This design comes from an exercise in tuning for small area on the open sky130 flow, not from production work. Function was checked by simulation only, so behaviour that the tests miss may differ from the original. Not every run is shown, and edits may drop behaviour that the tests do not exercise.

===== design/flow/run.sh =====
#!/bin/bash
# synth_recipe.tcl (not shown) runs the flow's synth.tcl, then flattens the netlist and writes it again
# the make line also repeats each setting of config.mk as NAME=value (left out here)
make -C /OpenROAD-flow-scripts/flow DESIGN_CONFIG=/design/flow/config.mk WORK_HOME=/design/flow/orfs CLKGATE_MAP_FILE= SYNTH_SCRIPT=/design/flow/synth_recipe.tcl finish

===== design/flow/config.mk =====
export PLATFORM = sky130hd
export DESIGN_NAME = RICSV_TOP
export DESIGN_NICKNAME = RICSV_TOP
export VERILOG_FILES = /design/flow/design.v
export SDC_FILE = /design/flow/constraint.sdc
export NUM_CORES = 4
export LEC_CHECK = 0
export CAP_MARGIN = 20
export CORE_MARGIN = 2
export CORE_UTILIZATION = 45
export PLACE_DENSITY = 0.6
export SETUP_SLACK_MARGIN = 0.5
export SLEW_MARGIN = 20

===== design/flow/design.v =====
module program_counter (clk, reset, pc_in, pc_out);
	input clk, reset;
	input [31:0] pc_in;
	output [31:0] pc_out;
	reg [31:0] pc_out;
	always @ (posedge clk or posedge reset)
	begin
		if(reset==1'b1)
			pc_out<=32'h00000000;
		else
			pc_out<=pc_in;
	end
endmodule
module PCplus4 (fromPC, nextToPC);
	input [31:0] fromPC;
	output [31:0] nextToPC;
	assign nextToPC = fromPC +32'h00000004;
endmodule 
module register_file (clk, reset, Rs1, Rs2, Rd, Write_data, RegWrite, Read_data1, Read_data2);
	input clk, reset, RegWrite;  
	input [4:0] Rs1, Rs2, Rd;  
	input [31:0] Write_data;  
	output [31:0] Read_data1, Read_data2;
	reg [31:0] Registers [31:1];  
	integer k;
	always @(posedge clk)
	begin
			if (reset == 1'b1)
			begin
				for (k=1; k<32; k=k+1)
				begin
					Registers[k] <= 32'h0;
				end
			end
			else if (RegWrite == 1'b1 && Rd != 5'd0)
			begin
				Registers[Rd] <= Write_data;
			end
	end
	assign Read_data1 = (Rs1 == 5'd0) ? 32'h0 : Registers[Rs1];
	assign Read_data2 = (Rs2 == 5'd0) ? 32'h0 : Registers[Rs2];
endmodule
module alu(A, B, zero, ALUControl_in, ALU_result);
	input [31:0] A,B;
	input [3:0] ALUControl_in;
	output reg [31:0] ALU_result;
	output reg zero;
	always @ (ALUControl_in or A or B)
	begin
		case (ALUControl_in)
			4'b0000: begin zero<=0; ALU_result <= A & B; end
			4'b0001: begin zero<=0; ALU_result <= A | B; end
			4'b0010: begin zero<=0; ALU_result <= A + B; end
			4'b0110: begin if (A==B) zero<= 1; else zero<=0; ALU_result <= A - B; end
			default: begin zero<=0; ALU_result <= A; end
		endcase
	end
endmodule 
module Mux1(Sel , A1, B1, Mux1_out);
	input Sel;
	input [31:0] A1, B1;
	output [31:0] Mux1_out;
	assign Mux1_out = (Sel == 1'b0) ? A1: B1;
endmodule 
module ALUControl (ALUOp_in, func7, func3, ALUControl_out);
	input [1:0] ALUOp_in;
	input [31:25] func7;
	input [14:12] func3;
	output reg [3:0] ALUControl_out;
	always @ (*) 
	begin
		casez ({ALUOp_in, func7, func3})
			12'b00_???????_??? : ALUControl_out = 4'b0010;  
			12'b01_???????_??? : ALUControl_out = 4'b0110;  
			12'b10_0000000_000 : ALUControl_out = 4'b0010; 
			12'b10_0100000_000 : ALUControl_out = 4'b0110;  
			12'b10_0000000_111 : ALUControl_out = 4'b0000;
			12'b10_0000000_110 : ALUControl_out = 4'b0001;
			12'b11_???????_000 : ALUControl_out = 4'b0010;  
			12'b11_???????_111 : ALUControl_out = 4'b0000;  
			12'b11_???????_110 : ALUControl_out = 4'b0001;  
			default 				: ALUControl_out = 4'b1111;  
		endcase
	end
endmodule 
module data_memory(clk, reset, MemWrite, MemRead, Address, write_data, Read_Data);
	input clk, reset, MemWrite, MemRead;
	input [31:0] Address, write_data;
	output [31:0] Read_Data;
	wire [31:0] Dword [63:0];
	genvar g;
	generate
		for (g=0; g<64; g=g+1)
		begin : word
			reg [31:0] Dmemory;
			always @ (posedge clk or posedge reset)
			begin
				if (reset == 1'b1) 
					Dmemory <= 32'h0;
				else if (MemWrite && Address[5:0] == g)
					Dmemory <= write_data;
			end
			assign Dword[g] = Dmemory;
		end
	endgenerate
	assign Read_Data = (MemRead) ? Dword[Address[5:0]] : 32'h0;
endmodule
module Mux2(Sel , A2, B2, Mux2_out);
	input Sel;
	input [31:0] A2, B2;
	output [31:0] Mux2_out;
	assign Mux2_out = (Sel == 1'b0) ? A2: B2;
endmodule 
module control (reset, OPcode, branch, MemRead, MemtoReg, MemWrite, ALUSrc, RegWrite, ALUOp_out);
	input reset;
	input [6:0] OPcode;
	output reg branch, MemRead, MemtoReg, MemWrite, ALUSrc, RegWrite;
	output reg [1:0] ALUOp_out;
	always @(*) 
	begin
		if (reset)
		begin
			{branch, MemRead, MemtoReg, MemWrite, ALUSrc, RegWrite, ALUOp_out} <= 7'b0000000;
		end
		else
		case (OPcode)
			7'b0110011:  
			begin
				branch <= 0;
				MemRead <=0;
				MemtoReg <=0;
				MemWrite <=0;
				ALUSrc <=0;
				RegWrite <= 1;
				ALUOp_out <= 2'b10;
			end
			7'b0000011:  
			begin
				ALUSrc <=1;
				MemtoReg <=1;     
				RegWrite <= 1;
				MemRead <=1;
				MemWrite <=0;
				branch <= 0;											
				ALUOp_out <= 2'b00;
			end
			7'b0010011:  
			begin
				ALUSrc <=1;
				MemtoReg <=0;
				RegWrite <= 1;
				MemRead <=0;
				MemWrite <=0;
				branch <= 0;											
				ALUOp_out <= 2'b11;
			end
			7'b0100011:  
			begin
				ALUSrc <=1;
				MemtoReg <=0;
				RegWrite <= 0;
				MemRead <=0;
				MemWrite <=1;
				branch <= 0;											
				ALUOp_out <= 2'b00;
			end
			7'b1100011:  
			begin
				ALUSrc <=0;
				MemtoReg <=0;
				RegWrite <= 0;
				MemRead <=0;
				MemWrite <=0;
				branch <= 1;											
				ALUOp_out <= 2'b01;
			end
			default:  
			begin
				ALUSrc <=0;
				MemtoReg <=0;
				RegWrite <= 0;
				MemRead <=0;
				MemWrite <=0;
				branch <= 0;											
				ALUOp_out <= 2'b10;
			end
		endcase
	end
endmodule  
module immediate_Generator(
  input wire reset,
  input wire [31:0] instruction,
  output reg [31:0] im_gen
);
  localparam [6:0] ITYPE = 7'd3;
  localparam [6:0] IMMTYPE = 7'd19;
  localparam [6:0] STYPE = 7'd35;
  localparam [6:0] SBTYPE = 7'd99;
  always @(*) begin
    im_gen = 32'h0;
    if (reset == 0) begin
      if (instruction[6:0] == ITYPE || instruction[6:0] == IMMTYPE) begin
        im_gen = {{20{instruction[31]}}, instruction[31:20]};
      end else if (instruction[6:0] == STYPE) begin
        im_gen = {{20{instruction[31]}}, instruction[31:25], instruction[11:7]};
      end else if (instruction[6:0] == SBTYPE) begin
        im_gen = {{20{instruction[31]}}, instruction[7], instruction[30:25], instruction[11:8], 1'b0};
      end
    end
  end
endmodule 
module jmp_adder
	(
    input reset,
    input [31:0] read_addr,
    input [31:0] im_gen,
    output reg [31:0] jmp_addr
	);
	always @(read_addr, reset, im_gen) 
	begin
		if (reset == 1) 
		begin
			jmp_addr<=0;
		end   
		else
		begin
			jmp_addr <= (read_addr + im_gen);
		end
  end
endmodule 
module Mux3(Sel , A3, B3, Mux3_out);
	input Sel;
	input [31:0] A3, B3;
	output [31:0] Mux3_out;
	assign Mux3_out = (Sel == 1'b1) ? B3: A3;
endmodule 
module AndGate(
	input zero, 
	input branch,
	output reg pc_sel);
	always @(branch, zero) 
	begin
		if (zero && branch)
        pc_sel <= 1;
		else
        pc_sel <= 0;
	end
endmodule 
module RICSV_TOP(
	input clk, rst_n,
	output [31:0] imem_addr,
	input  [31:0] imem_data,
	output wb_en,
	output [4:0] wb_rd,
	output [31:0] wb_data,
	output mem_we,
	output [5:0] mem_addr,
	output [31:0] mem_wdata
	);
	wire reset = ~rst_n;
	wire [31:0] instruction_outTop, read_data1Top, read_data2Top, ALUresultTop, toALU, Data_outTop, writeBackTop, im_genTop, jmp_addrTop;
	wire [3:0] ALUControl_outTop;
	wire RegWriteTop, MemWriteTop, MemReadTop, ALUSrcTop, MemtoRegTop, ZeroTop, AndGate_outTop, branch_outTop;
	wire [1:0] ALUOpTop;
	wire [31:0] PCtop, NextToPCtop, Mux3_outTop;
	PCplus4 PCplus4 
	(
	.fromPC(PCtop), 
	.nextToPC(NextToPCtop)
	);
	program_counter program_counter 
	(.clk(clk), 
	.reset(reset), 
	.pc_in(Mux3_outTop), 
	.pc_out(PCtop)
	);
	assign imem_addr = PCtop;
	assign instruction_outTop = imem_data;
	register_file register_file 
	(
	.clk(clk), 
	.reset(reset), 
	.Rs1(instruction_outTop[19:15]), 
	.Rs2(instruction_outTop[24:20]), 
	.Rd(instruction_outTop[11:7]), 
	.Write_data(writeBackTop),
	.RegWrite(RegWriteTop), 
	.Read_data1(read_data1Top), 
	.Read_data2(read_data2Top)
	);
	alu alu
	(
	.A(read_data1Top), 
	.B(toALU), 
	.zero(ZeroTop), 
	.ALUControl_in(ALUControl_outTop), 
	.ALU_result(ALUresultTop)
	);
	Mux1 Mux1
	(
	.Sel(ALUSrcTop) , 
	.A1(read_data2Top), 
	.B1(im_genTop), 
	.Mux1_out(toALU)
	);
	ALUControl ALUControl 
	(
	.ALUOp_in(ALUOpTop), 
	.func7(instruction_outTop[31:25]), 
	.func3(instruction_outTop[14:12]), 
	.ALUControl_out(ALUControl_outTop)
	);
	data_memory data_memory
	(
	.clk(clk), 
	.reset(reset), 
	.MemWrite(MemWriteTop), 
	.MemRead(MemReadTop), 
	.Address(ALUresultTop), 
	.write_data(read_data2Top), 
	.Read_Data(Data_outTop)
	);
	Mux2 Mux2
	(
	.Sel(MemtoRegTop), 
	.A2(ALUresultTop), 
	.B2(Data_outTop), 
	.Mux2_out(writeBackTop)
	);
	control control 
	(
	.reset(reset),
	.OPcode(instruction_outTop[6:0]), 
	.branch(branch_outTop), 
	.MemRead(MemReadTop), 
	.MemtoReg(MemtoRegTop), 
	.MemWrite(MemWriteTop), 
	.ALUSrc(ALUSrcTop), 
	.RegWrite(RegWriteTop), 
	.ALUOp_out(ALUOpTop)
	);
	immediate_Generator immediate_Generator
	(
	.reset(reset),
	.instruction(instruction_outTop),
	.im_gen(im_genTop)
	);
	jmp_adder jmp_adder
	(
    .reset(reset),
    .read_addr(PCtop),
    .im_gen(im_genTop),
    .jmp_addr(jmp_addrTop)
	);
	Mux3 Mux3
	(
	.Sel(AndGate_outTop), 
	.A3(NextToPCtop), 
	.B3(jmp_addrTop), 
	.Mux3_out(Mux3_outTop)
	);
	AndGate AndGate
	(
	.zero(ZeroTop), 
	.branch(branch_outTop),
	.pc_sel(AndGate_outTop)
	);	
	assign wb_en     = RegWriteTop & (instruction_outTop[11:7] != 5'd0);
	assign wb_rd     = instruction_outTop[11:7];
	assign wb_data   = writeBackTop;
	assign mem_we    = MemWriteTop;
	assign mem_addr  = ALUresultTop[5:0];
	assign mem_wdata = read_data2Top;
endmodule 

===== design/flow/constraint.sdc =====
create_clock -name core_clock -period 16.0 [get_ports {clk}]
set_input_delay 3.2000 -clock core_clock [delete_from_list [all_inputs] [get_ports {clk}]]
set_output_delay 3.2000 -clock core_clock [all_outputs]
set_load 0.01 [all_outputs]

==> metrics.cfg, run 1 <==
[logic_synthesis]
synth.area.mux_share_pct=10.01
async_reset_ff_share_pct=67.01
synthFlopType=dfrtp_1
synth_edf_count=1024
synth_top_family_by_area=compound AO/OA/AOI/OAI gates
synth.area.top_cells=dfrtp_1, edfxtp_1, mux4_2, o21ai_0, nand2_1
yosys.area.top_type_share_pct=35.83
syn-instance-count=13390
yosys.area_share.simple_pct=12.85
synth_fa_ha_area_share_pct=1.135

[layout]
seqCellArea_sq_um=82800
final-clk-cell-share_pct=6.879
diodes=31
reg.largest.list=data_memory.word.Dmemory (2048), register_file.Registers (1024), program_counter.pc_out (32)
inverters=185
sh_seq_area_pct=50.45
final_common_cell=nand2_1
multi_input_area_sq_um=57830
buffers=691
largest_reg_flops=2048

[clock_network]
cts.clk_slew.worst_paths_ps=70
post_cts_resized=5
cts_num_sinks=3104
cts_tree=done
cts_root_buf=clkbuf_16
cts_max_path_buffers=4
cts-hold-fix-buffers=0

[sta]
finalCriticalPeriod_ps=15680
hold_viol=0
final.period_utilization_pct=98.00
rsz0062_at_grt=false
fmax_mhz=63.78
maxSlewViolCount=0

[route]
vias=118500
drc_errors=0
routed_wl_um=646200

[worst_setup_path]
crit_type=in2out
rr_worst_depth=25
critPathBufInv=8
r2r_start=register_file.Registers[31][0]
crit_fanout=28
worst_setup_path_end_kind=primary output
cp.arrival_ps=12480
path_delay_family=simple AND/OR/NAND/NOR gates

[die]
chipWidth_um=572.2
nWellTaps=4305
initial_core_util_pct=45.24

[place]
gp_congestion=0.9774
io_buffers=142

[min_path]
hold_class=reg2reg

[status]
outcome=complete, no violations

[grt]
grt.total_usage_pct=39.17

[run 1: metal layers]
metal	routed length [um]	vias to the layer above	track usage, %	part of all wire [%]
met2	275200	8776	57.03	43
met3	82940	2218	11.95	13
met5	365	-	0	0.056
met4	57850	36	28.85	9.0
met1	229900	59680	49.38	36
li1	-	47820	-	-
[run 1: worst max-delay path by stage]
stage | slack, ps | endpoint | depth (start not counted)
6_report | 320 | wb_data[13] | 25
5_1_grt | 500 | wb_data[29] | 23
4_1_cts | 510 | wb_data[25] | 24
3_5_place_dp | -210 | wb_data[13] | 24
3_3_place_gp | -610 | wb_data[19] | 25
2_1_floorplan | 2120 | wb_data[3] | 31
[run 1: stage by stage]
step	area (sq um)	TNS [ps]	setup slack [ps]	hold slack (ps)	instances
3_3_place_gp	152500	-1838	-613.5	454.4	17080
2_1_floorplan	145400	0	2124	441.3	13420
3_5_place_dp	152600	-468.8	-207.2	462.7	17090
6_report	164100	0	320.1	473.4	17740
4_1_cts	163900	0	506.2	477.2	17710
5_1_grt	164100	0	504.7	486.9	17720
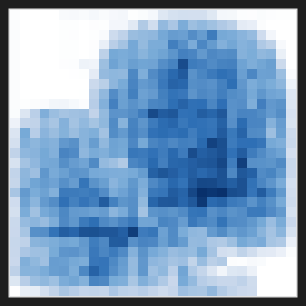
run_1/route_heat.png
Scale: 0.5 px per um. 29 x 29 tiles, from white (low) to dark blue (high), scaled to the fullest tile. Values are wire area over tile area, all layers added.
- mean over tiles: 0.36
- fullest tile: 0.80
- nearly empty tiles: 13%
- tiles over half the peak: 49%
- emptiest ninth of the die: top left

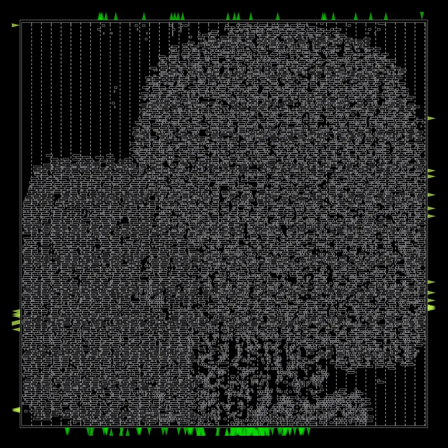
run_1/placed.png
Final Util: 51.10%
filler instances: 28210
Site Rows: 208

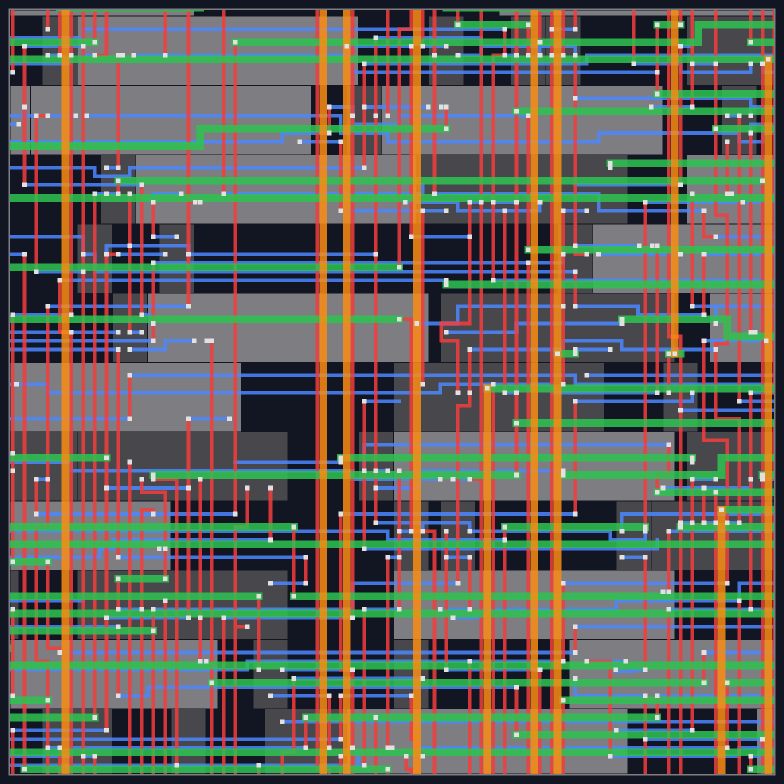
run_1/closeup.png
Window x 128 to 158, y 128 to 158 um. Cells in gray, sequential cells in the stronger gray; small squares are vias.
- red: M2
- green: M3
- orange: M4
- blue: M1
- most frequent: nor2_1 (15), edfxtp_1 (13), mux4_2 (5)
- netlist names of flops here include: `register_file.Registers` (13)
- sequential cells in the window: 13
- cells with their middle in the window: 41

run_1/clock_wires.png
Scale: 1 px per um.
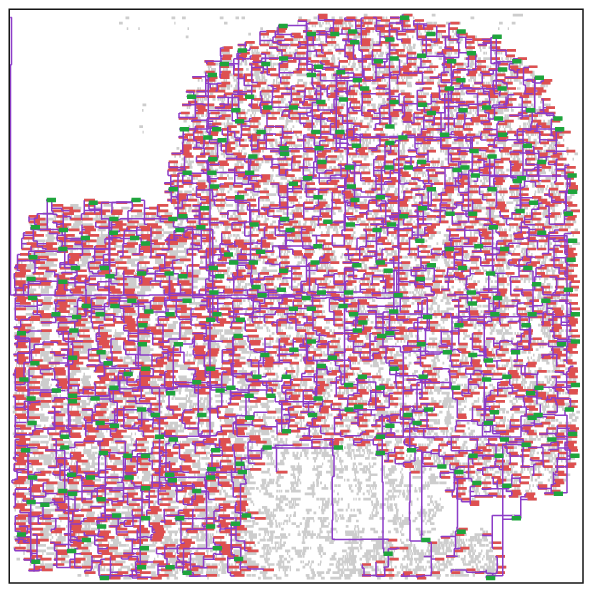

==> run 2, diff against run 1 <==
==> design/flow/design.v (replaced) <==
module RICSV_TOP(
	input clk, rst_n,
	output [31:0] imem_addr,
	input  [31:0] imem_data,
	output wb_en,
	output [4:0] wb_rd,
	output [31:0] wb_data,
	output mem_we,
	output [5:0] mem_addr,
	output [31:0] mem_wdata
	);
	wire [31:0] I   = imem_data;
	wire [6:0]  op  = I[6:0];
	wire [4:0]  rs1 = I[19:15];
	wire [4:0]  rs2 = I[24:20];
	wire [4:0]  rd  = I[11:7];
	wire [2:0]  f3  = I[14:12];
	wire [6:0]  f7  = I[31:25];
	wire base   = (op[3:0] == 4'b0011);
	wire is_op  = base & (op[6:4] == 3'b011);
	wire is_opi = base & (op[6:4] == 3'b001);
	wire is_ld  = base & (op[6:4] == 3'b000);
	wire is_st  = base & (op[6:4] == 3'b010);
	wire is_br  = base & (op[6:4] == 3'b110);
	wire rf_we  = (is_op | is_opi | is_ld) & (rd != 5'd0);
	reg ph;
	always @(posedge clk)
		ph <= rst_n & ~ph;
	wire [31:0] rq [1:31];
	wire [31:0] wdata;             
	wire [31:0] rwx = {32{~rst_n}} | (wdata ^ {32{ph}});
	genvar k;
	generate
		for (k = 1; k < 32; k = k + 1) begin : xr
			reg [31:0] q;
			wire we = rf_we & (rd == k);
			wire wr = ~rst_n | we;      
			wire hd = ~we;              
			always @(posedge clk)
				q <= ~((q & {32{hd}}) | (rwx & {32{wr}}));
			assign rq[k] = q;
		end
	endgenerate
	reg [31:0] r1, r2;
	integer i;
	always @(*) begin
		r1 = 32'h0;
		r2 = 32'h0;
		for (i = 1; i < 32; i = i + 1) begin
			r1 = r1 | (rq[i] & {32{rs1 == i}});
			r2 = r2 | (rq[i] & {32{rs2 == i}});
		end
	end
	wire [31:0] rs1v = r1 ^ {32{ph & (rs1 != 5'd0)}};
	wire [31:0] rs2v = r2 ^ {32{ph & (rs2 != 5'd0)}};
	wire        use_imm = ~op[6] & ~(op[5] & op[4]);
	wire [31:0] imm     = {{20{I[31]}}, I[31:25], op[5] ? I[11:7] : I[24:20]};
	wire [31:0] B       = use_imm ? imm : rs2v;
	wire        sub     = op[5] & op[4] & I[30];
	wire [31:0] sum     = rs1v + (B ^ {32{sub}}) + {31'h0, sub};
	wire f7_ok  = ~op[5] | (f7 == 7'b0000000);    
	wire f7_sub = (f7 == 7'b0100000);
	wire do_add = (f3 == 3'b000) & (f7_ok | f7_sub);
	wire do_and = (f3 == 3'b111) & f7_ok;
	wire do_or  = (f3 == 3'b110) & f7_ok;
	wire [31:0] res = do_add ? sum :
	                  do_and ? (rs1v & B) :
	                  do_or  ? (rs1v | B) : rs1v;
	wire [5:0] maddr = sum[5:0];
	wire [31:0] mq [0:63];
	wire [31:0] mwx = {32{~rst_n}} | (rs2v ^ {32{ph}});
	generate
		for (k = 0; k < 64; k = k + 1) begin : dm
			reg [31:0] q;
			wire we = is_st & (maddr == k);
			wire wr = ~rst_n | we;
			wire hd = ~we;
			always @(posedge clk)
				q <= ~((q & {32{hd}}) | (mwx & {32{wr}}));
			assign mq[k] = q;
		end
	endgenerate
	reg [31:0] m0;
	always @(*) begin
		m0 = 32'h0;
		for (i = 0; i < 64; i = i + 1)
			m0 = m0 | (mq[i] & {32{maddr == i}});
	end
	wire [31:0] mrd = m0 ^ {32{ph}};
	assign wdata = op[4] ? res : mrd;
	wire        taken = is_br & (rs1v == rs2v);
	wire [12:1] immB  = {I[31], I[7], I[30:25], I[11:8]};
	reg  [31:1] pc;
	wire [31:1] pc_inc = taken ? {{19{I[31]}}, immB} : 31'd2;
	always @(posedge clk or negedge rst_n)
		if (!rst_n) pc <= 31'h0;
		else        pc <= pc + pc_inc;
	assign imem_addr = {pc, 1'b0};
	assign wb_en     = rf_we;
	assign wb_rd     = rd;
	assign wb_data   = wdata;
	assign mem_we    = is_st;
	assign mem_addr  = maddr;
	assign mem_wdata = rs2v;
endmodule
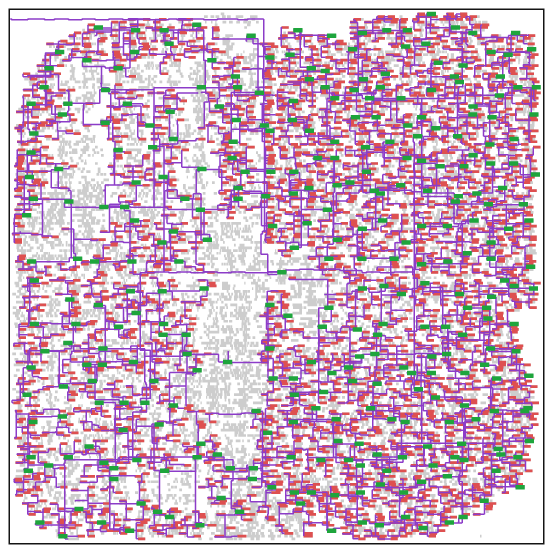
run_2/clock_wires.png
Scale: 1 px per um.
- green: clock-net drivers (count 329)
- purple: clock wires (length 38.4 mm)
- red: flip-flops (count 3072)
- routed clock nets: 330

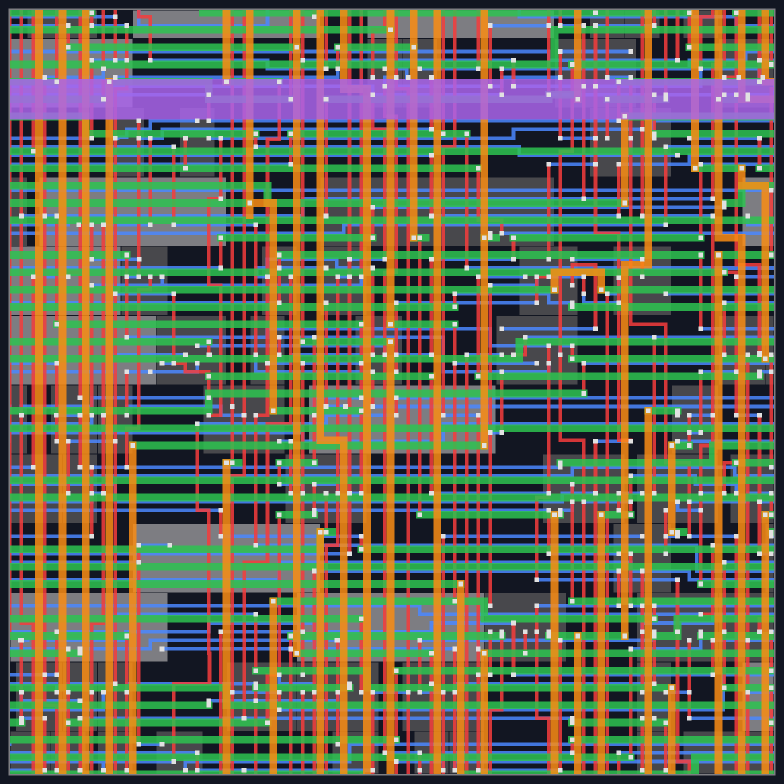
run_2/closeup.png
Window x 118 to 148, y 118 to 148 um. Cells in gray, sequential cells in the stronger gray; small squares are vias.
- orange: M4
- red: M2
- green: M3
- purple: M5
- blue: M1
- sequential cells in the window: 8
- cells with their middle in the window: 54
- most frequent: nand2_1 (16), dfxtp_1 (8)
- netlist names of flops here include: `xr.q` (8)

==> run 2 against run 1 <==
Compared with the run above:
- synthesized cell count is 0.99% higher
- wire length rose by 6.8%
- maximum frequency up 0.11%
- core utilization increased by 0.89 points
- via count up 7.7%
- highest routed layer unchanged
==> metrics.cfg, run 2 <==
[worst_setup_path]
crit_cells=28  ; +12%
worst_setup_path_end_kind=primary output
rr_worst_depth=29  ; +16%
critPathBufInv=6  ; -2
path_delay_family=simple AND/OR/NAND/NOR gates
r2r_start=xr[19].q[26]
crit_fanout=18  ; -36%
crit_end=wb_data[20]

[clock_network]
cts.clk_slew.worst_paths_ps=60  ; about the same
cts_tree=done
cts_max_path_buffers=4  ; unchanged
cts_num_sinks=3072  ; -1.0%
post_cts_resized=23  ; +18
cts_root_buf=clkbuf_16
cts-hold-fix-buffers=0  ; unchanged

[layout]
reg.largest.list=dm.q (2048), xr.q (992), pc (31)
final_common_cell=a22oi_1
multi_input_area_sq_um=59910  ; +3.6%
final_area_sq_um=145000  ; -12%
fin_util_pct=51.99  ; +0.89 points
finalNonFillerCells=17180  ; -3.2%
seqCellArea_sq_um=61660  ; -26%

[logic_synthesis]
synthFlopType=dfxtp_1
async_reset_ff_share_pct=1.009  ; -66 points
yosys.area.top_type_share_pct=48.35  ; +13 points
synth.area.top_cells=dfxtp_1, a22oi_1, a21oi_1, nand2_1, clkbuf_1

[place]
pre_cts_ws_ps=-356.3  ; -149.1 ps
gp_congestion=1.056  ; +8.0%
io_buffers=141  ; -0.70%
placed_area_sq_um=133000  ; -13%
dpl.cell_count=16500  ; -3.5%

[sta]
finalCriticalPeriod_ps=15660  ; -17.33 ps
setup_ws_ps=337.4  ; +17.33 ps
hold_viol=0  ; unchanged
maxSlewViolCount=0  ; unchanged
fin_tns_setup_ps=0  ; unchanged

[status]
outcome=complete, no violations

[grt]
grt.total_usage_pct=46.19  ; +7.0 points

[route]
vias=127700  ; +7.7%
routed_wl_um=690300  ; +6.8%

[die]
initial_core_util_pct=45.14  ; -0.096 points

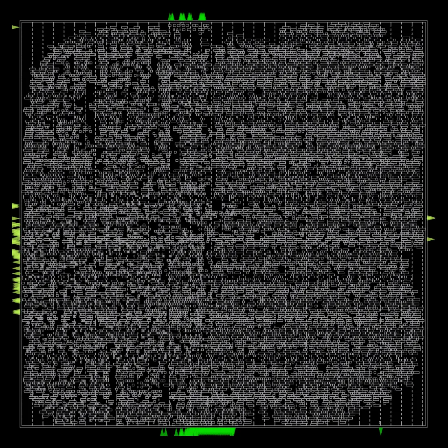
run_2/placed.png
core area: 278900 sq um
Seq cells: 3072

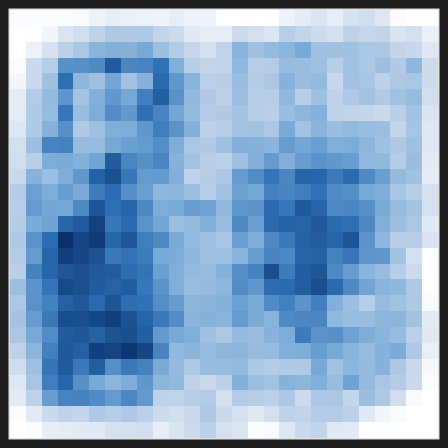
run_2/route_heat.png
27 x 27 tiles, from white (low) to dark blue (high), scaled to the fullest tile. Values are wire area over tile area, all layers added.
- fullest tile: 1.0
- tiles over half the peak: 35%
- densest ninth of the die: left middle
- mean over tiles: 0.46
- nearly empty tiles: 3.8%

## run 2: changes by cell type after synthesis, sizes merged, moves of 393 or more
cell	previous run	this run
dfxtp	0	3041
dfrtp	2080	31
a21oi	158	1058
o21a	24	417
o21ai	2143	186
edfxtp	1024	0
nor2	1174	399
nand2	2444	1379
a22oi	478	3136
mux4	628	0
## run 2: per-layer routing
metal | track usage (%) | share of wire [%]
met3 | 18.76 | 15
met2 | 65.29 | 40
met4 | 37.25 | 10
met1 | 54.86 | 35
met5 | 1.599 | 0.12
## run 2: cell families after synthesis
group / after synthesis / share of synthesized area (%)
compound gates: 5827 / 33.46
flops: 3072 / 48.97
simple gates: 2596 / 9.402
buf+inv: 1631 / 4.997
fa+ha+maj: 62 / 0.6281
other cells: 1 / 0.002979
xor+xnor: 235 / 1.650
mux: 94 / 0.8865
## run 2: layout make-up
| type | count | share of cell area [%] |
|---|---|---|
| multi-input cells | 8815 | 41.32 |
| diodes | 47 | 0.08112 |
| clock buffers | 484 | 6.686 |
| well taps | 3724 | 3.214 |
| repair buffers | 836 | 4.866 |
| clock inverters | 121 | 1.105 |
| flip-flops and latches | 3072 | 42.53 |
| inverters | 78 | 0.2071 |
run_2/ff_map.png
Scale: 1 px per um.
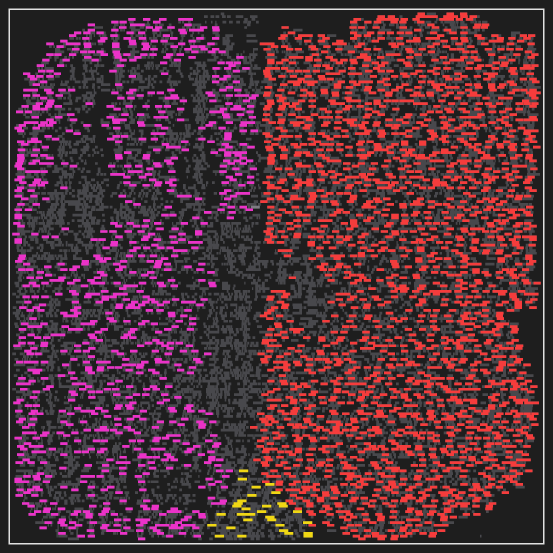

==> run 3: a larger rewrite; changed files in full <==
==> design/flow/design.v <==
module RICSV_TOP(
	input clk, rst_n,
	output [31:0] imem_addr,
	input  [31:0] imem_data,
	output wb_en,
	output [4:0] wb_rd,
	output [31:0] wb_data,
	output mem_we,
	output [5:0] mem_addr,
	output [31:0] mem_wdata
	);
	wire [31:0] I   = imem_data;
	wire [6:0]  op  = I[6:0];
	wire [4:0]  rs1 = I[19:15];
	wire [4:0]  rs2 = I[24:20];
	wire [4:0]  rd  = I[11:7];
	wire [2:0]  f3  = I[14:12];
	wire [6:0]  f7  = I[31:25];
	wire base   = (op[3:0] == 4'b0011);
	wire is_op  = base & (op[6:4] == 3'b011);
	wire is_opi = base & (op[6:4] == 3'b001);
	wire is_ld  = base & (op[6:4] == 3'b000);
	wire is_st  = base & (op[6:4] == 3'b010);
	wire is_br  = base & (op[6:4] == 3'b110);
	wire rf_we  = (is_op | is_opi | is_ld) & (rd != 5'd0);
	reg ph;
	always @(posedge clk)
		ph <= rst_n & ~ph;
	wire [31:0] wdata;             
	wire [31:0] rwx = {32{~rst_n}} | (wdata ^ {32{ph}});
	wire [31:0] s1, s2, sw;        
	dec5 u_dec_rs1 (.a(rs1), .en(1'b1),  .y(s1));
	dec5 u_dec_rs2 (.a(rs2), .en(1'b1),  .y(s2));
	dec5 u_dec_rd  (.a(rd),  .en(rf_we), .y(sw));
	wire [31:0] rq [1:31];
	genvar k;
	generate
		for (k = 1; k < 32; k = k + 1) begin : xr
			reg  [31:0] q;
			wire [31:0] d;
			wire wr = ~rst_n | sw[k];   
			wire hd = ~sw[k];           
			st_word u_st (.q(q), .hd(hd), .x(rwx), .wr(wr), .d(d));
			always @(posedge clk)
				q <= d;
			assign rq[k] = q;
		end
	endgenerate
	wire [31:0] t1 [0:10];
	wire [31:0] t2 [0:10];
	generate
		for (k = 0; k < 10; k = k + 1) begin : rg
			aoi222_32 u1 (.a(rq[3*k+1]), .b(rq[3*k+2]), .c(rq[3*k+3]),
			              .sa(s1[3*k+1]), .sb(s1[3*k+2]), .sc(s1[3*k+3]), .y(t1[k]));
			aoi222_32 u2 (.a(rq[3*k+1]), .b(rq[3*k+2]), .c(rq[3*k+3]),
			              .sa(s2[3*k+1]), .sb(s2[3*k+2]), .sc(s2[3*k+3]), .y(t2[k]));
		end
	endgenerate
	nand2_32s u_t1l (.a(rq[31]), .sa(s1[31]), .y(t1[10]));
	nand2_32s u_t2l (.a(rq[31]), .sa(s2[31]), .y(t2[10]));
	wire [31:0] r1a, r1b, r1c, r2a, r2b, r2c;
	nand4_32 u_r1a (.a(t1[0]), .b(t1[1]), .c(t1[2]), .d(t1[3]), .y(r1a));
	nand4_32 u_r1b (.a(t1[4]), .b(t1[5]), .c(t1[6]), .d(t1[7]), .y(r1b));
	nand3_32 u_r1c (.a(t1[8]), .b(t1[9]), .c(t1[10]), .y(r1c));
	nand4_32 u_r2a (.a(t2[0]), .b(t2[1]), .c(t2[2]), .d(t2[3]), .y(r2a));
	nand4_32 u_r2b (.a(t2[4]), .b(t2[5]), .c(t2[6]), .d(t2[7]), .y(r2b));
	nand3_32 u_r2c (.a(t2[8]), .b(t2[9]), .c(t2[10]), .y(r2c));
	wire [31:0] r2   = r2a | r2b | r2c;
	wire [31:0] rs1v = (r1a | r1b | r1c) ^ {32{ph & (rs1 != 5'd0)}};
	wire [31:0] rs2v = r2 ^ {32{ph & (rs2 != 5'd0)}};
	wire        use_imm = ~op[6] & ~(op[5] & op[4]);
	wire [31:0] imm     = {{20{I[31]}}, I[31:25], op[5] ? I[11:7] : I[24:20]};
	wire [31:0] B       = use_imm ? imm : rs2v;
	wire        sub     = op[5] & op[4] & I[30];
	wire [31:0] sum     = rs1v + (B ^ {32{sub}}) + {31'h0, sub};
	wire f7_ok  = ~op[5] | (f7 == 7'b0000000);    
	wire f7_sub = (f7 == 7'b0100000);
	wire do_add = (f3 == 3'b000) & (f7_ok | f7_sub);
	wire do_and = (f3 == 3'b111) & f7_ok;
	wire do_or  = (f3 == 3'b110) & f7_ok;
	wire [31:0] res = do_add ? sum :
	                  do_and ? (rs1v & B) :
	                  do_or  ? (rs1v | B) : rs1v;
	wire [5:0] maddr = sum[5:0];
	wire [31:0] mwx = r2 | {32{~rst_n | (ph & (rs2 == 5'd0))}};
	wire [63:0] sm, smw;           
	dec6 u_dec_ma (.a(maddr), .en(1'b1),  .y(sm));
	dec6 u_dec_mw (.a(maddr), .en(is_st), .y(smw));
	wire [31:0] mq [0:63];
	generate
		for (k = 0; k < 64; k = k + 1) begin : dm
			reg  [31:0] q;
			wire [31:0] d;
			wire wr = ~rst_n | smw[k];
			wire hd = ~smw[k];
			st_word u_st (.q(q), .hd(hd), .x(mwx), .wr(wr), .d(d));
			always @(posedge clk)
				q <= d;
			assign mq[k] = q;
		end
	endgenerate
	wire [31:0] tm [0:21];
	generate
		for (k = 0; k < 21; k = k + 1) begin : mg
			aoi222_32 u (.a(mq[3*k]), .b(mq[3*k+1]), .c(mq[3*k+2]),
			             .sa(sm[3*k]), .sb(sm[3*k+1]), .sc(sm[3*k+2]), .y(tm[k]));
		end
	endgenerate
	nand2_32s u_tml (.a(mq[63]), .sa(sm[63]), .y(tm[21]));
	wire [31:0] o0, o1, o2, o3, o4, o5, n0, n1, m0;
	nand4_32 u_o0 (.a(tm[0]),  .b(tm[1]),  .c(tm[2]),  .d(tm[3]),  .y(o0));
	nand4_32 u_o1 (.a(tm[4]),  .b(tm[5]),  .c(tm[6]),  .d(tm[7]),  .y(o1));
	nand4_32 u_o2 (.a(tm[8]),  .b(tm[9]),  .c(tm[10]), .d(tm[11]), .y(o2));
	nand4_32 u_o3 (.a(tm[12]), .b(tm[13]), .c(tm[14]), .d(tm[15]), .y(o3));
	nand4_32 u_o4 (.a(tm[16]), .b(tm[17]), .c(tm[18]), .d(tm[19]), .y(o4));
	nand2_32 u_o5 (.a(tm[20]), .b(tm[21]), .y(o5));
	nor3_32  u_n0 (.a(o0), .b(o1), .c(o2), .y(n0));
	nor3_32  u_n1 (.a(o3), .b(o4), .c(o5), .y(n1));
	nand2_32 u_m0 (.a(n0), .b(n1), .y(m0));
	wire [31:0] mrd = m0 ^ {32{ph}};
	assign wdata = op[4] ? res : mrd;
	wire        taken = is_br & (rs1v == rs2v);
	wire [12:1] immB  = {I[31], I[7], I[30:25], I[11:8]};
	reg  [31:1] pc;
	wire [31:1] pc_inc = taken ? {{19{I[31]}}, immB} : 31'd2;
	always @(posedge clk or negedge rst_n)
		if (!rst_n) pc <= 31'h0;
		else        pc <= pc + pc_inc;
	assign imem_addr = {pc, 1'b0};
	assign wb_en     = rf_we;
	assign wb_rd     = rd;
	assign wb_data   = wdata;
	assign mem_we    = is_st;
	assign mem_addr  = maddr;
	assign mem_wdata = rs2v;
endmodule
module dec5(input [4:0] a, input en, output [31:0] y);
	assign y = {31'h0, en} << a;
endmodule
module dec6(input [5:0] a, input en, output [63:0] y);
	assign y = {63'h0, en} << a;
endmodule
module st_word(input [31:0] q, input hd, input [31:0] x, input wr, output [31:0] d);
	assign d = ~((q & {32{hd}}) | (x & {32{wr}}));
endmodule
module aoi222_32(input [31:0] a, b, c, input sa, sb, sc, output [31:0] y);
	assign y = ~((a & {32{sa}}) | (b & {32{sb}}) | (c & {32{sc}}));
endmodule
module nand2_32s(input [31:0] a, input sa, output [31:0] y);
	assign y = ~(a & {32{sa}});
endmodule
module nand4_32(input [31:0] a, b, c, d, output [31:0] y);
	assign y = ~(a & b & c & d);
endmodule
module nand3_32(input [31:0] a, b, c, output [31:0] y);
	assign y = ~(a & b & c);
endmodule
module nand2_32(input [31:0] a, b, output [31:0] y);
	assign y = ~(a & b);
endmodule
module nor3_32(input [31:0] a, b, c, output [31:0] y);
	assign y = ~(a | b | c);
endmodule
==> design/flow/config.mk <==
export PLATFORM = sky130hd
export DESIGN_NAME = RICSV_TOP
export DESIGN_NICKNAME = RICSV_TOP
export VERILOG_FILES = /design/flow/design.v
export SDC_FILE = /design/flow/constraint.sdc
export NUM_CORES = 4
export LEC_CHECK = 0
export CAP_MARGIN = 20
export CORE_MARGIN = 2
export CORE_UTILIZATION = 45
export CTS_BUF_LIST = sky130_fd_sc_hd__clkbuf_4 sky130_fd_sc_hd__clkbuf_8
export PLACE_DENSITY = 0.6
export SETUP_SLACK_MARGIN = 0.5
export SLEW_MARGIN = 20
export SYNTH_HIERARCHICAL = 1
export SYNTH_MINIMUM_KEEP_SIZE = 0
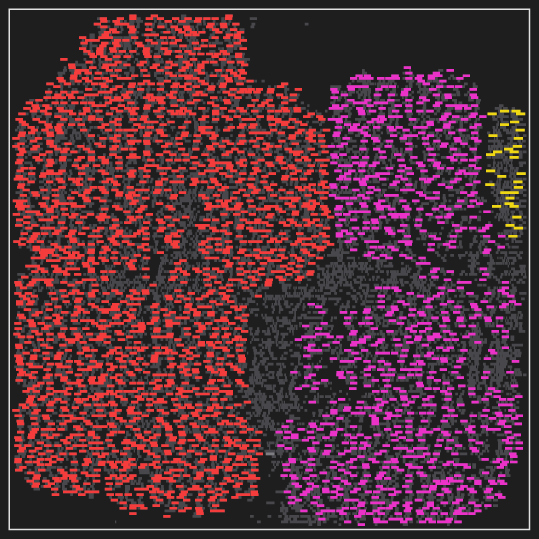
run_3/ff_map.png
Scale: 1 px per um.
- yellow: `pc` (sequential cells 31)
- magenta: `xr.q` (sequential cells 992)
- red: `dm.q` (sequential cells 2048)
- not colored: 1

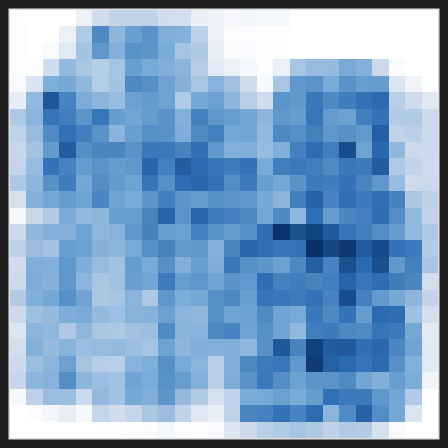
run_3/route_heat.png
26 x 26 tiles, from white (low) to dark blue (high), scaled to the fullest tile. Values are wire area over tile area, all layers added.
DR vias: 109600
routed length per instance: 35.94 um
gr usage total: 36.94%

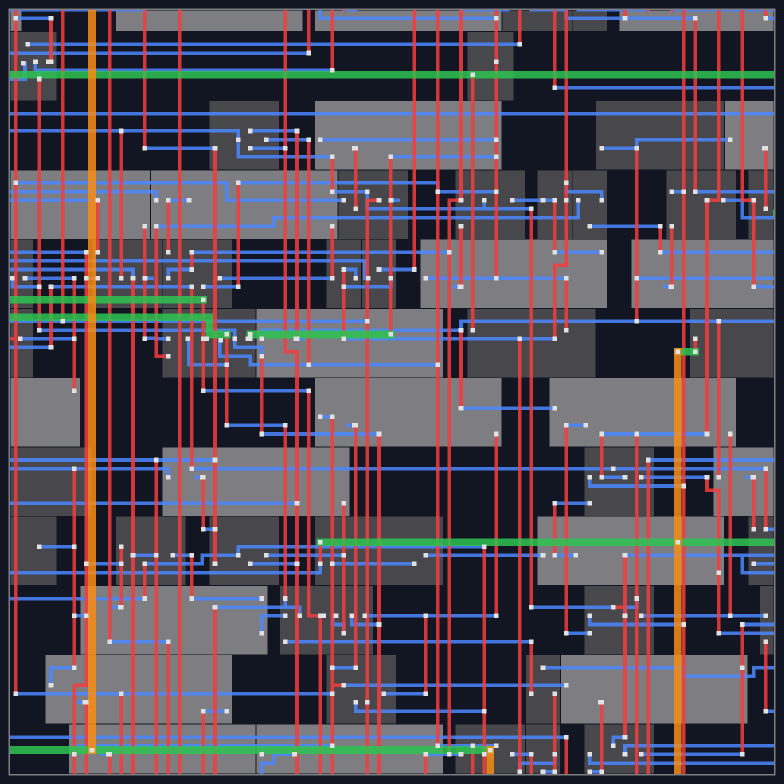
run_3/closeup.png
Window x 115 to 145, y 115 to 145 um. Cells in gray, sequential cells in the stronger gray; small squares are vias.
- red: M2
- green: M3
- blue: M1
- orange: M4
- sequential cells in the window: 15
- most frequent: dfxtp_1 (15), a22oi_1 (13), nand2_1 (6)
- cells with their middle in the window: 43
- netlist names of flops here include: `dm.q` (15)

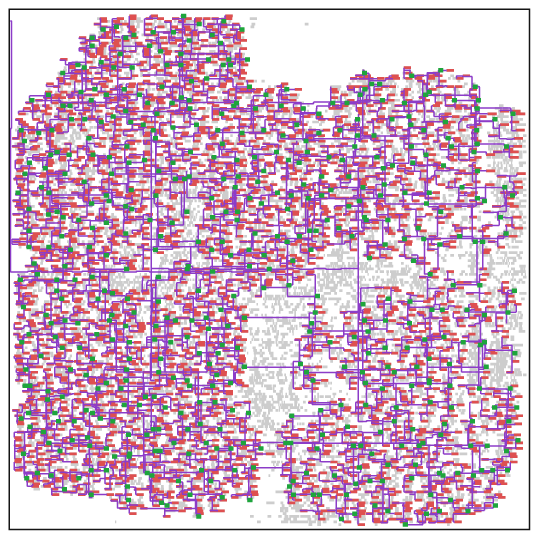
run_3/clock_wires.png
Scale: 1 px per um.
- red: flip-flops (count 3072)
- purple: clock wires (length 39.5 mm)
- green: clock-net drivers (count 522)
- routed clock nets: 523

==> run 3 against run 2 <==
Compared with the run above:
- maximum frequency grew 1.0%
- critical path type unchanged
- still clean on timing, DRC and antenna
- final area decreased by 8.1%
- die area shrank 5.3%
- sequential cell count unchanged
- count of clock-buffer cells in the layout is 322 higher
==> metrics.cfg, run 3 <==
[clock_network]
cts_max_path_buffers=4  ; unchanged
cts_root_buf=clkbuf_8
cts-hold-fix-buffers=0  ; unchanged
cts_num_sinks=3072  ; unchanged
post_cts_resized=19  ; -17%

[layout]
fin_util_pct=50.67  ; -1.3 points
final_area_sq_um=133300  ; -8.1%
final_common_cell=a22oi_1
reg.largest.list=dm.q (2048), xr.q (992), pc (31)
multi_input_area_sq_um=50000  ; -17%
finalNonFillerCells=14760  ; -14%

[place]
placed_area_sq_um=121500  ; -8.6%
gp_congestion=0.9801  ; -7.2%
dpl.cell_count=13810  ; -16%

[route]
routed_wl_um=530600  ; -23%
met2_length_um=224800  ; -19%
routed-wl-met3_um=67280  ; -33%

[sta]
setup_ws_ps=492.7  ; +155.3 ps

[worst_setup_path]
worst_setup_path_end_kind=primary output
r2r_start=xr[19].q[1]

[grt]
grtUsageMet2_pct=54.65  ; -11 points
grt_busiest_layer=met2
grt_use_met1_pct=46.82  ; -8.0 points

[status]
outcome=complete, no violations

## run 3: worst max-delay path: stages
cell	delay (ps)
clkdlybuf4s50_1	640
nand2b_4	340
buf_4	260
nor2_4	70
buf_4	330
a222oi_1	430
nand4_1	320
nor3_2	490
xor2_1	240
a31oi_1	170
buf_4	210
fa_1	810
inv_1	330
buf_4	250
nand4bb_1	290
nor2_2	250
buf_4	250
a222oi_1	600
nand4_1	630
nor3_4	540
buf_4	210
nand2_1	80
xor2_1	170
nor2_1	80
a221oi_4	360
buf_4	180
clkdlybuf4s50_1	520
## run 3: final cells by class
cell class                 count  share of cell area, %
clock buffer                 806                  7.536
antenna                        2               0.003756
inverter                     129                 0.3634
timing repair buffer         699                  4.280
sequential                  3072                  46.27
tap                         3515                  3.300
clock inverter               107                 0.7248
multi-input combinational   6434                  37.52
run_3/placed.png
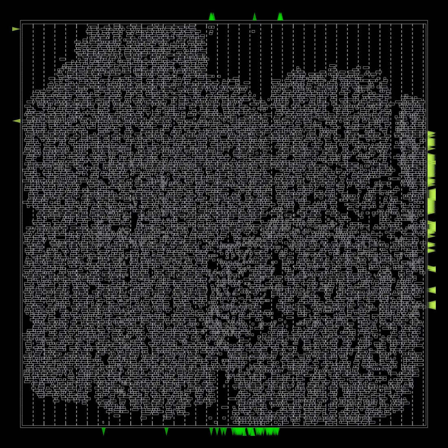

==> run 4, diff against run 3 <==
--- a/design/flow/design.v
+++ b/design/flow/design.v
@@ -29,8 +29,8 @@
 	wire [31:0] wdata;             
 	wire [31:0] rwx = {32{~rst_n}} | (wdata ^ {32{ph}});
-	wire [31:0] s1, s2, sw;        
-	dec5 u_dec_rs1 (.a(rs1), .en(1'b1),  .y(s1));
-	dec5 u_dec_rs2 (.a(rs2), .en(1'b1),  .y(s2));
-	dec5 u_dec_rd  (.a(rd),  .en(rf_we), .y(sw));
+	wire [31:0] s1, s2, swn;       
+	dec5  u_dec_rs1 (.a(rs1), .en(1'b1),  .y(s1));
+	dec5  u_dec_rs2 (.a(rs2), .en(1'b1),  .y(s2));
+	dec5n u_dec_rd  (.a(rd),  .en(rf_we), .yn(swn));
 	wire [31:0] rq [1:31];
 	genvar k;
@@ -39,6 +39,6 @@
 			reg  [31:0] q;
 			wire [31:0] d;
-			wire wr = ~rst_n | sw[k];   
-			wire hd = ~sw[k];           
+			wire hd = swn[k];              
+			wire wr = ~(rst_n & swn[k]);   
 			st_word u_st (.q(q), .hd(hd), .x(rwx), .wr(wr), .d(d));
 			always @(posedge clk)
@@ -84,7 +84,7 @@
 	wire [5:0] maddr = sum[5:0];
 	wire [31:0] mwx = r2 | {32{~rst_n | (ph & (rs2 == 5'd0))}};
-	wire [63:0] sm, smw;           
-	dec6 u_dec_ma (.a(maddr), .en(1'b1),  .y(sm));
-	dec6 u_dec_mw (.a(maddr), .en(is_st), .y(smw));
+	wire [63:0] sm, smwn;          
+	dec6  u_dec_ma (.a(maddr), .en(1'b1),  .y(sm));
+	dec6n u_dec_mw (.a(maddr), .en(is_st), .yn(smwn));
 	wire [31:0] mq [0:63];
 	generate
@@ -92,6 +92,6 @@
 			reg  [31:0] q;
 			wire [31:0] d;
-			wire wr = ~rst_n | smw[k];
-			wire hd = ~smw[k];
+			wire hd = smwn[k];
+			wire wr = ~(rst_n & smwn[k]);
 			st_word u_st (.q(q), .hd(hd), .x(mwx), .wr(wr), .d(d));
 			always @(posedge clk)
@@ -138,4 +138,10 @@
 	assign y = {31'h0, en} << a;
 endmodule
+module dec5n(input [4:0] a, input en, output [31:0] yn);
+	assign yn = ~({31'h0, en} << a);
+endmodule
+module dec6n(input [5:0] a, input en, output [63:0] yn);
+	assign yn = ~({63'h0, en} << a);
+endmodule
 module dec6(input [5:0] a, input en, output [63:0] y);
 	assign y = {63'h0, en} << a;
--- a/design/flow/config.mk
+++ b/design/flow/config.mk
@@ -9,5 +9,7 @@
 export CORE_MARGIN = 2
 export CORE_UTILIZATION = 45
-export CTS_BUF_LIST = sky130_fd_sc_hd__clkbuf_4 sky130_fd_sc_hd__clkbuf_8
+export CTS_BUF_LIST = sky130_fd_sc_hd__clkbuf_16
+export CTS_CLUSTER_DIAMETER = 100
+export CTS_CLUSTER_SIZE = 26
 export PLACE_DENSITY = 0.6
 export SETUP_SLACK_MARGIN = 0.5
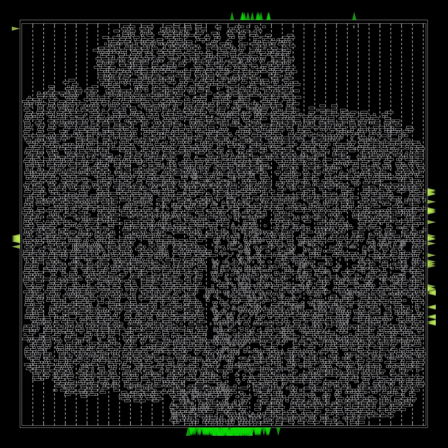
run_4/placed.png
Non-Filler Instances: 14060
core area: 263000 sq um
filler instances: 24080
Final Util: 48.21%

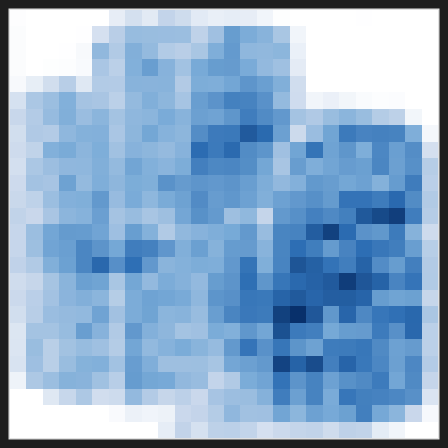
run_4/route_heat.png
26 x 26 tiles, from white (low) to dark blue (high), scaled to the fullest tile. Values are wire area over tile area, all layers added.
gr usage total: 34.82%
routed length per instance: 35.35 um
WL final: 497000 um

==> run 4 against run 3 <==
Compared with the run above:
- setup slack lost 79 ps
- final area is 4.9% lower
- sequential cell count unchanged
- maximum frequency down 0.51%
- wire length decreased by 6.3%
==> metrics.cfg, run 4 <==
[route]
vias=106000  ; -3.3%
routed-wl-met3_um=54930  ; -18%
drt_first_pass_iters=15
wl_met1_um=188600
met2_length_um=216800  ; -3.5%
drt_iter0_markers=23280

[layout]
final_common_cell=a22oi_1
num-nets-final=10590
multi_input_area_sq_um=50030  ; about the same
final_area_sq_um=126800  ; -4.9%
area_growth_pct=6.385
most-common-layout-cells=a22oi_1, dfxtp_1, a222oi_1, buf_4, nand2_1
reg.largest.list=dm.q (2048), xr.q (992), pc (31)
largest_reg_flops=2048

[clock_network]
cts.clk_slew.worst_paths_ps=100
insertion_delay_ps=890
cts_max_path_buffers=3  ; -1
post_cts_resized=8  ; -11
cts-hold-fix-buffers=0  ; unchanged
cts_tree=done
cts_num_sinks=3072  ; unchanged
cts_root_buf=clkbuf_16

[worst_setup_path]
crit_fanout=16
worst_setup_path_end_kind=primary output
crit_end=wb_data[9]
r2r_start=ph
cp.arrival_ps=12390
rrSetupSlack_ps=6960
crit_type=in2out
start_kind=input port
r2r_end=xr[8].q[0]

[logic_synthesis]
synth_area_sq_um=119200

[sta]
final.period_utilization_pct=97.41
hold_viol=0
finalCriticalPeriod_ps=15590
max-slew-margin-rel_pct=15.65
fin_tns_setup_ps=0
setup_ws_ps=414.0  ; -78.72 ps
maxSlewViolCount=0
skew_ps=73.76
setup_viol_count_final=0

[grt]
grtUsageMet2_pct=52.72  ; -1.9 points
grt_busiest_layer=met2
grt_use_met1_pct=45.17  ; -1.6 points
grt_overflow=0
grt_use_met3_pct=7.495
first_global_vias=98110

[die]
chipWidth_um=518.6
fp.dieArea_sq_um=269000
pin_count=143
die_h_um=518.6

[place]
gp_congestion=1.038  ; +5.9%
pre_cts_ws_ps=171.5
placed_area_sq_um=122500  ; +0.77%
io_buffers=141
dp_hpwl_um=324700
dpl.cell_count=13870  ; +0.43%

[status]
outcome=complete, no violations

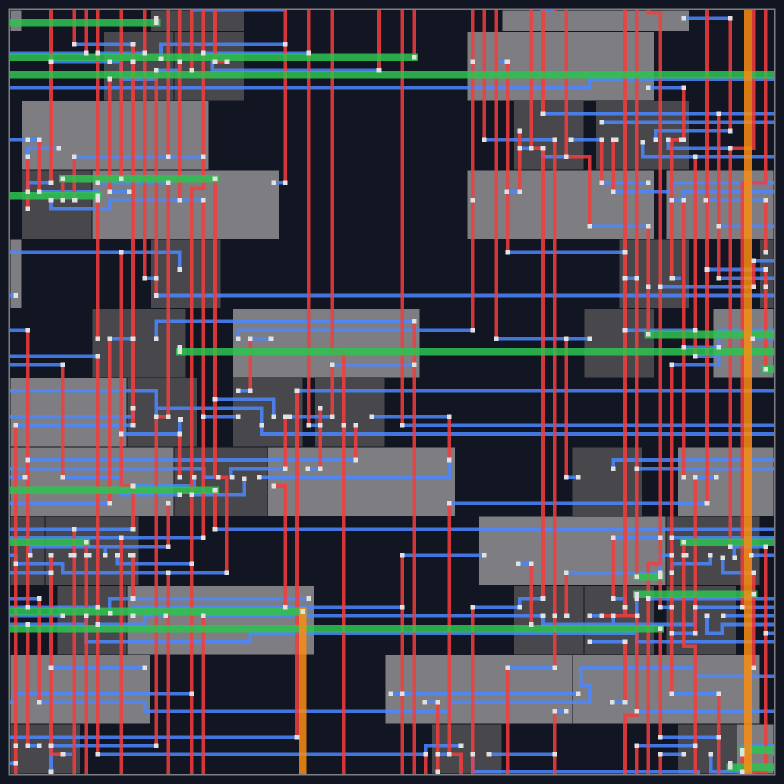
run_4/closeup.png
Window x 115 to 145, y 115 to 145 um. Cells in gray, sequential cells in the stronger gray; small squares are vias.

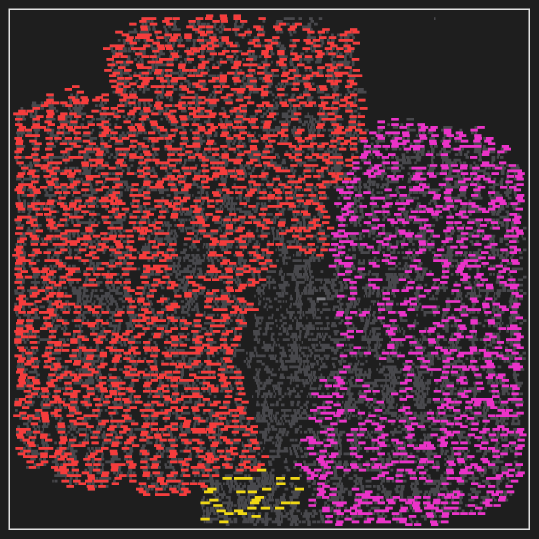
run_4/ff_map.png
Scale: 1 px per um.
Seq/total area: 48.63%
register area: 61660 sq um

run 4: critical path: stages:
cell,delay [ps]
clkdlybuf4s50_1,810
nand2b_1,510
nor2_4,210
a222oi_1,470
nand4_1,390
o31a_1,380
o21ai_0,250
nand3_1,190
mux2_2,360
fa_1,620
inv_1,600
or4b_1,430
nor2_2,240
buf_4,260
a222oi_1,600
nand4_1,690
nor3_4,550
buf_4,170
nand2_1,80
xor2_1,160
buf_4,140
o22ai_1,70
a21oi_1,160
buf_4,220
clkdlybuf4s50_1,560
run 4: layout make-up:
class                   count  share of cell area [%]
multi-input cells        6442                   39.46
clock buffers             143                   2.822
diodes                      8                 0.01579
clock inverters            37                  0.3632
well taps                3515                   3.469
repair buffers            791                   5.087
flip-flops and latches   3072                   48.63
inverters                  50                  0.1480
run_4/clock_wires.png
Scale: 1 px per um.
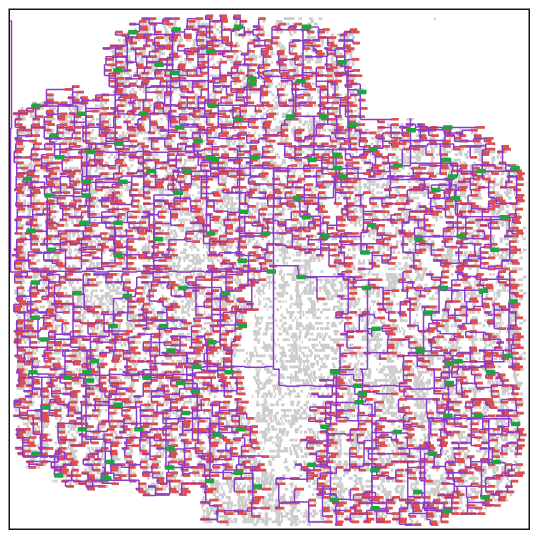

==> run 5, diff against run 4 <==
--- a/design/flow/design.v
+++ b/design/flow/design.v
@@ -30,6 +30,6 @@
 	wire [31:0] rwx = {32{~rst_n}} | (wdata ^ {32{ph}});
 	wire [31:0] s1, s2, swn;       
-	dec5  u_dec_rs1 (.a(rs1), .en(1'b1),  .y(s1));
-	dec5  u_dec_rs2 (.a(rs2), .en(1'b1),  .y(s2));
+	dec5  u_dec_rs1 (.a(rs1), .y(s1));
+	dec5  u_dec_rs2 (.a(rs2), .y(s2));
 	dec5n u_dec_rd  (.a(rd),  .en(rf_we), .yn(swn));
 	wire [31:0] rq [1:31];
@@ -72,6 +72,8 @@
 	wire [31:0] imm     = {{20{I[31]}}, I[31:25], op[5] ? I[11:7] : I[24:20]};
 	wire [31:0] B       = use_imm ? imm : rs2v;
-	wire        sub     = op[5] & op[4] & I[30];
-	wire [31:0] sum     = rs1v + (B ^ {32{sub}}) + {31'h0, sub};
+	wire        sub     = op[6] | (op[5] & op[4] & I[30]);
+	wire [31:0] Bx      = B ^ {32{sub}};
+	wire [31:0] sum     = rs1v + Bx + {31'h0, sub};
+	wire        eq      = &(rs1v ^ Bx);     
 	wire f7_ok  = ~op[5] | (f7 == 7'b0000000);    
 	wire f7_sub = (f7 == 7'b0100000);
@@ -85,5 +87,5 @@
 	wire [31:0] mwx = r2 | {32{~rst_n | (ph & (rs2 == 5'd0))}};
 	wire [63:0] sm, smwn;          
-	dec6  u_dec_ma (.a(maddr), .en(1'b1),  .y(sm));
+	dec6  u_dec_ma (.a(maddr), .y(sm));
 	dec6n u_dec_mw (.a(maddr), .en(is_st), .yn(smwn));
 	wire [31:0] mq [0:63];
@@ -108,5 +110,5 @@
 	endgenerate
 	nand2_32s u_tml (.a(mq[63]), .sa(sm[63]), .y(tm[21]));
-	wire [31:0] o0, o1, o2, o3, o4, o5, n0, n1, m0;
+	wire [31:0] o0, o1, o2, o3, o4, o5;
 	nand4_32 u_o0 (.a(tm[0]),  .b(tm[1]),  .c(tm[2]),  .d(tm[3]),  .y(o0));
 	nand4_32 u_o1 (.a(tm[4]),  .b(tm[5]),  .c(tm[6]),  .d(tm[7]),  .y(o1));
@@ -115,10 +117,7 @@
 	nand4_32 u_o4 (.a(tm[16]), .b(tm[17]), .c(tm[18]), .d(tm[19]), .y(o4));
 	nand2_32 u_o5 (.a(tm[20]), .b(tm[21]), .y(o5));
-	nor3_32  u_n0 (.a(o0), .b(o1), .c(o2), .y(n0));
-	nor3_32  u_n1 (.a(o3), .b(o4), .c(o5), .y(n1));
-	nand2_32 u_m0 (.a(n0), .b(n1), .y(m0));
-	wire [31:0] mrd = m0 ^ {32{ph}};
+	wire [31:0] mrd = (o0 | o1 | o2 | o3 | o4 | o5) ^ {32{ph}};
 	assign wdata = op[4] ? res : mrd;
-	wire        taken = is_br & (rs1v == rs2v);
+	wire        taken = is_br & eq;
 	wire [12:1] immB  = {I[31], I[7], I[30:25], I[11:8]};
 	reg  [31:1] pc;
@@ -135,6 +134,6 @@
 	assign mem_wdata = rs2v;
 endmodule
-module dec5(input [4:0] a, input en, output [31:0] y);
-	assign y = {31'h0, en} << a;
+module dec5(input [4:0] a, output [31:0] y);
+	assign y = 32'h1 << a;
 endmodule
 module dec5n(input [4:0] a, input en, output [31:0] yn);
@@ -144,6 +143,6 @@
 	assign yn = ~({63'h0, en} << a);
 endmodule
-module dec6(input [5:0] a, input en, output [63:0] y);
-	assign y = {63'h0, en} << a;
+module dec6(input [5:0] a, output [63:0] y);
+	assign y = 64'h1 << a;
 endmodule
 module st_word(input [31:0] q, input hd, input [31:0] x, input wr, output [31:0] d);
@@ -165,5 +164,2 @@
 	assign y = ~(a & b);
 endmodule
-module nor3_32(input [31:0] a, b, c, output [31:0] y);
-	assign y = ~(a | b | c);
-endmodule
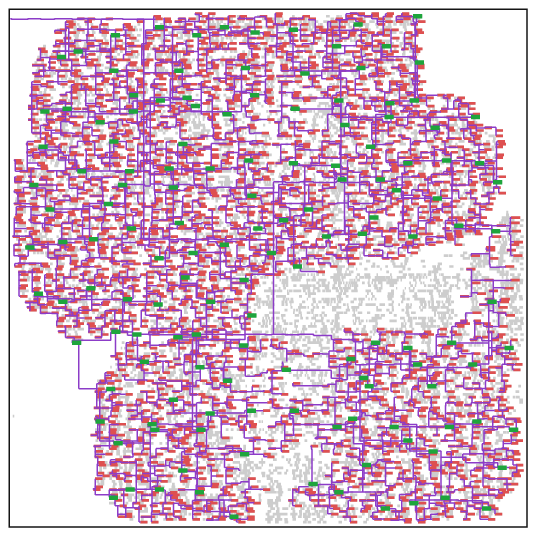
run_5/clock_wires.png
Scale: 1 px per um.
- red: flip-flops (count 3072)
- purple: clock wires (length 31.9 mm)
- green: clock-net drivers (count 143)
- flops lie: all over the die

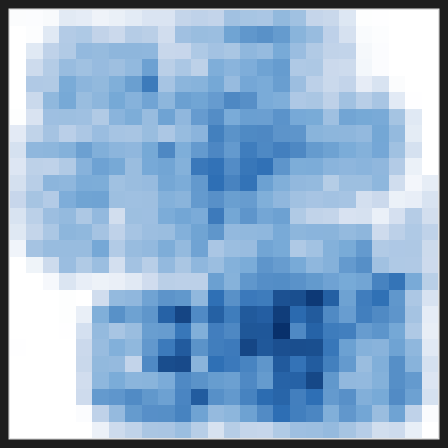
run_5/route_heat.png
26 x 26 tiles, from white (low) to dark blue (high), scaled to the fullest tile. Values are wire area over tile area, all layers added.
- densest ninth of the die: bottom middle
- nearly empty tiles: 12%
- fullest tile: 0.88
- mean over tiles: 0.34
- tiles over half the peak: 32%

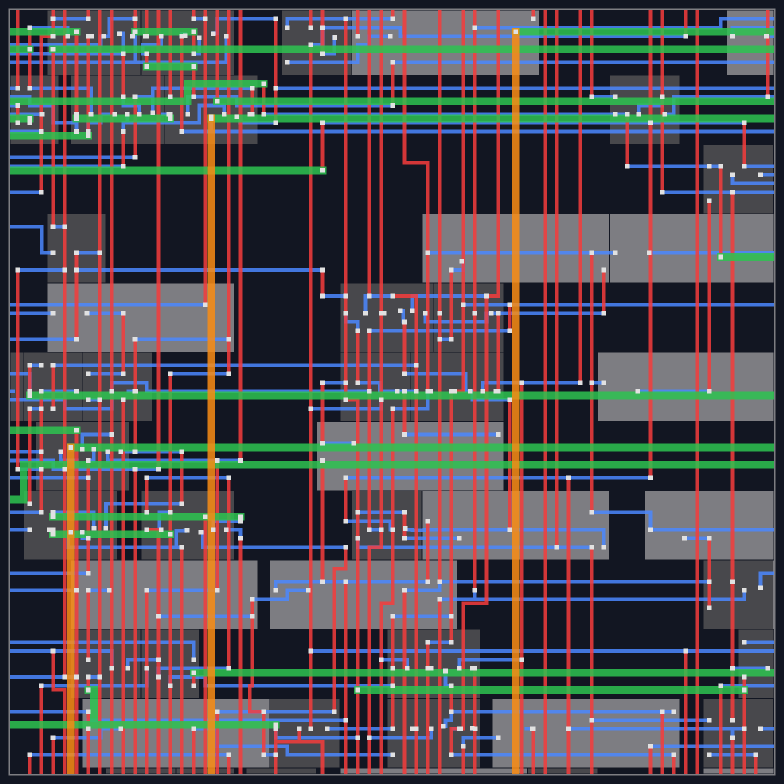
run_5/closeup.png
Window x 114 to 144, y 114 to 144 um. Cells in gray, sequential cells in the stronger gray; small squares are vias.
- orange: M4
- green: M3
- red: M2
- blue: M1
- cells with their middle in the window: 39
- most frequent: a22oi_1 (13), dfxtp_1 (12), a222oi_1 (11)
- netlist names of flops here include: `xr.q` (12)
- sequential cells in the window: 12

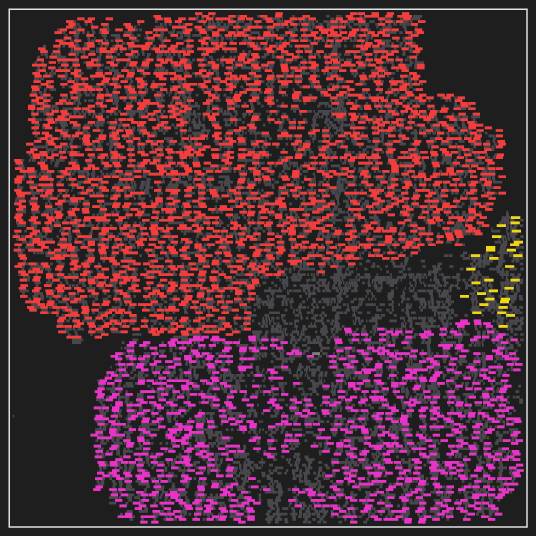
run_5/ff_map.png
Scale: 1 px per um.
Seq/total area: 48.98%
register area: 61660 sq um
Final Util: 48.12%

==> run 5 against run 4 <==
Compared with the run above:
- synthesized area is 0.92% lower
- cell count is 0.98% lower
- global-route usage increased by 1.5 points
- sequential share of layout area rose by 0.35 points
- count of clock-buffer cells in the layout rose by 1
- non-clock buffer count rose by 7
- register-to-register slack worse by 240 ps
- synthesized cell count is 1.2% lower
==> metrics.cfg, run 5 <==
[clock_network]
cts_max_path_buffers=3  ; unchanged
cts_root_buf=clkbuf_16
cts_num_sinks=3072  ; unchanged
insertion_delay_ps=910  ; +20 ps
cts-hold-fix-buffers=0  ; unchanged
post_cts_resized=20  ; +12
cts_tree=done

[grt]
grt_busiest_layer=met2
first_global_vias=97760  ; -0.36%

[layout]
final_common_cell=a22oi_1
area_growth_pct=6.589
finalNonFillerCells=13920  ; -0.98%
final_area_sq_um=125900  ; -0.73%

[die]
fp.dieArea_sq_um=266500  ; -0.91%
chipWidth_um=516.3  ; -0.46%
pin_count=143  ; unchanged

[worst_setup_path]
crit_fanout=32  ; +16
worst_path_most_repeated_cell=buf_4
worst_setup_path_end_kind=primary output
r2r_start=xr[1].q[1]
crit_type=in2out
cpMaxStageDelayCell=a222oi_1

[place]
dp_hpwl_um=335700  ; +3.4%
dpl.cell_count=13710  ; -1.1%
placed_area_sq_um=121300  ; -0.98%
gp_congestion=1.045  ; +0.73%

[sta]
final.period_utilization_pct=97.33  ; about the same
max-slew-margin-rel_pct=9.678  ; -6.0 points
setup_ws_ps=427.6  ; +13.65 ps
setup_viol_count_final=0  ; unchanged
skew_ps=65.35  ; -8.406 ps
fin_tns_setup_ps=0  ; unchanged
finalCriticalPeriod_ps=15570  ; -13.65 ps

[logic_synthesis]
synth_area_sq_um=118100  ; -0.92%

[route]
drt_first_pass_iters=17  ; +2
wl_per_cell_um=36.71  ; +3.8%
routed-wl-met3_um=76710  ; +40%
vias=106700  ; +0.67%
wl_met1_um=200200  ; +6.1%
met2_length_um=205800  ; -5.1%

[status]
outcome=complete, no violations

## run 5: worst max-delay path: cells and delay by family
family	cells	cell delay [ps]
AOI/OAI and AO/OA	5	1780
xor gates and xnor gates	4	720
adders and majority gates	1	470
buffers and inverters	9	2660
and+or+nand+nor	12	3470
## run 5: path summary, 6_finish.rpt
kind / to / slack, ps / depth (start not counted)
setup / recovery: wb_data[2] / 430 / 31
hold / removal: dm[41].q[6] / 460 / 1
setup reg to reg: xr[29].q[11] / 6720 / 30
hold reg to reg: dm[41].q[6] / 460 / 1
max in group asynchronous: pc[1] / 12930 / 2
min in group asynchronous: pc[24] / 2170 / 1
## run 5: area by class of cell
cell class | instances | area [sq um]
diodes | 16 | 40.04
clock buffers | 144 | 3603
clock inverters | 39 | 546.8
fillers | 23870 | 135700
inverters | 35 | 131.4
multi-input cells | 6301 | 48950
flip-flops and latches | 3072 | 61660
well taps | 3515 | 4398
repair buffers | 798 | 6540
run_5/placed.png
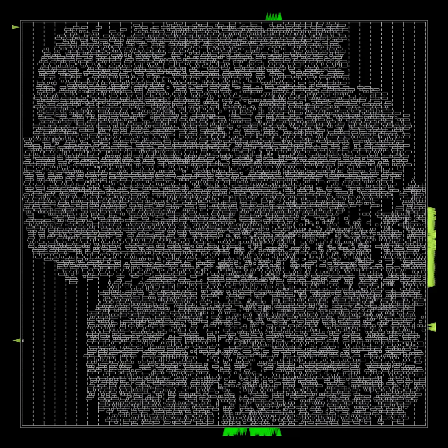

==> run 6, diff against run 5 <==
==> design/flow/flow/run.sh (new file) <==
#!/bin/bash
# The standard layout (standard.sh: synthesis through finish, unchanged),
# except that the port buffers ORFS inserts before global placement are plain
# sky130_fd_sc_hd__buf_1 cells instead of its default delay-cell buffers. Every
# input and output port still gets its own buffer; the resizer sizes them up
# where timing or slew needs it. The full make output goes to standard.log.
set -euo pipefail
export BUFFER_PORTS_ARGS="-buffer_cell sky130_fd_sc_hd__buf_1"
bash standard.sh > standard.log 2>&1
==> design/flow/standard.sh (new file) <==
#!/bin/bash
# synth_recipe.tcl (not shown) runs the flow's synth.tcl, then flattens the netlist and writes it again
# the make line also repeats each setting of config.mk as NAME=value (left out here)
make -C /OpenROAD-flow-scripts/flow DESIGN_CONFIG=/design/flow/config.mk WORK_HOME=/design/flow/orfs CLKGATE_MAP_FILE= SYNTH_SCRIPT=/design/flow/synth_recipe.tcl "${@:-finish}"
removed: design/flow/run.sh
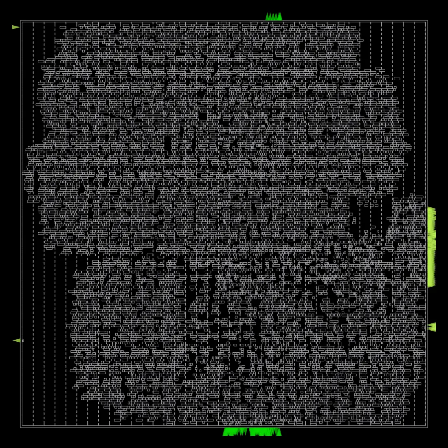
run_6/placed.png
filler instances: 23980
Final Util: 47.40%

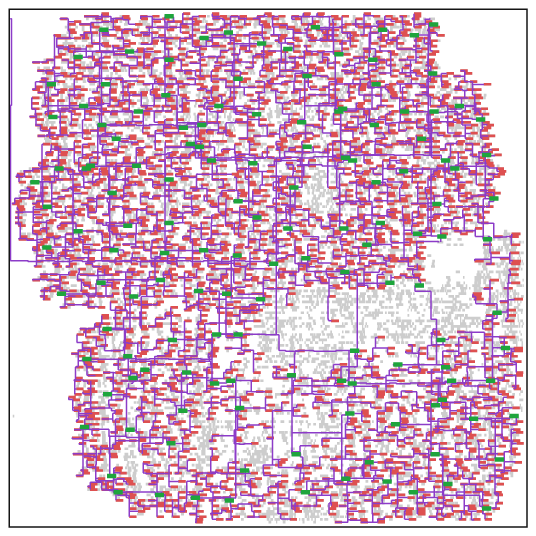
run_6/clock_wires.png
Scale: 1 px per um.
Skew-Pair Late Insertion Delay: 890 ps
clk_skew: 78.83 ps

==> run 6 against run 5 <==
Compared with the run above:
- setup slack lost 48 ps
- die area is the same
- sequential cell count is the same
- worst hold slack is essentially flat
- clock skew grew 13 ps
- sequential share of layout area grew 0.74 points
- critical path type unchanged
- critical endpoint is now wb_data[9]
- highest routed layer unchanged
==> metrics.cfg, run 6 <==
[layout]
largest_class=sequential cells
final-clk-cell-share_pct=3.289  ; -0.0085 points
diodes=22  ; +6
sh_seq_area_pct=49.73  ; +0.74 points
multi_input_area_sq_um=48910  ; about the same
seq_cells=3072  ; unchanged
final_common_cell=a22oi_1
finalNonFillerCells=13810  ; -0.78%
clock_buffers=144  ; unchanged
area_growth_pct=4.996
multi_input_comb_cells=6304  ; +0.048%
multi_input_area_share_pct=39.45  ; +0.56 points
layout.nonclk_buf_share_pct=3.834  ; -1.4 points

[worst_setup_path]
worst_path_most_repeated_cell=xnor2_1
r2r_end=xr[30].q[9]
crit_fanout=18  ; -44%
r2r_start=xr[7].q[4]
crit_type=in2out
critPathBufInv=3  ; -6
rrSetupSlack_ps=6130  ; -590 ps
cpMaxStageDelayCell=nor3_1
rr_worst_depth=24  ; -20%

[place]
placed_area_sq_um=119600  ; -1.4%
gp_congestion=1.029  ; -1.6%
dp_hpwl_um=331700  ; -1.2%

[min_path]
worst_hold_path.num_cells=1  ; unchanged
whs_endpoint=dm[59].q[4]

[sta]
setup_ws_ps=379.9  ; -47.75 ps
setup_viol_count_final=0  ; unchanged
finalCriticalPeriod_ps=15620  ; +47.75 ps
max-slew-margin-rel_pct=15.96  ; +6.3 points
final.period_utilization_pct=97.63  ; +0.30 points

[clock_network]
cts_max_path_buffers=3  ; unchanged
cts_tree=done
cts_root_buf=clkbuf_16
cts_num_sinks=3072  ; unchanged

[status]
outcome=complete, no violations

[grt]
first_global_vias=96330  ; -1.5%

[die]
chipWidth_um=516.3  ; unchanged
nWellTaps=3515  ; unchanged
pin_count=143  ; unchanged
fp.dieArea_sq_um=266500  ; unchanged

[route]
vias=106600  ; -0.10%
wl_per_cell_um=37.27  ; +1.5%

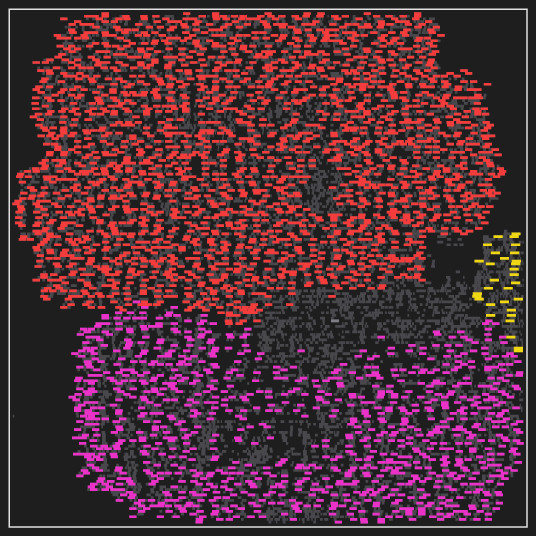
run_6/ff_map.png
Scale: 1 px per um.
- magenta: `xr.q` (sequential cells 992)
- yellow: `pc` (sequential cells 31; where right middle)
- red: `dm.q` (sequential cells 2048)
- not colored: 1

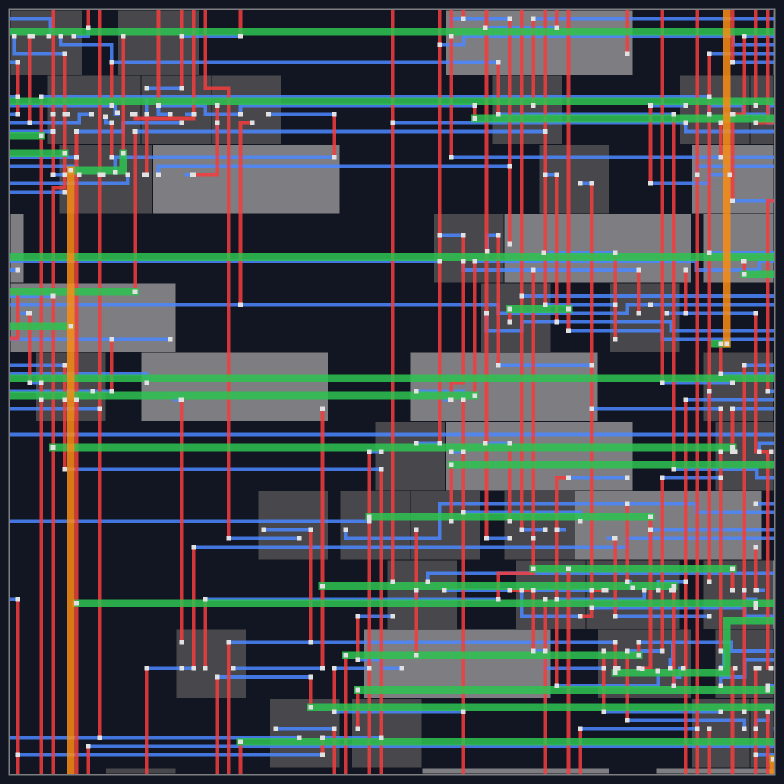
run_6/closeup.png
Window x 114 to 144, y 114 to 144 um. Cells in gray, sequential cells in the stronger gray; small squares are vias.

-- run 6: cell count changes in the layout (fill, tap and decap cells not counted), moves of 4 or more --
cell,previous run,this run
clkdlybuf4s50_1,139,0
buf_1,0,125
buf_4,641,552
nand2_1,358,346
nand2_2,25,37
nor3_1,87,95
buf_12,10,4
diode_2,16,22
nor3_2,18,12
a21oi_1,112,116
-- run 6: timing repair --
item,in CTS,in global routing
pin swaps,0,10
buffers inserted,0,12
gates cloned,0,3
resized for setup,2,20
endpoints found under the setup margin,1,26
-- run 6: worst max-delay path by stage --
stage / start / to / slack [ps] / cells after the start
3_3_place_gp: imem_data[22] / wb_data[0] / 430 / 28
3_5_place_dp: imem_data[19] / wb_data[0] / 460 / 26
2_1_floorplan: imem_data[22] / wb_data[10] / 3750 / 27
4_1_cts: imem_data[22] / wb_data[14] / 560 / 30
6_report: imem_data[20] / wb_data[9] / 380 / 24
5_1_grt: imem_data[20] / wb_data[10] / 500 / 26
-- run 6: routing by layer --
metal	routed length, um	up-vias	GRT usage, %
met5	391	-	0
met4	27900	12	16.37
met3	80390	1206	13.19
met2	204600	8391	49.88
met1	201400	53830	50.64
li1	-	43160	-
run_6/route_heat.png
26 x 26 tiles, from white (low) to dark blue (high), scaled to the fullest tile. Values are wire area over tile area, all layers added.
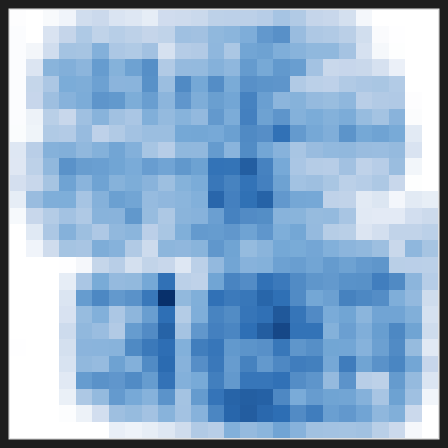

==> run 7, diff against run 6 <==
--- a/design/flow/config.mk
+++ b/design/flow/config.mk
@@ -8,9 +8,9 @@
 export CAP_MARGIN = 20
 export CORE_MARGIN = 2
-export CORE_UTILIZATION = 45
+export CORE_UTILIZATION = 52
 export CTS_BUF_LIST = sky130_fd_sc_hd__clkbuf_16
 export CTS_CLUSTER_DIAMETER = 100
 export CTS_CLUSTER_SIZE = 26
-export PLACE_DENSITY = 0.6
+export PLACE_DENSITY = 0.68
 export SETUP_SLACK_MARGIN = 0.5
 export SLEW_MARGIN = 20
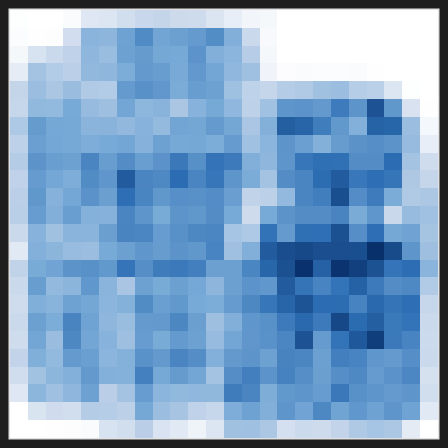
run_7/route_heat.png
24 x 24 tiles, from white (low) to dark blue (high), scaled to the fullest tile. Values are wire area over tile area, all layers added.
- fullest tile: 0.83
- densest ninth of the die: right middle
- nearly empty tiles: 8.3%
- emptiest ninth of the die: top right
- mean over tiles: 0.39
- tiles over half the peak: 51%

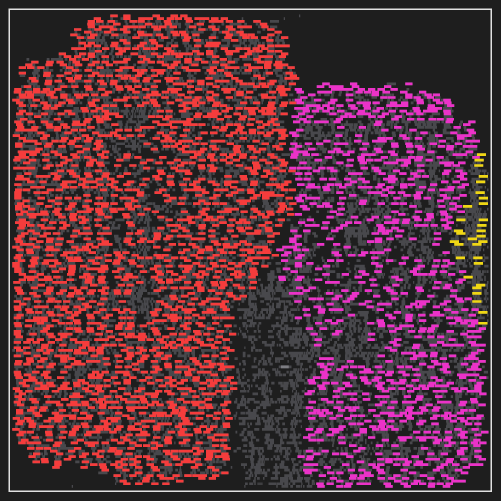
run_7/ff_map.png
Scale: 1 px per um.
- red: `dm.q` (sequential cells 2048)
- yellow: `pc` (sequential cells 31; where right middle)
- magenta: `xr.q` (sequential cells 992)
- not colored: 1

==> run 7 against run 6 <==
Compared with the run above:
- core utilization increased by 7.2 points
- critical path depth grew 7
- maximum frequency about the same
- die area is 13% lower
- critical path type unchanged
- highest routed layer unchanged
==> metrics.cfg, run 7 <==
[worst_setup_path]
rr_worst_depth=24  ; unchanged
critPathBufInv=9  ; +6
crit_fanout=32  ; +14
rrSetupSlack_ps=6480  ; +350 ps
crit_end=wb_data[19]
r2r_end=xr[1].q[18]
crit_type=in2out
cpMaxStageDelayCell=a222oi_1
worst_path_most_repeated_cell=buf_4

[place]
placed_area_sq_um=118900  ; -0.61%
dp_hpwl_um=312700  ; -5.7%
gp_congestion=1.082  ; +5.1%

[die]
fp.dieArea_sq_um=230900  ; -13%
chipWidth_um=480.5  ; -6.9%
pin_count=143  ; unchanged

[grt]
grtUsageMet2_pct=58.43  ; +8.6 points
grt_use_met1_pct=49.68  ; -0.96 points
first_global_vias=97180  ; +0.89%

[clock_network]
insertion_delay_ps=890  ; about the same
cts_max_path_buffers=3  ; unchanged
cts_root_buf=clkbuf_16
cts_tree=done
cts_num_sinks=3072  ; unchanged

[sta]
skew_ps=50.09  ; -28.74 ps
setup_ws_ps=376.9  ; -2.932 ps
max-slew-margin-rel_pct=9.061  ; -6.9 points
setup_viol_count_final=0  ; unchanged
finalCriticalPeriod_ps=15620  ; +2.932 ps

[route]
routed-wl-met3_um=64770  ; -19%
vias=105700  ; -0.85%
met2_length_um=205300  ; +0.31%
top_layer=met5
wl_met1_um=171900  ; -15%
wl_per_cell_um=36.67  ; -1.6%

[layout]
area_growth_pct=4.234
drive_above_1_share_pct=9.521
final_common_cell=a22oi_1

[status]
outcome=complete, no violations

[min_path]
worst_hold_path.num_cells=1  ; unchanged

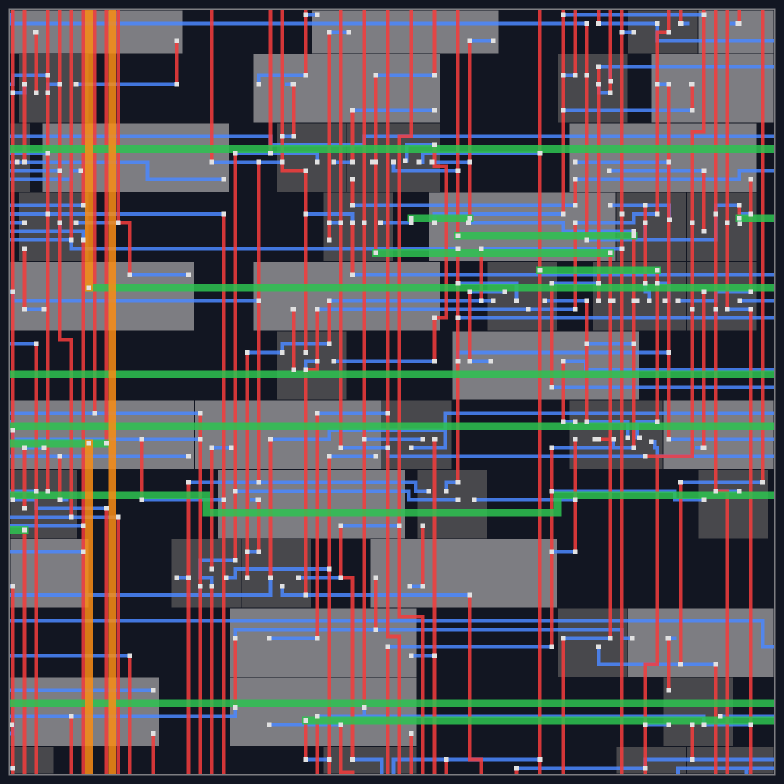
run_7/closeup.png
Window x 105 to 135, y 105 to 135 um. Cells in gray, sequential cells in the stronger gray; small squares are vias.
- blue: M1
- green: M3
- red: M2
- orange: M4
- netlist names of flops here include: `dm.q` (19)
- sequential cells in the window: 19
- most frequent: dfxtp_1 (19), a22oi_1 (17), a222oi_1 (3)
- cells with their middle in the window: 41

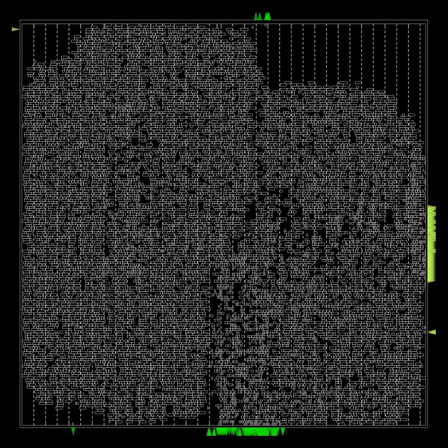
run_7/placed.png
Final Util: 54.62%
filler instances: 19470
Non-Filler Instances: 13270
Site Rows: 174

-- run 7: what timing repair did --
action | 4_1_cts | 5_1_grt
buffers inserted | 0 | 4
gates resized for setup | 0 | 10
setup endpoints to repair | 0 | 23
-- run 7: how the worst min path moves through the flow --
stage / from / to / slack, ps
floorplan: dm[10].q[0] / dm[10].q[0] / 440
global placement: dm[4].q[27] / dm[4].q[27] / 440
detailed placement: dm[60].q[2] / dm[60].q[2] / 450
CTS: dm[1].q[4] / dm[1].q[4] / 460
global route: dm[22].q[0] / dm[22].q[0] / 470
finish: dm[11].q[14] / dm[11].q[14] / 460
-- run 7: final cells by class --
cell class	count	area, sq um
fillers	19470	102200
well taps	2992	3744
clock inverters	28	390.4
diodes	16	40.04
multi-input cells	6302	48810
clock buffers	142	3553
inverters	35	131.4
repair buffers	683	4763
flip-flops and latches	3072	61660
run_7/clock_wires.png
Scale: 1 px per um.
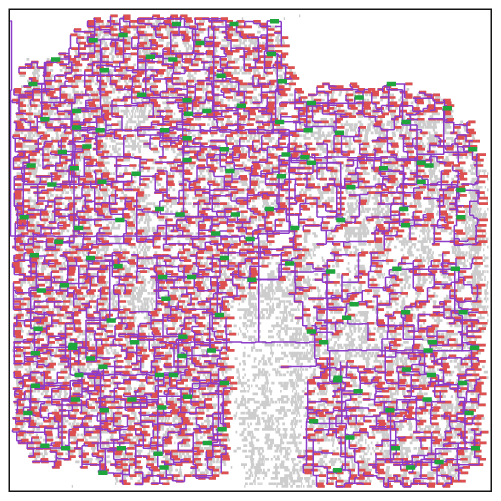

==> run 8, diff against run 7 <==
==> design/flow/config.mk (replaced) <==
export PLATFORM = sky130hd
export DESIGN_NAME = RICSV_TOP
export DESIGN_NICKNAME = RICSV_TOP
export VERILOG_FILES = /design/flow/design.v
export SDC_FILE = /design/flow/constraint.sdc
export NUM_CORES = 4
export LEC_CHECK = 0
export CAP_MARGIN = 10
export CORE_MARGIN = 2
export CORE_UTILIZATION = 45
export CTS_BUF_LIST = sky130_fd_sc_hd__clkbuf_16
export CTS_CLUSTER_DIAMETER = 100
export CTS_CLUSTER_SIZE = 26
export PLACE_DENSITY = 0.6
export SETUP_SLACK_MARGIN = 0.5
export SLEW_MARGIN = 10
export SYNTH_HIERARCHICAL = 1
export SYNTH_MINIMUM_KEEP_SIZE = 0
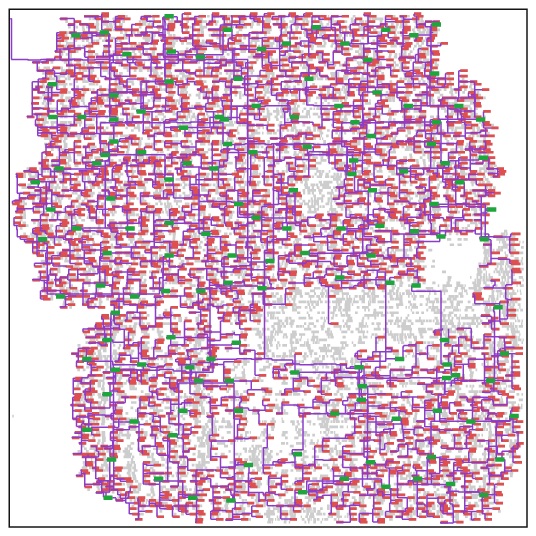
run_8/clock_wires.png
Scale: 1 px per um.
- purple: clock wires (length 31.8 mm)
- green: clock-net drivers (count 142)
- red: flip-flops (count 3072)
- flops lie: all over the die

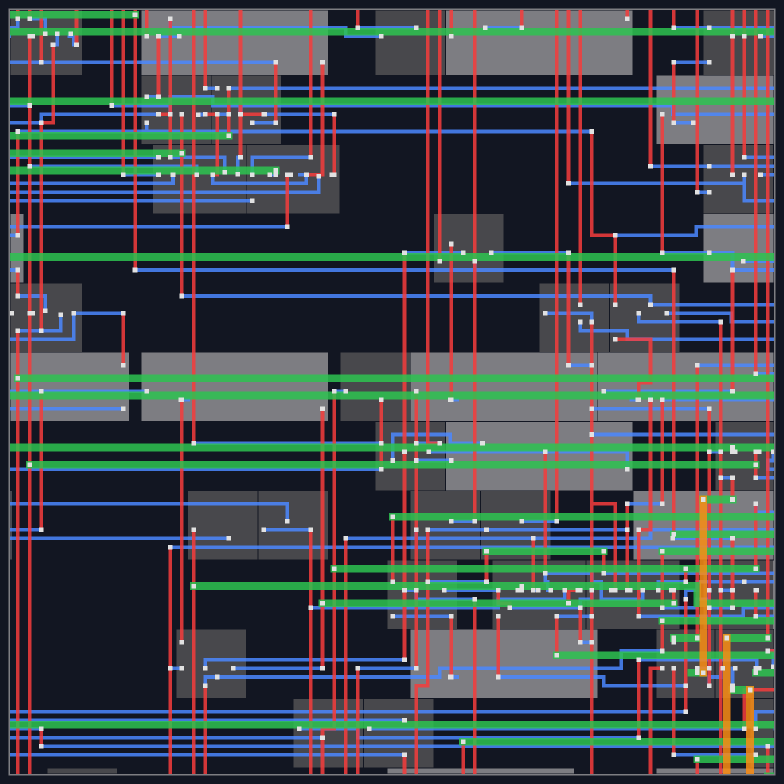
run_8/closeup.png
Window x 114 to 144, y 114 to 144 um. Cells in gray, sequential cells in the stronger gray; small squares are vias.
- blue: M1
- green: M3
- orange: M4
- red: M2
- netlist names of flops here include: `xr.q` (10)
- most frequent: a22oi_1 (10), dfxtp_1 (10), buf_4 (9)
- sequential cells in the window: 10
- cells with their middle in the window: 38

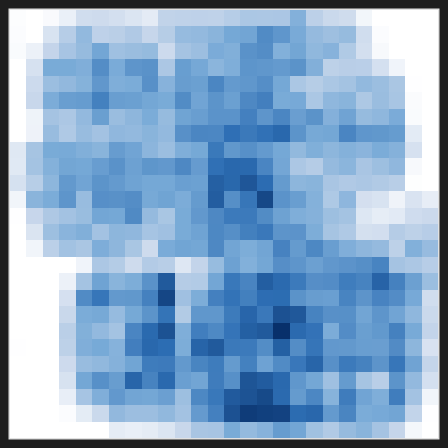
run_8/route_heat.png
26 x 26 tiles, from white (low) to dark blue (high), scaled to the fullest tile. Values are wire area over tile area, all layers added.
- densest ninth of the die: bottom middle
- tiles over half the peak: 44%
- nearly empty tiles: 11%

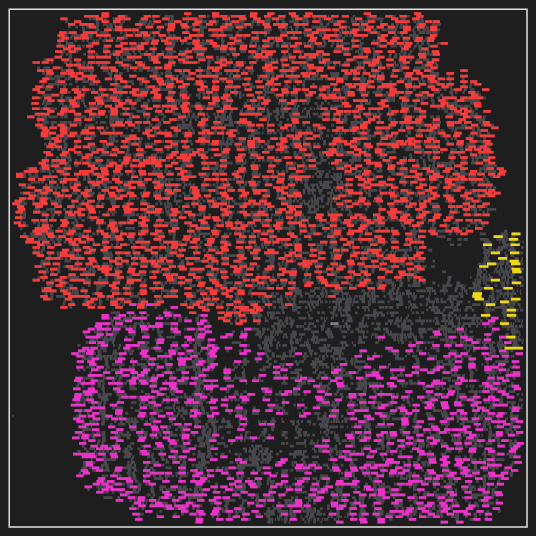
run_8/ff_map.png
Scale: 1 px per um.
- yellow: `pc` (sequential cells 31; where right middle)
- magenta: `xr.q` (sequential cells 992)
- red: `dm.q` (sequential cells 2048)
- not colored: 1

==> run 8 against run 7 <==
Compared with the run above:
- clock skew up 13 ps
- non-clock buffer count down 9
- count of clock-buffer cells in the layout up 2
- setup slack better by 1.8 ps
- synthesized cell count unchanged
- die area up 15%
- maximum frequency about the same
==> metrics.cfg, run 8 <==
[place]
dp_hpwl_um=331500  ; +6.0%
placed_area_sq_um=119500  ; +0.56%
gp_congestion=1.029  ; -4.9%

[layout]
finalNonFillerCells=13790  ; +3.9%
multi_input_area_sq_um=48880  ; +0.14%
fillers=24000  ; +23%
final_common_cell=a22oi_1
area_growth_pct=4.824

[route]
wl_per_cell_um=37.30  ; +1.7%
vias=106500  ; +0.78%

[die]
fp.dieArea_sq_um=266500  ; +15%
core_sq_um=261600
chipWidth_um=516.3  ; +7.4%
pin_count=143  ; unchanged
row_count=188  ; +8.0%

[clock_network]
post_cts_buffers=0  ; unchanged
cts.clk_slew.worst_paths_ps=70
cts_num_sinks=3072  ; unchanged
cts_max_path_buffers=3  ; unchanged
cts_tree=done
post_cts_resized=1  ; +1
insertion_delay_ps=880  ; about the same

[status]
outcome=complete, no violations

[sta]
finalCriticalPeriod_ps=15620  ; -1.815 ps
setup_viol_count_final=0  ; unchanged
max-slew-margin-rel_pct=8.525  ; -0.54 points
skew_ps=62.64  ; +12.55 ps

[grt]
first_global_vias=96710  ; -0.48%

[worst_setup_path]
cpMaxStageDelayCell=nor2_2
critPathBufInv=8  ; -1
crit_type=in2out
path_delay_family=simple AND/OR/NAND/NOR gates
worst_path_most_repeated_cell=buf_4

run 8: final timing paths:
| kind | depth (start not counted) | from | endpoint |
|---|---|---|---|
| min | 1 | dm[17].q[29] | dm[17].q[29] |
| max reg2reg | 25 | ph | xr[17].q[9] |
| min reg2reg | 1 | dm[17].q[29] | dm[17].q[29] |
| min in group asynchronous | 1 | rst_n | pc[30] |
| max | 29 | imem_data[20] | wb_data[13] |
| max in group asynchronous | 2 | rst_n | pc[2] |
run 8: through the flow:
stage	hold WS (ps)
2_1_floorplan	435.4
3_3_place_gp	442.6
3_5_place_dp	449.8
4_1_cts	463.0
5_1_grt	471.5
6_report	460.0
run 8: cell type report:
cell class	count	area share [%]
timing repair buffer	674	3.745
clock inverter	35	0.3700
clock buffer	144	2.911
tap	3515	3.553
inverter	35	0.1061
sequential	3072	49.81
multi-input combinational	6302	39.49
antenna	9	0.01819
run 8: layer usage:
layer / track usage (%) / up-vias / share of wire, %
met4: 16.81 / 24 / 5.3
met3: 13.40 / 1185 / 16
met2: 49.58 / 8393 / 40
met1: 50.70 / 53810 / 39
met5: 0 / - / 0.037
li1: - / 43090 / -

## separate check: timing with driven ports
No port has a modelled driver above. Below, the same layouts with a new extraction and two added sets of constraints. Step 1 (the two cells are an assumption about what drives the block):
set clk [get_ports {clk}]
set_driving_cell -lib_cell sky130_fd_sc_hd__clkbuf_16 $clk
set_driving_cell -lib_cell sky130_fd_sc_hd__buf_2 [delete_from_list [all_inputs] $clk]
Step 2 adds t to the input delays and takes it off the output delays; t is the mean of the earliest and latest rising clock arrival at the registers after step 1. Input paths then give back, and output paths get back, about the clock's delay inside the block. Three values: no drivers, after step 1, after step 2; two values: the first two.
run	t (ns)	setup WS [ns]	worst slew at a driven data input, ns
run 1	1.054	0.320 / 0.221 / 0.221	0.11
run 2	1.059	0.337 / 0.314 / 0.314	0.08
run 3	1.275	0.493 / 0.464 / 0.464	0.04
run 4	0.945	0.414 / 0.305 / 0.305	0.16
run 5	0.985	0.428 / 0.398 / 0.398	0.20
run 6	0.952	0.380 / 0.273 / 0.273	0.12
run 7	0.953	0.377 / 0.247 / 0.247	0.15
run 8	0.962	0.379 / 0.232 / 0.232	0.15
After both steps every run listed still meets setup and hold. The setup slack of run 8, which loses most, moves by -0.147 ns with the drivers and by -0.147 ns with both steps.
